Source: an optimization exercise on an open RTL-to-GDS flow (aim: small area). Production flows keep margins and buffers that such runs may drop.
The RTL was checked by simulation tests, not by an equivalence proof against the original design.
Not every run is shown, and edits may drop behaviour that the tests do not exercise.

==> flow/design.v <==
module wht_1d #(
    parameter  WIDTH0 = 8, 
    parameter  WIDTH1 = 11, 
    parameter  WIDTH2 = 13 
)(
    input   wire                            clk,
    input   wire                            rst_n,
    input   wire    signed  [WIDTH0-1:0]    blk_i0,
    input   wire    signed  [WIDTH0-1:0]    blk_i1,
    input   wire    signed  [WIDTH0-1:0]    blk_i2,
    input   wire    signed  [WIDTH0-1:0]    blk_i3,
    input   wire    signed  [WIDTH0-1:0]    blk_i4,
    input   wire    signed  [WIDTH0-1:0]    blk_i5,
    input   wire    signed  [WIDTH0-1:0]    blk_i6,
    input   wire    signed  [WIDTH0-1:0]    blk_i7,
    input   wire    signed  [WIDTH0-1:0]    blk_i8,
    input   wire    signed  [WIDTH0-1:0]    blk_i9,
    input   wire    signed  [WIDTH0-1:0]    blk_i10,
    input   wire    signed  [WIDTH0-1:0]    blk_i11,
    input   wire    signed  [WIDTH0-1:0]    blk_i12,
    input   wire    signed  [WIDTH0-1:0]    blk_i13,
    input   wire    signed  [WIDTH0-1:0]    blk_i14,
    input   wire    signed  [WIDTH0-1:0]    blk_i15,
    input   wire                            blk_ivalid,
    output  wire            [WIDTH2-1:0]    blk_o0,
    output  wire            [WIDTH2-1:0]    blk_o1,
    output  wire            [WIDTH2-1:0]    blk_o2,
    output  wire            [WIDTH2-1:0]    blk_o3,
    output  wire            [WIDTH2-1:0]    blk_o4,
    output  wire            [WIDTH2-1:0]    blk_o5,
    output  wire            [WIDTH2-1:0]    blk_o6,
    output  wire            [WIDTH2-1:0]    blk_o7,
    output  wire            [WIDTH2-1:0]    blk_o8,
    output  wire            [WIDTH2-1:0]    blk_o9,
    output  wire            [WIDTH2-1:0]    blk_o10,
    output  wire            [WIDTH2-1:0]    blk_o11,
    output  wire            [WIDTH2-1:0]    blk_o12,
    output  wire            [WIDTH2-1:0]    blk_o13,
    output  wire            [WIDTH2-1:0]    blk_o14,
    output  wire            [WIDTH2-1:0]    blk_o15,
    output  reg                             blk_ovalid
);
    reg     signed          [WIDTH1-1:0]    cal_pix00[15:0]; 
    reg     signed          [WIDTH1-1:0]    cal_pix01[15:0]; 
    reg     signed          [WIDTH1-1:0]    cal_pix02[15:0]; 
    reg     signed          [WIDTH1-1:0]    cal_pix03[15:0]; 
    reg     signed          [WIDTH1-1:0]    cal_pix04[15:0]; 
    reg     signed          [WIDTH1-1:0]    cal_pix05[15:0]; 
    reg     signed          [WIDTH1-1:0]    cal_pix06[15:0]; 
    reg     signed          [WIDTH1-1:0]    cal_pix07[15:0];
    reg     signed          [WIDTH1-1:0]    cal_pix10[15:0]; 
    reg     signed          [WIDTH1-1:0]    cal_pix11[15:0]; 
    reg     signed          [WIDTH1-1:0]    cal_pix12[15:0]; 
    reg     signed          [WIDTH1-1:0]    cal_pix13[15:0]; 
    reg     signed          [WIDTH1-1:0]    cal_pix20[15:0]; 
    reg     signed          [WIDTH1-1:0]    cal_pix21[15:0];
    reg     signed          [WIDTH1-1:0]    cal_pix30[15:0]; 
    reg                                     blk_ivalid_s1;
    reg                                     blk_ivalid_s2;
    reg                                     blk_ivalid_s3;
    always @(posedge clk or negedge rst_n) begin:blk0
        if (!rst_n) begin
            cal_pix00[0] <= 0;
            cal_pix01[0] <= 0;
            cal_pix02[0] <= 0;
            cal_pix03[0] <= 0;
            cal_pix04[0] <= 0;
            cal_pix05[0] <= 0;
            cal_pix06[0] <= 0;
            cal_pix07[0] <= 0;
        end
        else if (blk_ivalid) begin
            cal_pix00[0] <= blk_i0 + blk_i1;
            cal_pix01[0] <= blk_i2 + blk_i3;
            cal_pix02[0] <= blk_i4 + blk_i5;
            cal_pix03[0] <= blk_i6 + blk_i7;
            cal_pix04[0] <= blk_i8 + blk_i9;
            cal_pix05[0] <= blk_i10 + blk_i11;
            cal_pix06[0] <= blk_i12 + blk_i13;
            cal_pix07[0] <= blk_i14 + blk_i15;
        end
    end
    always @(posedge clk or negedge rst_n) begin:blk1
        if (!rst_n) begin
            cal_pix00[1] <= 0;
            cal_pix01[1] <= 0;
            cal_pix02[1] <= 0;
            cal_pix03[1] <= 0;
            cal_pix04[1] <= 0;
            cal_pix05[1] <= 0;
            cal_pix06[1] <= 0;
            cal_pix07[1] <= 0;
        end
        else if (blk_ivalid) begin
            cal_pix00[1] <= blk_i0 + blk_i1;
            cal_pix01[1] <= blk_i2 + blk_i3;
            cal_pix02[1] <= blk_i4 + blk_i5;
            cal_pix03[1] <= blk_i6 + blk_i7;
            cal_pix04[1] <= (-blk_i8) + (-blk_i9);
            cal_pix05[1] <= (-blk_i10) + (-blk_i11);
            cal_pix06[1] <= (-blk_i12) + (-blk_i13);
            cal_pix07[1] <= (-blk_i14) + (-blk_i15);
        end
    end
    always @(posedge clk or negedge rst_n) begin:blk2
        if (!rst_n) begin
            cal_pix00[2] <= 0;
            cal_pix01[2] <= 0;
            cal_pix02[2] <= 0;
            cal_pix03[2] <= 0;
            cal_pix04[2] <= 0;
            cal_pix05[2] <= 0;
            cal_pix06[2] <= 0;
            cal_pix07[2] <= 0;
        end
        else if (blk_ivalid) begin
            cal_pix00[2] <= blk_i0 + blk_i1;
            cal_pix01[2] <= blk_i2 + blk_i3;
            cal_pix02[2] <= (-blk_i4) + (-blk_i5);
            cal_pix03[2] <= (-blk_i6) + (-blk_i7);
            cal_pix04[2] <= blk_i8 + blk_i9;
            cal_pix05[2] <= blk_i10 + blk_i11;
            cal_pix06[2] <= (-blk_i12) + (-blk_i13);
            cal_pix07[2] <= (-blk_i14) + (-blk_i15);
        end
    end
    always @(posedge clk or negedge rst_n) begin:blk3
        if (!rst_n) begin
            cal_pix00[3] <= 0;
            cal_pix01[3] <= 0;
            cal_pix02[3] <= 0;
            cal_pix03[3] <= 0;
            cal_pix04[3] <= 0;
            cal_pix05[3] <= 0;
            cal_pix06[3] <= 0;
            cal_pix07[3] <= 0;
        end
        else if (blk_ivalid) begin
            cal_pix00[3] <= blk_i0 + blk_i1;
            cal_pix01[3] <= blk_i2 + blk_i3;
            cal_pix02[3] <= (-blk_i4) + (-blk_i5);
            cal_pix03[3] <= (-blk_i6) + (-blk_i7);
            cal_pix04[3] <= (-blk_i8) + (-blk_i9);
            cal_pix05[3] <= (-blk_i10) + (-blk_i11);
            cal_pix06[3] <= blk_i12 + blk_i13;
            cal_pix07[3] <= blk_i14 + blk_i15;
        end
    end
    always @(posedge clk or negedge rst_n) begin:blk4
        if (!rst_n) begin
            cal_pix00[4] <= 0;
            cal_pix01[4] <= 0;
            cal_pix02[4] <= 0;
            cal_pix03[4] <= 0;
            cal_pix04[4] <= 0;
            cal_pix05[4] <= 0;
            cal_pix06[4] <= 0;
            cal_pix07[4] <= 0;
        end
        else if (blk_ivalid) begin
            cal_pix00[4] <= blk_i0 + blk_i1;
            cal_pix01[4] <= (-blk_i2) + (-blk_i3);
            cal_pix02[4] <= blk_i4 + blk_i5;
            cal_pix03[4] <= (-blk_i6) + (-blk_i7);
            cal_pix04[4] <= blk_i8 + blk_i9;
            cal_pix05[4] <= (-blk_i10) + (-blk_i11);
            cal_pix06[4] <= blk_i12 + blk_i13;
            cal_pix07[4] <= (-blk_i14) + (-blk_i15);
        end
    end
    always @(posedge clk or negedge rst_n) begin:blk5
        if (!rst_n) begin
            cal_pix00[5] <= 0;
            cal_pix01[5] <= 0;
            cal_pix02[5] <= 0;
            cal_pix03[5] <= 0;
            cal_pix04[5] <= 0;
            cal_pix05[5] <= 0;
            cal_pix06[5] <= 0;
            cal_pix07[5] <= 0;
        end
        else if (blk_ivalid) begin
            cal_pix00[5] <= blk_i0 + blk_i1;
            cal_pix01[5] <= (-blk_i2) + (-blk_i3);
            cal_pix02[5] <= blk_i4 + blk_i5;
            cal_pix03[5] <= (-blk_i6) + (-blk_i7);
            cal_pix04[5] <= (-blk_i8) + (-blk_i9);
            cal_pix05[5] <= blk_i10 + blk_i11;
            cal_pix06[5] <= (-blk_i12) + (-blk_i13);
            cal_pix07[5] <= blk_i14 + blk_i15;
        end
    end
    always @(posedge clk or negedge rst_n) begin:blk6
        if (!rst_n) begin
            cal_pix00[6] <= 0;
            cal_pix01[6] <= 0;
            cal_pix02[6] <= 0;
            cal_pix03[6] <= 0;
            cal_pix04[6] <= 0;
            cal_pix05[6] <= 0;
            cal_pix06[6] <= 0;
            cal_pix07[6] <= 0;
        end
        else if (blk_ivalid) begin
            cal_pix00[6] <= blk_i0 + blk_i1;
            cal_pix01[6] <= (-blk_i2) + (-blk_i3);
            cal_pix02[6] <= (-blk_i4) + (-blk_i5);
            cal_pix03[6] <= blk_i6 + blk_i7;
            cal_pix04[6] <= blk_i8 + blk_i9;
            cal_pix05[6] <= (-blk_i10) + (-blk_i11);
            cal_pix06[6] <= (-blk_i12) + (-blk_i13);
            cal_pix07[6] <= blk_i14 + blk_i15;
        end
    end
    always @(posedge clk or negedge rst_n) begin:blk7
        if (!rst_n) begin
            cal_pix00[7] <= 0;
            cal_pix01[7] <= 0;
            cal_pix02[7] <= 0;
            cal_pix03[7] <= 0;
            cal_pix04[7] <= 0;
            cal_pix05[7] <= 0;
            cal_pix06[7] <= 0;
            cal_pix07[7] <= 0;
        end
        else if (blk_ivalid) begin
            cal_pix00[7] <= blk_i0 + blk_i1;
            cal_pix01[7] <= (-blk_i2) + (-blk_i3);
            cal_pix02[7] <= (-blk_i4) + (-blk_i5);
            cal_pix03[7] <= blk_i6 + blk_i7;
            cal_pix04[7] <= (-blk_i8) + (-blk_i9);
            cal_pix05[7] <= blk_i10 + blk_i11;
            cal_pix06[7] <= blk_i12 + blk_i13;
            cal_pix07[7] <= (-blk_i14) + (-blk_i15);
        end
    end
    always @(posedge clk or negedge rst_n) begin:blk8
        if (!rst_n) begin
            cal_pix00[8] <= 0;
            cal_pix01[8] <= 0;
            cal_pix02[8] <= 0;
            cal_pix03[8] <= 0;
            cal_pix04[8] <= 0;
            cal_pix05[8] <= 0;
            cal_pix06[8] <= 0;
            cal_pix07[8] <= 0;
        end
        else if (blk_ivalid) begin
            cal_pix00[8] <= blk_i0 + (-blk_i1);
            cal_pix01[8] <= blk_i2 + (-blk_i3);
            cal_pix02[8] <= blk_i4 + (-blk_i5);
            cal_pix03[8] <= blk_i6 + (-blk_i7);
            cal_pix04[8] <= blk_i8 + (-blk_i9);
            cal_pix05[8] <= blk_i10 + (-blk_i11);
            cal_pix06[8] <= blk_i12 + (-blk_i13);
            cal_pix07[8] <= blk_i14 + (-blk_i15);
        end
    end
    always @(posedge clk or negedge rst_n) begin:blk9
        if (!rst_n) begin
            cal_pix00[9] <= 0;
            cal_pix01[9] <= 0;
            cal_pix02[9] <= 0;
            cal_pix03[9] <= 0;
            cal_pix04[9] <= 0;
            cal_pix05[9] <= 0;
            cal_pix06[9] <= 0;
            cal_pix07[9] <= 0;
        end
        else if (blk_ivalid) begin
            cal_pix00[9] <= blk_i0 + (-blk_i1);
            cal_pix01[9] <= blk_i2 + (-blk_i3);
            cal_pix02[9] <= blk_i4 + (-blk_i5);
            cal_pix03[9] <= blk_i6 + (-blk_i7);
            cal_pix04[9] <= (-blk_i8) + blk_i9;
            cal_pix05[9] <= (-blk_i10) + blk_i11;
            cal_pix06[9] <= (-blk_i12) + blk_i13;
            cal_pix07[9] <= (-blk_i14) + blk_i15;
        end
    end
    always @(posedge clk or negedge rst_n) begin:blk10
        if (!rst_n) begin
            cal_pix00[10] <= 0;
            cal_pix01[10] <= 0;
            cal_pix02[10] <= 0;
            cal_pix03[10] <= 0;
            cal_pix04[10] <= 0;
            cal_pix05[10] <= 0;
            cal_pix06[10] <= 0;
            cal_pix07[10] <= 0;
        end
        else if (blk_ivalid) begin
            cal_pix00[10] <= blk_i0 + (-blk_i1);
            cal_pix01[10] <= blk_i2 + (-blk_i3);
            cal_pix02[10] <= (-blk_i4) + blk_i5;
            cal_pix03[10] <= (-blk_i6) + blk_i7;
            cal_pix04[10] <= blk_i8 + (-blk_i9);
            cal_pix05[10] <= blk_i10 + (-blk_i11);
            cal_pix06[10] <= (-blk_i12) + blk_i13;
            cal_pix07[10] <= (-blk_i14) + blk_i15;
        end
    end
    always @(posedge clk or negedge rst_n) begin:blk11
        if (!rst_n) begin
            cal_pix00[11] <= 0;
            cal_pix01[11] <= 0;
            cal_pix02[11] <= 0;
            cal_pix03[11] <= 0;
            cal_pix04[11] <= 0;
            cal_pix05[11] <= 0;
            cal_pix06[11] <= 0;
            cal_pix07[11] <= 0;
        end
        else if (blk_ivalid) begin
            cal_pix00[11] <= blk_i0 + (-blk_i1);
            cal_pix01[11] <= blk_i2 + (-blk_i3);
            cal_pix02[11] <= (-blk_i4) + blk_i5;
            cal_pix03[11] <= (-blk_i6) + blk_i7;
            cal_pix04[11] <= (-blk_i8) + blk_i9;
            cal_pix05[11] <= (-blk_i10) + blk_i11;
            cal_pix06[11] <= blk_i12 + (-blk_i13);
            cal_pix07[11] <= blk_i14 + (-blk_i15);
        end
    end
    always @(posedge clk or negedge rst_n) begin:blk12
        if (!rst_n) begin
            cal_pix00[12] <= 0;
            cal_pix01[12] <= 0;
            cal_pix02[12] <= 0;
            cal_pix03[12] <= 0;
            cal_pix04[12] <= 0;
            cal_pix05[12] <= 0;
            cal_pix06[12] <= 0;
            cal_pix07[12] <= 0;
        end
        else if (blk_ivalid) begin
            cal_pix00[12] <= blk_i0 + (-blk_i1);
            cal_pix01[12] <= (-blk_i2) + blk_i3;
            cal_pix02[12] <= blk_i4 + (-blk_i5);
            cal_pix03[12] <= (-blk_i6) + blk_i7;
            cal_pix04[12] <= blk_i8 + (-blk_i9);
            cal_pix05[12] <= (-blk_i10) + blk_i11;
            cal_pix06[12] <= blk_i12 + (-blk_i13);
            cal_pix07[12] <= (-blk_i14) + blk_i15;
        end
    end
    always @(posedge clk or negedge rst_n) begin:blk13
        if (!rst_n) begin
            cal_pix00[13] <= 0;
            cal_pix01[13] <= 0;
            cal_pix02[13] <= 0;
            cal_pix03[13] <= 0;
            cal_pix04[13] <= 0;
            cal_pix05[13] <= 0;
            cal_pix06[13] <= 0;
            cal_pix07[13] <= 0;
        end
        else if (blk_ivalid) begin
            cal_pix00[13] <= blk_i0 + (-blk_i1);
            cal_pix01[13] <= (-blk_i2) + blk_i3;
            cal_pix02[13] <= blk_i4 + (-blk_i5);
            cal_pix03[13] <= (-blk_i6) + blk_i7;
            cal_pix04[13] <= (-blk_i8) + blk_i9;
            cal_pix05[13] <= blk_i10 + (-blk_i11);
            cal_pix06[13] <= (-blk_i12) + blk_i13;
            cal_pix07[13] <= blk_i14 + (-blk_i15);
        end
    end
    always @(posedge clk or negedge rst_n) begin:blk14
        if (!rst_n) begin
            cal_pix00[14] <= 0;
            cal_pix01[14] <= 0;
            cal_pix02[14] <= 0;
            cal_pix03[14] <= 0;
            cal_pix04[14] <= 0;
            cal_pix05[14] <= 0;
            cal_pix06[14] <= 0;
            cal_pix07[14] <= 0;
        end
        else if (blk_ivalid) begin
            cal_pix00[14] <= blk_i0 + (-blk_i1);
            cal_pix01[14] <= (-blk_i2) + blk_i3;
            cal_pix02[14] <= (-blk_i4) + blk_i5;
            cal_pix03[14] <= blk_i6 + (-blk_i7);
            cal_pix04[14] <= blk_i8 + (-blk_i9);
            cal_pix05[14] <= (-blk_i10) + blk_i11;
            cal_pix06[14] <= (-blk_i12) + blk_i13;
            cal_pix07[14] <= blk_i14 + (-blk_i15);
        end
    end
    always @(posedge clk or negedge rst_n) begin:blk15
        if (!rst_n) begin
            cal_pix00[15] <= 0;
            cal_pix01[15] <= 0;
            cal_pix02[15] <= 0;
            cal_pix03[15] <= 0;
            cal_pix04[15] <= 0;
            cal_pix05[15] <= 0;
            cal_pix06[15] <= 0;
            cal_pix07[15] <= 0;
        end
        else if (blk_ivalid) begin
            cal_pix00[15] <= blk_i0 + (-blk_i1);
            cal_pix01[15] <= (-blk_i2) + blk_i3;
            cal_pix02[15] <= (-blk_i4) + blk_i5;
            cal_pix03[15] <= blk_i6 + (-blk_i7);
            cal_pix04[15] <= (-blk_i8) + blk_i9;
            cal_pix05[15] <= blk_i10 + (-blk_i11);
            cal_pix06[15] <= blk_i12 + (-blk_i13);
            cal_pix07[15] <= (-blk_i14) + blk_i15;
        end
    end
    always @(posedge clk or negedge rst_n) begin
        if (!rst_n) begin
            blk_ivalid_s1 <= 0;
            blk_ivalid_s2 <= 0;
            blk_ivalid_s3 <= 0;
        end
        else begin
            blk_ivalid_s1 <= blk_ivalid;
            blk_ivalid_s2 <= blk_ivalid_s1;
            blk_ivalid_s3 <= blk_ivalid_s2;
        end
    end
    generate
        genvar i;
        for (i=0; i<16; i=i+1) begin:gen_calpix
            always @(posedge clk or negedge rst_n) begin
                if (!rst_n) begin
                    cal_pix10[i] <= 0;
                    cal_pix11[i] <= 0;
                    cal_pix12[i] <= 0;
                    cal_pix13[i] <= 0;
                end
                else if (blk_ivalid_s1) begin
                    cal_pix10[i] <= cal_pix00[i] + cal_pix01[i];
                    cal_pix11[i] <= cal_pix02[i] + cal_pix03[i];
                    cal_pix12[i] <= cal_pix04[i] + cal_pix05[i];
                    cal_pix13[i] <= cal_pix06[i] + cal_pix07[i];
                end
            end
            always @(posedge clk or negedge rst_n) begin
                if (!rst_n) begin
                    cal_pix20[i] <= 0;
                    cal_pix21[i] <= 0;
                end
                else if (blk_ivalid_s2) begin
                    cal_pix20[i] <= cal_pix10[i] + cal_pix11[i];
                    cal_pix21[i] <= cal_pix12[i] + cal_pix13[i];
                end
            end
            always @(posedge clk or negedge rst_n) begin
                if (!rst_n) begin
                    cal_pix30[i] <= 0;
                end
                else if (blk_ivalid_s3) begin
                    cal_pix30[i] <= cal_pix20[i] + cal_pix21[i];
                end
            end
        end
    endgenerate
    assign blk_o0 = cal_pix30[0];
    assign blk_o1 = cal_pix30[1];
    assign blk_o2 = cal_pix30[2];
    assign blk_o3 = cal_pix30[3];
    assign blk_o4 = cal_pix30[4];
    assign blk_o5 = cal_pix30[5];
    assign blk_o6 = cal_pix30[6];
    assign blk_o7 = cal_pix30[7];
    assign blk_o8 = cal_pix30[8];
    assign blk_o9 = cal_pix30[9];
    assign blk_o10 = cal_pix30[10];
    assign blk_o11 = cal_pix30[11];
    assign blk_o12 = cal_pix30[12];
    assign blk_o13 = cal_pix30[13];
    assign blk_o14 = cal_pix30[14];
    assign blk_o15 = cal_pix30[15];
    always @(posedge clk or negedge rst_n) begin
        if (!rst_n) begin
            blk_ovalid <= 0;
        end
        else begin
            blk_ovalid <= blk_ivalid_s3;
        end
    end
endmodule  
==> flow/run.sh <==
#!/bin/bash
# synth_recipe.tcl (not shown) runs the flow's synth.tcl, then flattens the netlist and writes it again
# the make line also repeats each setting of config.mk as NAME=value (left out here)
make -C /OpenROAD-flow-scripts/flow DESIGN_CONFIG=/design/flow/config.mk WORK_HOME=/design/flow/orfs CLKGATE_MAP_FILE= SYNTH_SCRIPT=/design/flow/synth_recipe.tcl finish
==> flow/config.mk <==
export PLATFORM = sky130hd
export DESIGN_NAME = wht_1d
export DESIGN_NICKNAME = wht_1d
export VERILOG_FILES = /design/flow/design.v
export SDC_FILE = /design/flow/constraint.sdc
export NUM_CORES = 8
export LEC_CHECK = 0
export CAP_MARGIN = 20
export CORE_MARGIN = 2
export CORE_UTILIZATION = 50
export PLACE_DENSITY = 0.65
export SLEW_MARGIN = 20
==> flow/constraint.sdc <==
create_clock -name core_clock -period 10.0 [get_ports {clk}]
set_input_delay 2.0000 -clock core_clock [delete_from_list [all_inputs] [get_ports {clk}]]
set_output_delay 2.0000 -clock core_clock [all_outputs]
set_load 0.01 [all_outputs]
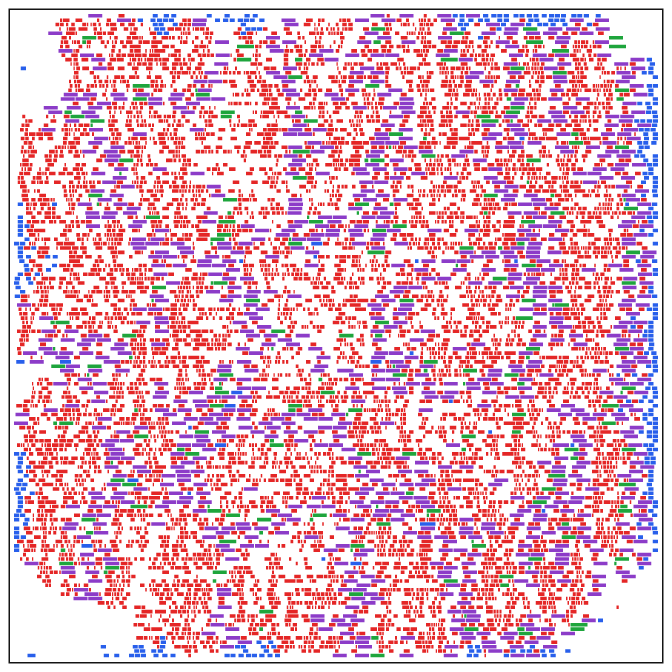
*Placement by cell class, run 1*
| class | color | cells | share of their area |
|---|---|---|---|
| flip-flops | purple | 983 | 28% |
| clock drivers and dummy loads | green | 211 | 4.6% |
| all other logic | red | 7340 | 63% |
| other buffers and delay cells | blue | 364 | 4.3% |
register fraction of the total cell area: 27.5%
Core Util, Final: 55.9%
std cell rows: 147
area of the placeable core: 160000 um2

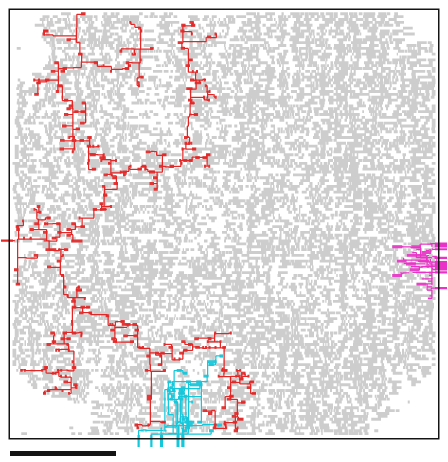
*I/O nets highlighted, run 1*
Scale bar: 100 um.
| port | color | direction | edge | end cells | buffers | wire |
|---|---|---|---|---|---|---|
| blk_o5 | magenta | output | east | 11 | 13 | 374 um |
| blk_i5 | cyan | input | south | 38 | 8 | 847 um |
| blk_ivalid | red | input | west | 312 | 3 | 2790 um |

==> parameters.txt, run 1 <==
Parameter                              Value

Layout
  Post-route cell area    89400 um2
  Combined area of the multi-input logic cells    roughly 53000 um2
  Number of nets at the end of the flow    9950
  Combined flip-flop and latch cell area    roughly 25000 um2
  Filler Cells Inserted    14389
  Area overhead of the layout relative to synthesis    11.3%

Detailed routing
  Routed WL    about 260000 um
  Count of antenna-violating nets left after detailed routing    0
  Via count    roughly 67000

STA
  Number of hold violations in the final report    0
  Final-layout worst hold slack    a little under 0.5 ns
  Fin crit share    46.0%
  Unrepaired setup endpoints after global routing    no
  Worst clock skew on the final layout    between 0.03 and 0.04 ns
  Slew Limit Fails    0
  Pin slew with the least headroom to its limit    approximately 1.1 ns
  Final setup violation count    0
  Total negative slack for setup checks    0 ns
  Rel. slew slack    around 29%

Floorplanning
  Die boundary width    405 um
  Full die area    approximately 160000 um2
  Effective utilization at floorplan    between 50% and 60%
  I/O pin total    340
  Height of the die    slightly above 400 um

Setup path
  Worst Reg2Reg Path Length in Cells    9
  Kind of start point of the critical path    input pin
  Maximum fanout encountered on the critical timing path    6
  Flop-to-flop setup slack    6.10 ns
  Crit path max-delay cell type    sky130_fd_sc_hd__clkdlybuf4s50_1
  Required time at the endpoint of the critical path    between 10 and 15 ns
  CP Class    input pin to flop
  Reg-to-reg critical path endpoint    cal_pix20[11][6]
  Largest stage delay on the critical path    between 0.5 and 0.6 ns
  Startpoint of the worst-slack reg-to-reg timing path    cal_pix10[10][0]

Status
  Outcome  timing/DRC/antenna clean

Min path
  Min-delay worst type    flop to flop
  Instance count along the most critical hold path    2
  Hold path startpoint    cal_pix30[3][1]

Global route
  Number of global-route vias before repair    about 62000

Clock tree
  Total of hold buffers inserted after clock tree synthesis    0
  Total clock sinks    ~1000
  Post-CTS setup buffer count    0
  Clock Latency Late Sink    0.77 ns
  Number of buffers added by the clock tree synthesis step    113

Place
  Final GP Congestion    0.978
  Detail Placement HPWL    between 200000 and 250000 um
  DP Area    85300 um2

Yosys
  Synth Area per Inst    a little over 9 um2
  Library cell occupying the most area in the post-synthesis netlist    sky130_fd_sc_hd__dfrtp_1
  Number of enable flip-flop cells after synthesis    0
  Cell types with the highest counts after synthesis    sky130_fd_sc_hd__dfrtp_1, sky130_fd_sc_hd__ha_1, sky130_fd_sc_hd__nor2_1
  Dominant cell by count in the synthesized netlist    sky130_fd_sc_hd__dfrtp_1
  Sequential element share of the synthesized area    a little under a third
  Dominant register cell in the synthesized netlist    sky130_fd_sc_hd__dfrtp_1
  Net count after synthesis    about 10000
  Most area-consuming cells after synthesis    sky130_fd_sc_hd__dfrtp_1, sky130_fd_sc_hd__ha_1, sky130_fd_sc_hd__mux2_2, sky130_fd_sc_hd__xnor2_1, sky130_fd_sc_hd__a21oi_1
  Post-synthesis cell type count    79
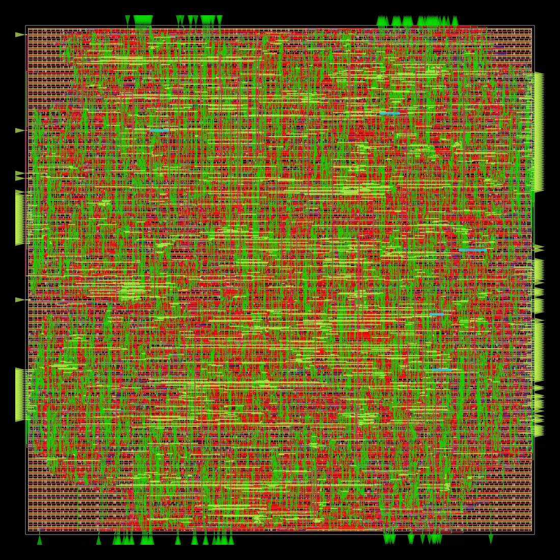
*Signal routing as the flow saved it, run 1*
GRT Total Usage: 31.1%
DR WL/cell: 23.6 um
sum of routed wire segments on met1: 125000 um

run 1: cells by family (layout without fill, tap and decap cells):
logic type | count (synthesis) | after routing | share of synthesized area, %
compound gates | 2448 | 2448 | 19.2
xor+xnor | 754 | 754 | 8.23
fa+ha+maj | 1017 | 1017 | 16.8
buf+inv | 759 | 1050 | 3.84
flops | 983 | 983 | 30.6
mux | 675 | 675 | 9.33
other cells | 0 | 5 | 0
simple gates | 1971 | 1971 | 12.0
run 1: final cells by class:
| class | instances | share of cell area [%] |
|---|---|---|
| inverters | 475 | 2.00 |
| well taps | 2086 | 2.92 |
| clock buffers | 148 | 3.52 |
| multi-input cells | 6865 | 58.9 |
| diodes | 5 | 0.0140 |
| clock inverters | 63 | 0.949 |
| flip-flops and latches | 983 | 27.5 |
| repair buffers | 364 | 4.17 |
run 1: flip-flops by register name, indices dropped and copies added, names as in the netlist, 41 cells and up:
signal,flops
cal_pix10,41
cal_pix11,81
cal_pix12,81
cal_pix13,81
cal_pix20,81
cal_pix21,161
cal_pix30,161
run 1: how the worst max path moves through the flow:
stage	to	slack, ns	cells after the start
after floorplan	cal_pix02[10][10]	5.52	11
after global placement	cal_pix02[10][10]	4.65	12
after detailed placement	cal_pix05[11][9]	4.65	13
after CTS	cal_pix05[11][9]	5.45	13
after global routing	cal_pix04[3][9]	5.18	11
final	cal_pix04[3][9]	5.40	11
run 1: stage by stage:
step	std cells	setup WS (ns)	util (%)
floorplan	8607	5.52	-
global placement	10772	4.65	53.3
detailed placement	10772	4.65	53.3
CTS	10983	5.45	55.8
global route	10984	5.18	55.8
finish	10989	5.40	55.9
run 1: metal layers:
metal / vias to the layer above / global-route usage (%) / part of all wire (%)
li1: 31564 / - / -
met1: 32616 / 46.5 / 48
met2: 2096 / 46.2 / 42
met3: 283 / 5.33 / 7.3
met4: 10 / 7.73 / 2.4
met5: - / 0 / 0.027
run 1: critical path: cells and delay by family:
kind | cells | cell delay (ns)
muxes | 1 | 0.26
buffers and inverters | 1 | 0.55
xor gates and xnor gates | 2 | 0.26
and+or+nand+nor | 3 | 1.12
AOI/OAI and AO/OA | 3 | 0.61
adders and majority gates | 1 | 0.43
### Layout detail, run 1

Scale bar: 5 um. Window x 192 to 212, y 273 to 293 um. Cells in gray, sequential cells in the stronger gray; small squares are vias.
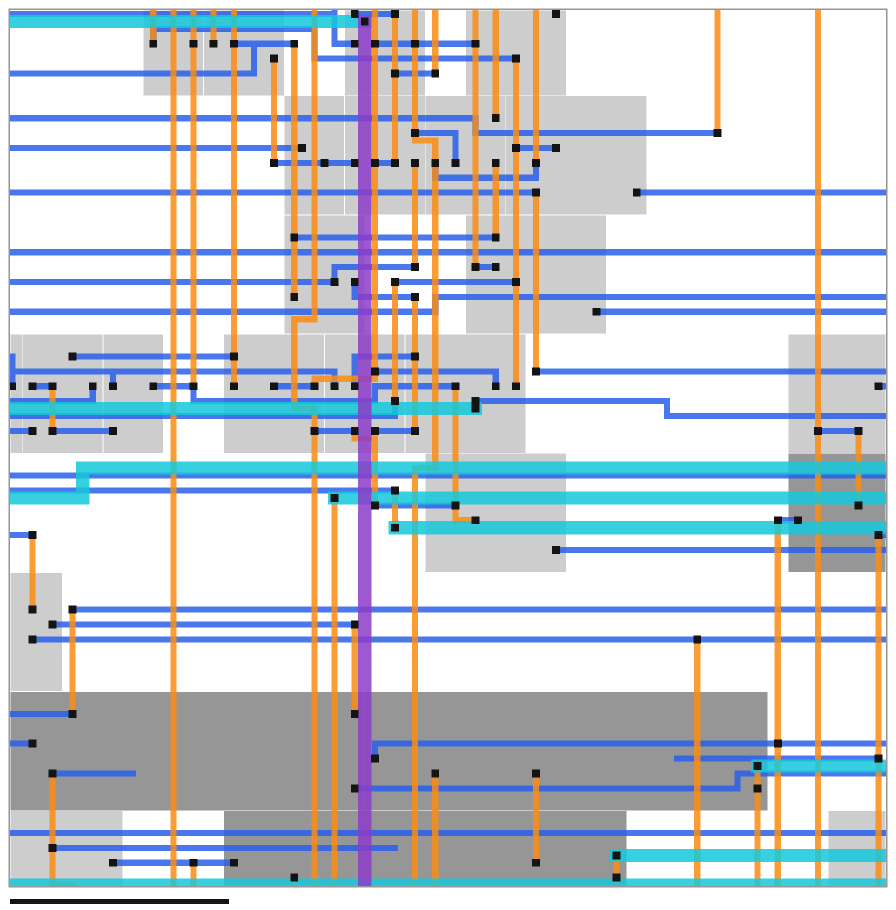

## Run 2: large edit since run 1, in outline
flow/design.v: 486 -> 2510 lines; modules unchanged: 0
  wht_1d: edited, 486 -> 2510 lines
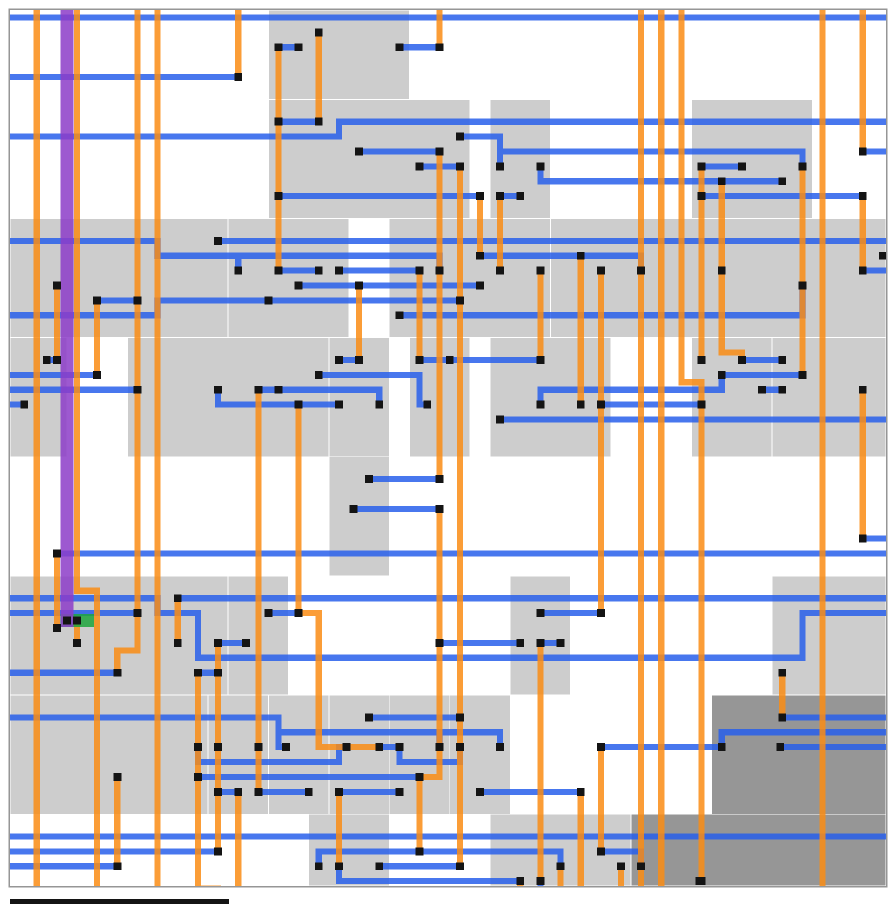
*Layout detail, run 2*
Scale bar: 5 um. Window x 116 to 136, y 167 to 187 um. Cells in gray, sequential cells in the stronger gray; small squares are vias.
| layer | color |
|---|---|
| met2 | orange |
| met1 | blue |
| met3 | green |
| met4 | purple |
cells with their middle in the window: 29
sequential cells in the window: 2
netlist names of flops here include: r3_3 (1), r4_3 (1)
most frequent: inv_1 (6), nor2_1 (4)

==> parameters.txt, run 2 <==
Parameter                              Value

Floorplanning
  Std cell rows    91
  Effective utilization at floorplan    around half
  I/O pin total    340
  Die boundary width    252 um
  Area of the placeable core    61400 um2

STA
  Worst clock skew on the final layout    about 0.024 ns
  Fin crit share    a little over nine tenths
  Worst Slack Setup Final    ~0.26 ns
  Number of hold violations in the final report    0
  Final setup violation count    0
  Final-layout worst hold slack    between 0.3 and 0.4 ns
  Pin slew with the least headroom to its limit    between 0.9 and 1 ns
  Total negative slack for setup checks    0 ns
  Slew Limit Fails    0

Setup path
  CP Class    flop to primary output
  Crit path max-delay cell type    sky130_fd_sc_hd__fa_1
  Count of buffering cells on the critical path with inverters included    4
  Maximum fanout encountered on the critical timing path    4
  Largest stage delay on the critical path    0.60 ns
  Kind of start point of the critical path    flop

Status
  Outcome  timing/DRC/antenna clean

Yosys
  Most area-consuming cells after synthesis    sky130_fd_sc_hd__dfxtp_1, sky130_fd_sc_hd__fa_1, sky130_fd_sc_hd__ha_1, sky130_fd_sc_hd__xnor2_1, sky130_fd_sc_hd__inv_1
  Net count after synthesis    between 3000 and 4000
  Sequential element share of the synthesized area    approximately a third
  Dominant register cell in the synthesized netlist    sky130_fd_sc_hd__dfxtp_1
  Number of enable flip-flop cells after synthesis    0
  Cell types with the highest counts after synthesis    sky130_fd_sc_hd__dfxtp_1, sky130_fd_sc_hd__inv_1, sky130_fd_sc_hd__xnor2_1
  Synth Area per Inst    roughly 10 um2

Layout
  Final cell count without fillers    4145
  Antenna diode count    0
  Area overhead of the layout relative to synthesis    15.7%
  Core Util, Final    roughly three fifths
  Number of nets at the end of the flow    about 3900

Detailed routing
  Routed WL    79600 um
  DR WL/cell    19.2 um
  Via count    about 21000

Place
  Cell total after placement    just over 4000
  Post-Place Setup Slack    0.306 ns
  DP Area    around 34000 um2
  Detail Placement HPWL    roughly 68000 um
  Final GP Congestion    0.929

Clock tree
  Clock Latency Late Sink    approximately 0.60 ns
  Number of buffers added by the clock tree synthesis step    47

Min path
  Min-delay worst type    flop to flop
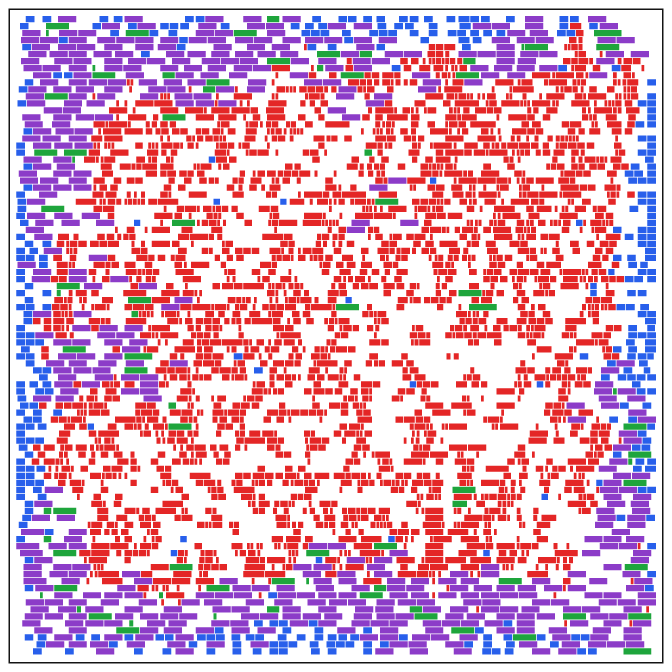
*Placement by cell class, run 2*
| class | color | cells | share of their area |
|---|---|---|---|
| other buffers and delay cells | blue | 361 | 10% |
| flip-flops | purple | 516 | 30% |
| all other logic | red | 2399 | 55% |
| clock drivers and dummy loads | green | 79 | 4.4% |

-- run 2: changes by cell type after synthesis, moves of 517 or more --
cell	previous run	this run
sky130_fd_sc_hd__mux2_2	592	0
sky130_fd_sc_hd__dfrtp_1	983	4
sky130_fd_sc_hd__o21ai_0	594	57
sky130_fd_sc_hd__ha_1	919	243
sky130_fd_sc_hd__a21oi_1	620	103
sky130_fd_sc_hd__nor2_1	727	152
-- run 2: layout make-up --
class	count	area, um2
clock buffer	62	1310
clock inverter	17	216
fill	5262	25700
inverter	463	1740
multi-input combinational	1936	17500
sequential	516	10300
tap	790	988
timing repair buffer	361	3580
-- run 2: logic make-up after synthesis --
family                   count (synthesis)  synth area share, %
buffers and inverters                  684                 10.9
flip-flops                             516                 33.6
AND/OR/NAND/NOR                        515                 8.21
adder cells (fa/ha/maj)                483                 22.6
XOR/XNOR                               472                 14.3
AO/OA/AOI/OAI                          464                 10.4
multiplexers                             2               0.0649
-- run 2: metal layers --
layer | track usage [%] | share of wire, % | vias up
met2 | 40.9 | 45 | 548
met5 | 0 | 0 | -
li1 | - | - | 10344
met1 | 32.7 | 46 | 9923
met3 | 4.32 | 5.3 | 104
met4 | 8.89 | 3.6 | 0
-- run 2: path summary, 6_finish.rpt --
check                               from  depth (start not counted)            end  slack [ns]
setup / recovery                 r4_6[0]                         22    blk_o14[10]        0.26
hold / removal                  r2_15[5]                          0       r3_15[5]        0.31
setup reg to reg           blk_ivalid_s2                          0  blk_ivalid_s3        9.52
hold reg to reg                 r2_15[5]                          0       r3_15[5]        0.31
max in group asynchronous          rst_n                          1     blk_ovalid        8.23
min in group asynchronous          rst_n                          1  blk_ivalid_s2        1.61
-- run 2: repair_timing --
action / 4_1_cts / 5_1_grt
resized for setup: 16 / 69
setup endpoints to repair: 21 / 45
pin swaps: 1 / 8
endpoints found under the hold margin: 0 / 0
setup buffers: 1 / 6
### Signal routing as the flow saved it, run 2

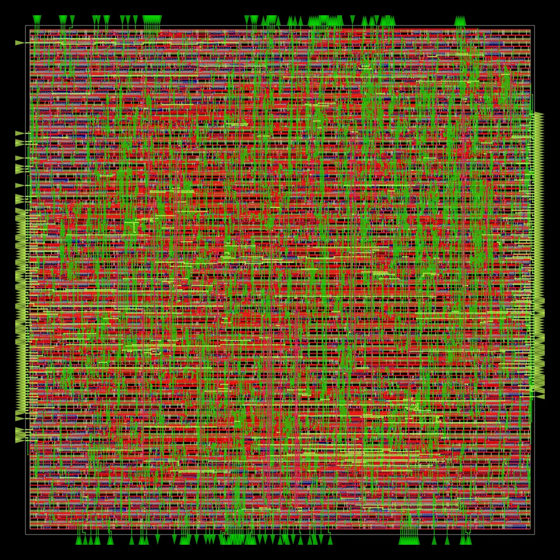

## Run 3: what changed since run 2
--- a/flow/config.mk
+++ b/flow/config.mk
@@ -6,7 +6,8 @@
 export NUM_CORES = 8
 export LEC_CHECK = 0
+export ABC_AREA = 1
 export CAP_MARGIN = 20
 export CORE_MARGIN = 2
-export CORE_UTILIZATION = 50
-export PLACE_DENSITY = 0.65
+export CORE_UTILIZATION = 60
+export PLACE_DENSITY = 0.75
 export SLEW_MARGIN = 20
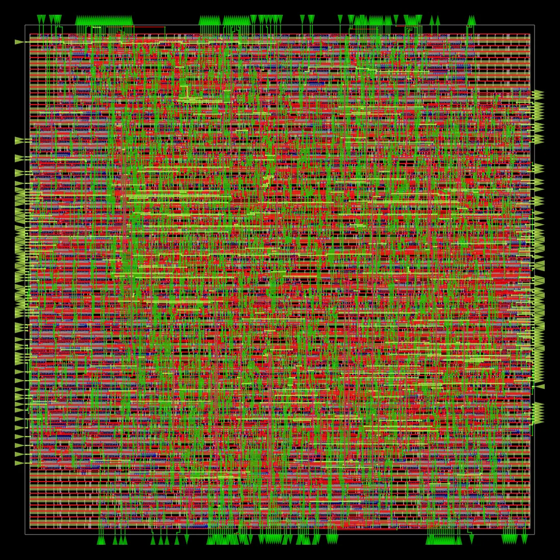
*Signal routing as the flow saved it, run 3*
GRT Total Usage: 25.5%
met2 WL: 32900 um
routed wire length on met3: 3700 um
uppermost routed layer: met4

==> parameters.txt, run 3 <==
Parameter                              Value

Layout
  Number of nets at the end of the flow    4726
  Antenna diode count    0
  Combined flip-flop and latch cell area    ~10000 um2
  Filler Cells Inserted    approximately 4300

Place
  Detail Placement HPWL    58600 um

STA
  Pin slew with the least headroom to its limit    about 0.88 ns
  Fin crit share    ~95%
  Rel. slew slack    between 40% and 50%
  Final setup violation count    0
  Final-layout worst hold slack    0.316 ns
  Worst Slack Setup Final    around 0.50 ns

Setup path
  Kind of start point of the critical path    flop
  Crit path max-delay cell type    sky130_fd_sc_hd__fa_1

Clock tree
  Total clock sinks    516
  Number of buffers added by the clock tree synthesis step    between 40 and 50

Floorplanning
  Effective utilization at floorplan    about three fifths
  Area of the placeable core    ~53000 um2

Min path
  Min-delay worst type    flop to flop

Status
  Outcome  timing/DRC/antenna clean

Yosys
  Synth Area per Inst    around 8.0 um2
  Sequential element share of the synthesized area    between 30 and 40%

Detailed routing
  Count of antenna-violating nets left after detailed routing    0

Global route
  Number of global-route vias before repair    roughly 23000
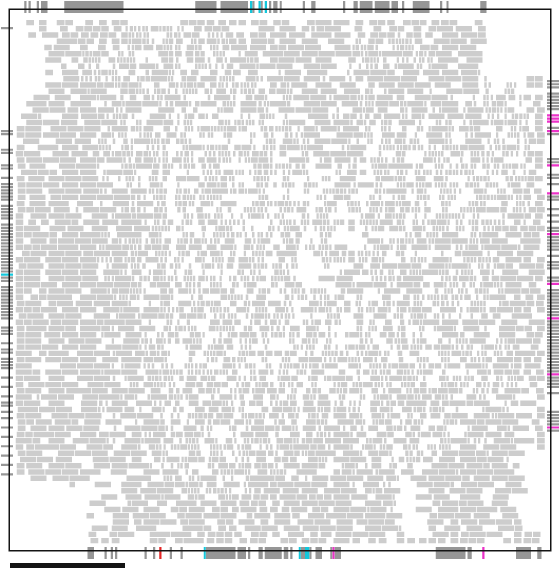
*Pin map, run 3*
Scale bar: 50 um. Pins as bars across the die edge, other pins in gray.
| port | color | pins | direction | edge |
|---|---|---|---|---|
| blk_ivalid | red | 1 | input | south |
| blk_i5 | cyan | 8 | input | 4 south, 3 north, 1 west |
| blk_o5 | magenta | 13 | output | 11 east, 2 south |
all pins by edge: 102 north, 84 south, 82 east, 72 west
Port Buffer Count: 339
die boundary width: 235 um

[run 3: layout make-up]
class	instances	area share, %
Inverter	748	7.68
Tap cell	688	2.36
Timing Repair Buffer	340	9.31
Multi-Input combinational cell	2546	47.5
Sequential cell	516	28.3
Clock buffer	63	3.80
Clock inverter	26	1.03
[run 3: per-layer routing]
metal / track usage, % / wire [um] / share of wire, % / vias to the layer above
li1: - / - / - / 12174
met1: 33.1 / 31200 / 45 / 10730
met2: 44.2 / 32900 / 47 / 511
met3: 3.35 / 3700 / 5.3 / 114
met4: 8.40 / 2210 / 3.2 / 0
met5: 0 / 0 / 0 / -
[run 3: cell families after synthesis]
| logic type | after synthesis | share of synthesized area, % |
|---|---|---|
| XOR/XNOR | 347 | 10.5 |
| adder cells (fa/ha/maj) | 398 | 19.0 |
| flip-flops | 516 | 32.2 |
| buffers and inverters | 962 | 13.7 |
| AO/OA/AOI/OAI | 135 | 2.83 |
| AND/OR/NAND/NOR | 1666 | 21.7 |
[run 3: path summary, 6_finish.rpt]
kind,start,end,slack [ns],depth (start not counted)
max in group asynchronous,rst_n,blk_ivalid_s1,8.24,1
min in group asynchronous,rst_n,blk_ivalid_s2,1.59,1
min,r2_3[5],r3_3[5],0.32,0
max,r4_15[0],blk_o3[9],0.50,21
max reg2reg,r3_5[4],r4_5[4],9.49,0
min reg2reg,r2_3[5],r3_3[5],0.32,0
[run 3: metrics by stage]
stage | std cells | utilization [%] | area (um2)
2_1_floorplan | 4024 | - | 32100
3_5_place_dp | 4838 | 65.9 | 34800
4_1_cts | 4927 | 69.3 | 36500
6_report | 4927 | 69.3 | 36500
5_1_grt | 4927 | 69.3 | 36500
3_3_place_gp | 4838 | 65.9 | 34800
### Layout detail, run 3

Scale bar: 5 um. Window x 108 to 128, y 155 to 175 um. Cells in gray, sequential cells in the stronger gray; small squares are vias.
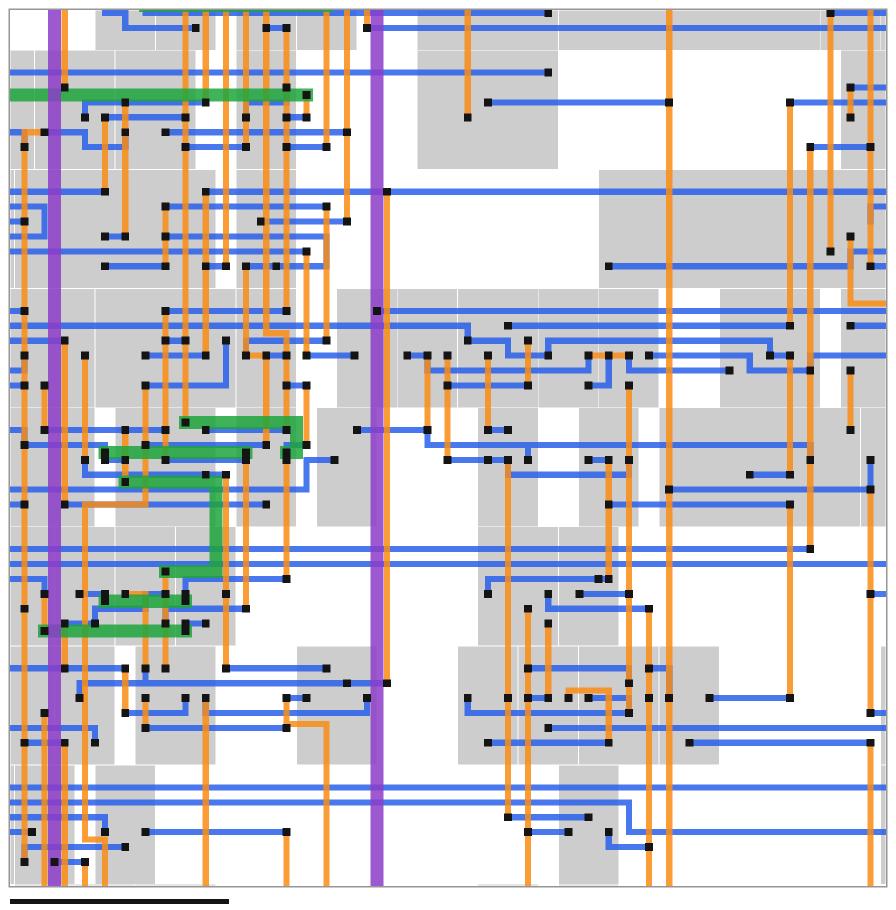

--- run 4: outline of the changes from run 3 ---
flow/design.v: 2510 -> 1992 lines; modules unchanged: 0
  wht_1d: edited, 2510 -> 1982 lines
  wht_fa: new, 10 lines
==> module wht_fa as of run 4 <==
module wht_fa (
    input   wire    a,
    input   wire    b,
    input   wire    c,
    output  wire    s,
    output  wire    co
);
    assign s  = a ^ b ^ c;
    assign co = (a & b) | (a & c) | (b & c);
endmodule
--- a/flow/config.mk
+++ b/flow/config.mk
@@ -6,8 +6,8 @@
 export NUM_CORES = 8
 export LEC_CHECK = 0
-export ABC_AREA = 1
 export CAP_MARGIN = 20
 export CORE_MARGIN = 2
-export CORE_UTILIZATION = 60
-export PLACE_DENSITY = 0.75
+export CORE_UTILIZATION = 50
+export PLACE_DENSITY = 0.65
 export SLEW_MARGIN = 20
+export SYNTH_HIERARCHICAL = 1
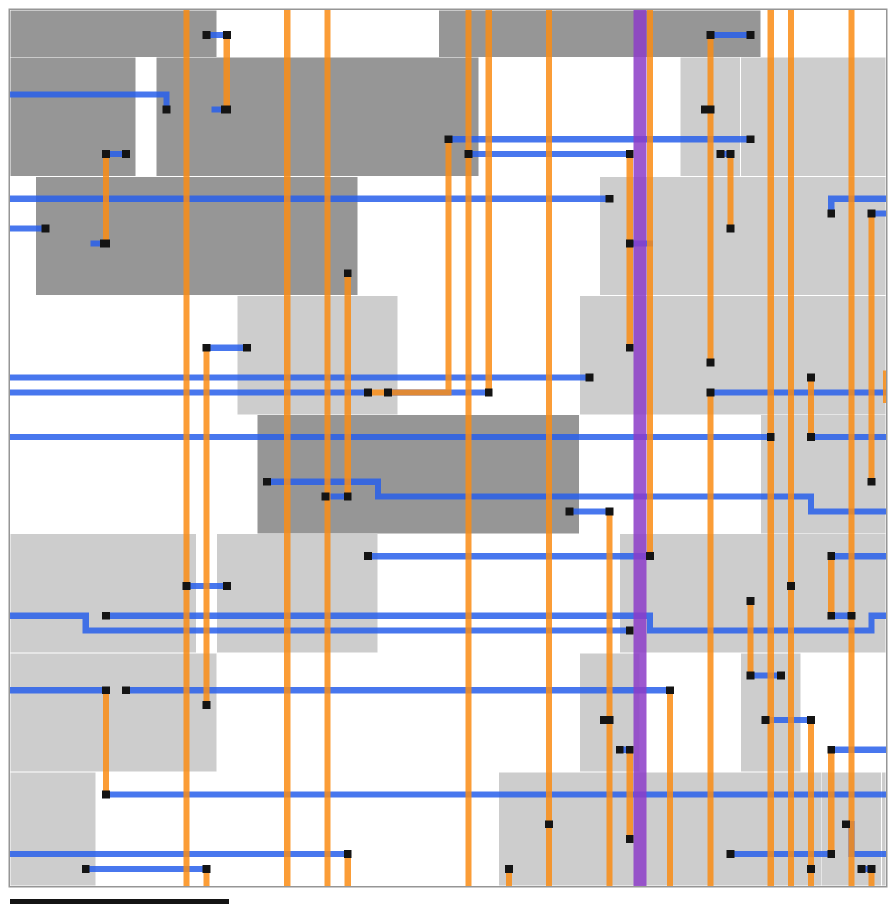
*Layout detail, run 4*
Scale bar: 5 um. Window x 102 to 122, y 147 to 167 um. Cells in gray, sequential cells in the stronger gray; small squares are vias.
| layer | color |
|---|---|
| met4 | purple |
| met2 | orange |
| met1 | blue |
cells with their middle in the window: 15
most frequent: fa_1 (6), inv_1 (4), dfxtp_1 (3)
sequential cells in the window: 3

==> parameters.txt, run 4 <==
Parameter                              Value

Clock tree
  Post-cts sizing count    0
  Total of hold buffers inserted after clock tree synthesis    0
  Post-CTS setup buffer count    0

STA
  Final setup violation count    0
  Slew Limit Fails    0
  Total negative slack for setup checks    0 ns
  Worst clock skew on the final layout    ~0.016 ns
  Pin slew with the least headroom to its limit    0.569 ns

Place
  Detail Placement HPWL    approximately 44000 um
  DP Area    27000 um2
  Port Buffer Count    339
  Cell total after placement    2354

Floorplanning
  Full die area    50600 um2
  I/O pin total    340

Yosys
  Net count after synthesis    ~2300
  Dominant cell by count in the synthesized netlist    sky130_fd_sc_hd__fa_1
  Most area-consuming cells after synthesis    sky130_fd_sc_hd__fa_1, sky130_fd_sc_hd__dfxtp_1, sky130_fd_sc_hd__buf_4, sky130_fd_sc_hd__inv_1, sky130_fd_sc_hd__ha_1

Min path
  Hold path startpoint    r3_9[7]
  Min-delay worst type    flop to flop
  Instance count along the most critical hold path    0

Setup path
  Startpoint of the worst-slack reg-to-reg timing path    blk_ivalid_s1
  Required time at the endpoint of the critical path    about 8.0 ns
  Reg-to-reg critical path endpoint    blk_ivalid_s2

Detailed routing
  DR WL/cell    19.7 um

Layout
  Final cell count without fillers    2439
  Core Util, Final    roughly 60%

Status
  Outcome  timing/DRC/antenna clean
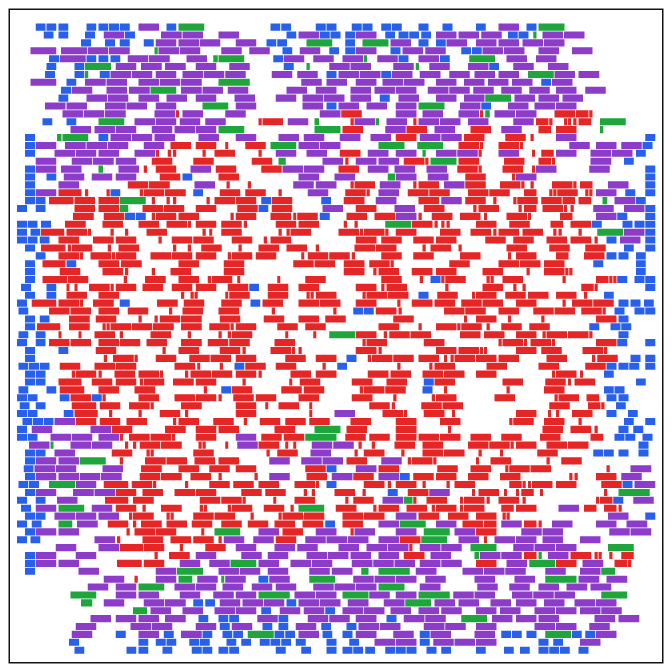
*Placement by cell class, run 4*
| class | color | cells | share of their area |
|---|---|---|---|
| clock drivers and dummy loads | green | 85 | 5.8% |
| flip-flops | purple | 516 | 37% |
| other buffers and delay cells | blue | 339 | 12% |
| all other logic | red | 884 | 45% |

[run 4: metal layers]
layer	vias up	part of all wire [%]	track usage, %
li1	4762	-	-
met1	5522	39	25.0
met2	301	52	36.2
met3	46	7.1	4.85
met4	0	1.5	4.36
met5	-	0	0
[run 4: cell families (layout without fill, tap and decap cells)]
family                     after synthesis  count (layout)  synth area share (%)
xor gates and xnor gates                16              16                  1.52
buffers and inverters                  518             734                  11.2
DFF                                    516             516                  42.4
adders and majority gates              558             558                  44.9
[run 4: critical path: stages, from the launching register on]
cell and delay (ns):
sky130_fd_sc_hd__dfxtp_1 0.31, sky130_fd_sc_hd__inv_1 0.05, sky130_fd_sc_hd__ha_1 0.14, sky130_fd_sc_hd__inv_1 0.05
sky130_fd_sc_hd__fa_1 0.60, sky130_fd_sc_hd__inv_1 0.09, sky130_fd_sc_hd__fa_1 0.44, sky130_fd_sc_hd__fa_1 0.42
sky130_fd_sc_hd__fa_1 0.54, sky130_fd_sc_hd__fa_1 0.61, sky130_fd_sc_hd__fa_1 0.53, sky130_fd_sc_hd__fa_1 0.43
sky130_fd_sc_hd__fa_1 0.41, sky130_fd_sc_hd__fa_1 0.43, sky130_fd_sc_hd__fa_1 0.41, sky130_fd_sc_hd__fa_1 0.39
sky130_fd_sc_hd__fa_1 0.38, sky130_fd_sc_hd__xnor3_1 0.30, sky130_fd_sc_hd__clkdlybuf4s50_1 0.57
[run 4: modules after synthesis (local to each module, per instance)]
module,cell area [um2],cells
wht_fa,20.0,1
wht_1d,13800,1080
[run 4: area by class of cell]
cell class | count | area [um2]
clock buffer | 65 | 1330
clock inverter | 20 | 297
inverter | 310 | 1160
multi-input combinational | 574 | 11300
timing repair buffer | 339 | 3390
fill | 3724 | 19300
tap | 615 | 769
sequential | 516 | 10300
[run 4: worst max-delay path by stage]
stage | from | end | slack [ns]
2_1_floorplan | r4_12[0] | blk_o11[10] | 1.90
3_3_place_gp | r4_2[0] | blk_o13[10] | 0.89
3_5_place_dp | r4_3[0] | blk_o12[11] | 0.80
4_1_cts | r4_3[0] | blk_o12[11] | 0.19
5_1_grt | r4_2[0] | blk_o12[11] | 0.02
6_report | r4_2[0] | blk_o13[10] | 0.33
### Signal routing as the flow saved it, run 4

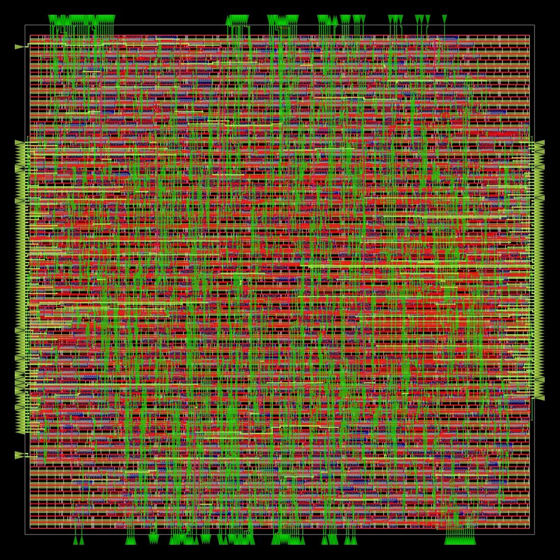

## Run 5: what changed since run 4
--- a/flow/config.mk
+++ b/flow/config.mk
@@ -8,6 +8,7 @@
 export CAP_MARGIN = 20
 export CORE_MARGIN = 2
-export CORE_UTILIZATION = 50
-export PLACE_DENSITY = 0.65
+export CORE_UTILIZATION = 60
+export CTS_BUF_LIST = sky130_fd_sc_hd__clkbuf_4 sky130_fd_sc_hd__clkbuf_8
+export PLACE_DENSITY = 0.7
 export SLEW_MARGIN = 20
 export SYNTH_HIERARCHICAL = 1
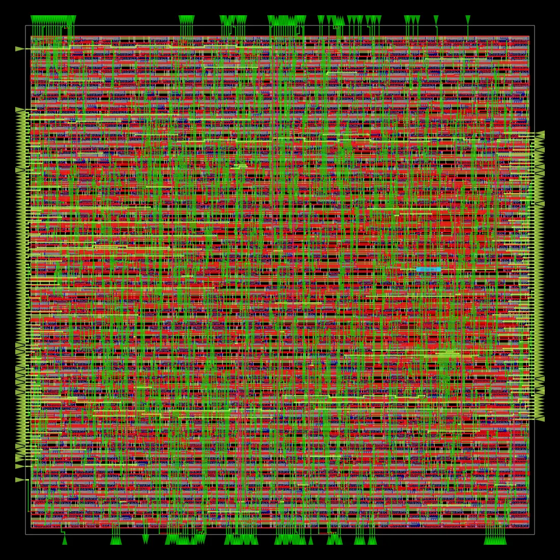
*Signal routing as the flow saved it, run 5*
routed wire length on met3: 2950 um
via count: 10747
uppermost routed layer: met5
DR WL/cell: 19.7 um

==> parameters.txt, run 5 <==
Parameter                              Value

STA
  Total negative slack for setup checks    0 ns
  Worst clock skew on the final layout    ~0.028 ns
  Worst Slack Setup Final    0.320 ns
  Final-layout worst hold slack    between 0.3 and 0.4 ns
  Fin crit share    96.8%
  Unrepaired setup endpoints after global routing    no
  Pin slew with the least headroom to its limit    0.546 ns
  Rel. slew slack    a little under two thirds
  Final setup violation count    0

Global route
  Number of global-route vias before repair    ~13000
  GRT Total Usage    a little under a quarter

Place
  Detail Placement HPWL    about 42000 um
  DP Area    26900 um2
  Port Buffer Count    approximately 340

Floorplanning
  I/O pin total    between 300 and 400
  Area of the placeable core    ~40000 um2
  Die boundary width    between 200 and 250 um
  Full die area    approximately 42000 um2

Yosys
  Post-synthesis xor/xnor area fraction    1.52%
  Net count after synthesis    about 2300
  Post-synthesis mux area share    0%
  Library cell occupying the most area in the post-synthesis netlist    sky130_fd_sc_hd__fa_1
  Cell types with the highest counts after synthesis    sky130_fd_sc_hd__fa_1, sky130_fd_sc_hd__dfxtp_1, sky130_fd_sc_hd__inv_1
  Post-synthesis cell type count    8
  Number of enable flip-flop cells after synthesis    0
  Dominant register cell in the synthesized netlist    sky130_fd_sc_hd__dfxtp_1
  Synth Area per Inst    around 15 um2

Layout
  Antenna diode count    0
  Final cell count without fillers    about 2400
  Core Util, Final    a little under three quarters
  Post-route cell area    28500 um2
  Area overhead of the layout relative to synthesis    16.9%

Setup path
  Kind of start point of the critical path    flop
  Maximum fanout encountered on the critical timing path    3
  Reg-to-reg critical path endpoint    r4_10[0]
  Flop-to-flop setup slack    between 9 and 10 ns
  Startpoint of the worst-slack reg-to-reg timing path    r3_10[0]
  CP Class    flop to primary output
  Worst Reg2Reg Path Length in Cells    0

Detailed routing
  Routed WL    between 40000 and 50000 um

Clock tree
  Clock Latency Late Sink    about 0.61 ns
  Post-CTS setup buffer count    0
  Number of buffers added by the clock tree synthesis step    between 70 and 80
  Post-cts sizing count    0

Status
  Outcome  timing/DRC/antenna clean

Min path
  Min-delay worst type    flop to flop
  Endpoint of the worst hold-timing path    r3_15[2]
  Instance count along the most critical hold path    0
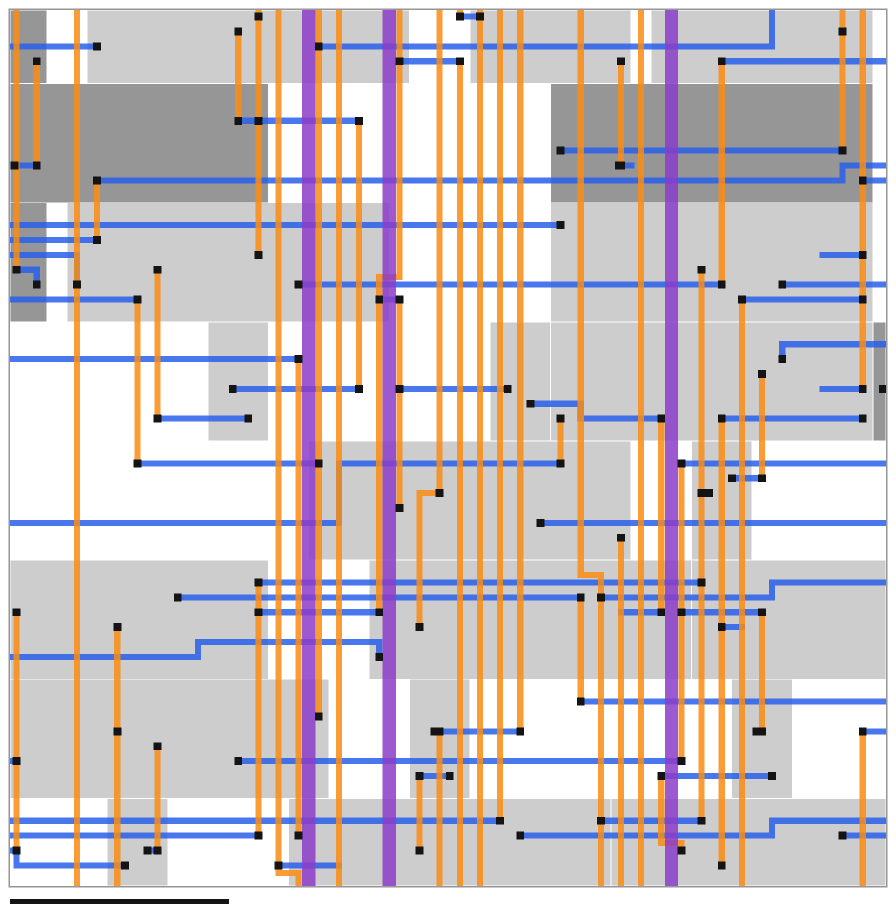
*Layout detail, run 5*
Scale bar: 5 um. Window x 93 to 113, y 134 to 154 um. Cells in gray, sequential cells in the stronger gray; small squares are vias.
| layer | color |
|---|---|
| met4 | purple |
| met1 | blue |
| met2 | orange |
netlist names of flops here include: r1_14 (1), r4_15 (1)
sequential cells in the window: 2
most frequent: fa_1 (11), inv_1 (6), dfxtp_1 (2)
cells with their middle in the window: 21

-- run 5: cell counts after synthesis --
Identical to the previous run, type by type.
-- run 5: worst max path at each step --
stage                   from           to  slack [ns]  cells after the start
finish              r4_12[0]  blk_o11[11]        0.32                     19
global route        r4_14[0]  blk_o15[12]        0.03                     20
CTS                 r4_14[0]   blk_o7[12]        0.20                     18
floorplan           r4_12[0]  blk_o11[10]        1.90                     19
detailed placement   r4_6[0]  blk_o15[11]        0.89                     19
global placement    r4_14[0]   blk_o7[10]        0.92                     18
-- run 5: layer usage --
| layer | share of wire [%] | wire length (um) | global-route usage, % | vias up |
|---|---|---|---|---|
| li1 | - | - | - | 4826 |
| met1 | 40 | 18900 | 29.9 | 5548 |
| met2 | 51 | 24200 | 41.3 | 315 |
| met3 | 6.3 | 2950 | 6.34 | 56 |
| met4 | 2.1 | 1000 | 6.58 | 2 |
| met5 | 0.017 | 8 | 0 | - |
-- run 5: layout make-up --
cell class | instances | area, um2
repair buffers | 339 | 3390
multi-input cells | 574 | 11300
clock buffers | 117 | 1490
clock inverters | 12 | 154
well taps | 525 | 657
flip-flops and latches | 516 | 10300
inverters | 310 | 1160
fillers | 2741 | 11400
-- run 5: logic make-up (layout without fill, tap and decap cells) --
kind of cell	count (synthesis)	after routing
adders and majority gates	558	558
xor gates and xnor gates	16	16
DFF	516	516
buffers and inverters	518	778
-- run 5: worst max-delay path: stages, from the launching register on --
cell and delay, ns:
sky130_fd_sc_hd__dfxtp_1 0.35, sky130_fd_sc_hd__inv_1 0.05, sky130_fd_sc_hd__ha_1 0.19, sky130_fd_sc_hd__inv_1 0.09, sky130_fd_sc_hd__fa_1 0.48, sky130_fd_sc_hd__fa_1 0.46
sky130_fd_sc_hd__fa_1 0.57, sky130_fd_sc_hd__inv_1 0.08, sky130_fd_sc_hd__fa_1 0.60, sky130_fd_sc_hd__inv_1 0.08, sky130_fd_sc_hd__fa_1 0.44, sky130_fd_sc_hd__fa_1 0.42
sky130_fd_sc_hd__fa_1 0.41, sky130_fd_sc_hd__fa_1 0.43, sky130_fd_sc_hd__fa_1 0.40, sky130_fd_sc_hd__fa_1 0.43, sky130_fd_sc_hd__fa_1 0.41, sky130_fd_sc_hd__fa_1 0.38
sky130_fd_sc_hd__xnor3_1 0.25, sky130_fd_sc_hd__clkdlybuf4s50_1 0.55

==> gallery <==
I/O nets highlighted.
(a)
Scale bar: 50 um.
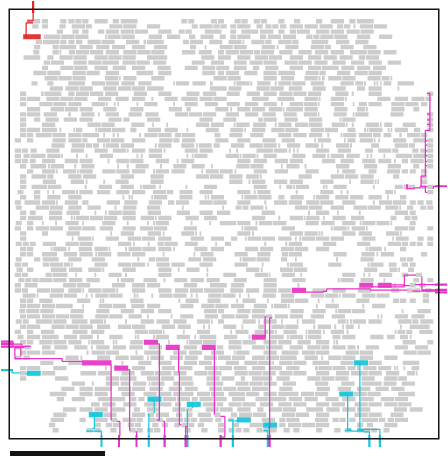
(b)
Scale bar: 100 um.
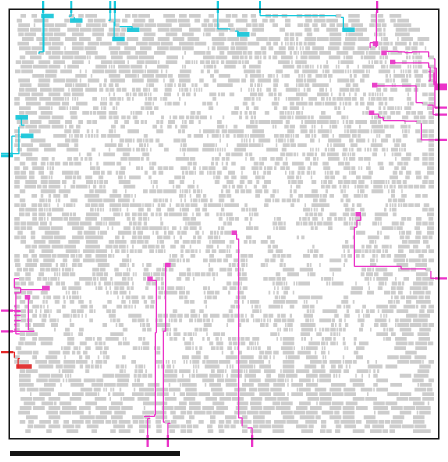
(c)
Scale bar: 50 um.
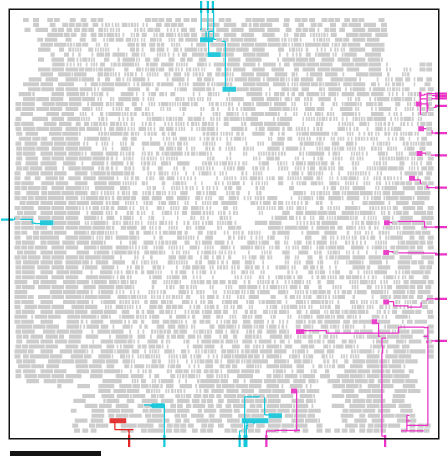
(b): run 2
(c): run 3
(a): run 4
The one with the fewest cells is (a).
The one with the largest die is (b).

Key to (a):
| port | color | direction | edge | end cells | buffers | wire |
|---|---|---|---|---|---|---|
| blk_i5 | cyan | input | 7 south, 1 west | 8 | 8 | 189 um |
| blk_o5 | magenta | output | 6 south, 4 east, 3 west | 11 | 13 | 596 um |
| blk_ivalid | red | input | north | 1 | 1 | 20.2 um |


==> notes/layouts.md <==
Pictures saved along the way, in no particular order.

Pin map.
image #1
Scale bar: 50 um. Pins as bars across the die edge, other pins in gray.
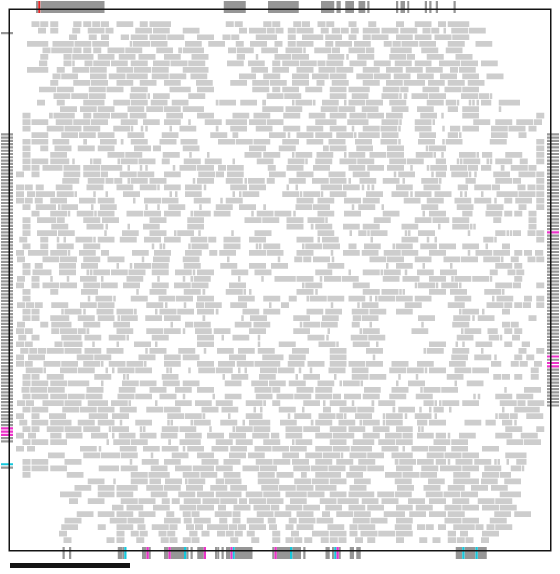
image #2
Scale bar: 100 um. Pins as bars across the die edge, other pins in gray.
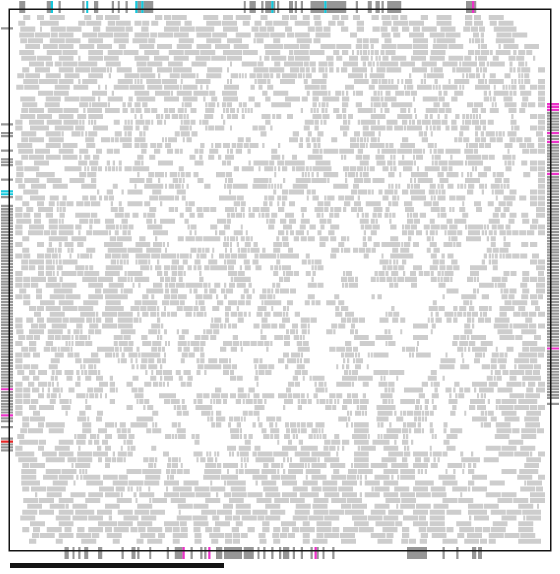
Run 4 is image #1.
Run 2 is image #2.

Key to image #2:
| port | color | pins | direction | edge |
|---|---|---|---|---|
| blk_i5 | cyan | 8 | input | 6 north, 2 west |
| blk_o5 | magenta | 13 | output | 7 east, 3 south, 2 west, 1 north |
| blk_ivalid | red | 1 | input | west |
all pins by edge: 103 east, 93 west, 74 north, 70 south

==> static timing again, ports no longer ideal <==
Ports are ideal in the flow. The routed layouts listed here were re-timed in OpenROAD. Step 1, drivers: a clkbuf_16 drives clk and a buf_2 each remaining input, both assumed. Step 2, shift: input delay + t, output delay - t, t = (earliest + latest rising clock arrival at the registers) / 2. This alone moves slack from input paths to output paths. Three values: no drivers, after step 1, after step 2; two values: the first two.
run | shift t [ns] | setup WS [ns] | slew at the worst register clock pin (ns)
run 1 | 0.834 | 5.399 / 5.459 / 4.625 | 0.07 / 0.07
run 2 | 0.646 | 0.256 / 0.195 / 0.841 | 0.07 / 0.07
run 3 | 0.650 | 0.497 / 0.437 / 1.087 | 0.07 / 0.07
run 4 | 0.613 | 0.330 / 0.272 / 0.885 | 0.07 / 0.07
run 5 | 0.647 | 0.320 / 0.268 / 0.915 | 0.07 / 0.07
After both steps every run listed still meets setup and hold. For run 1, which loses most, drivers alone change the setup slack by +0.060 ns; drivers and shift together by -0.774 ns.
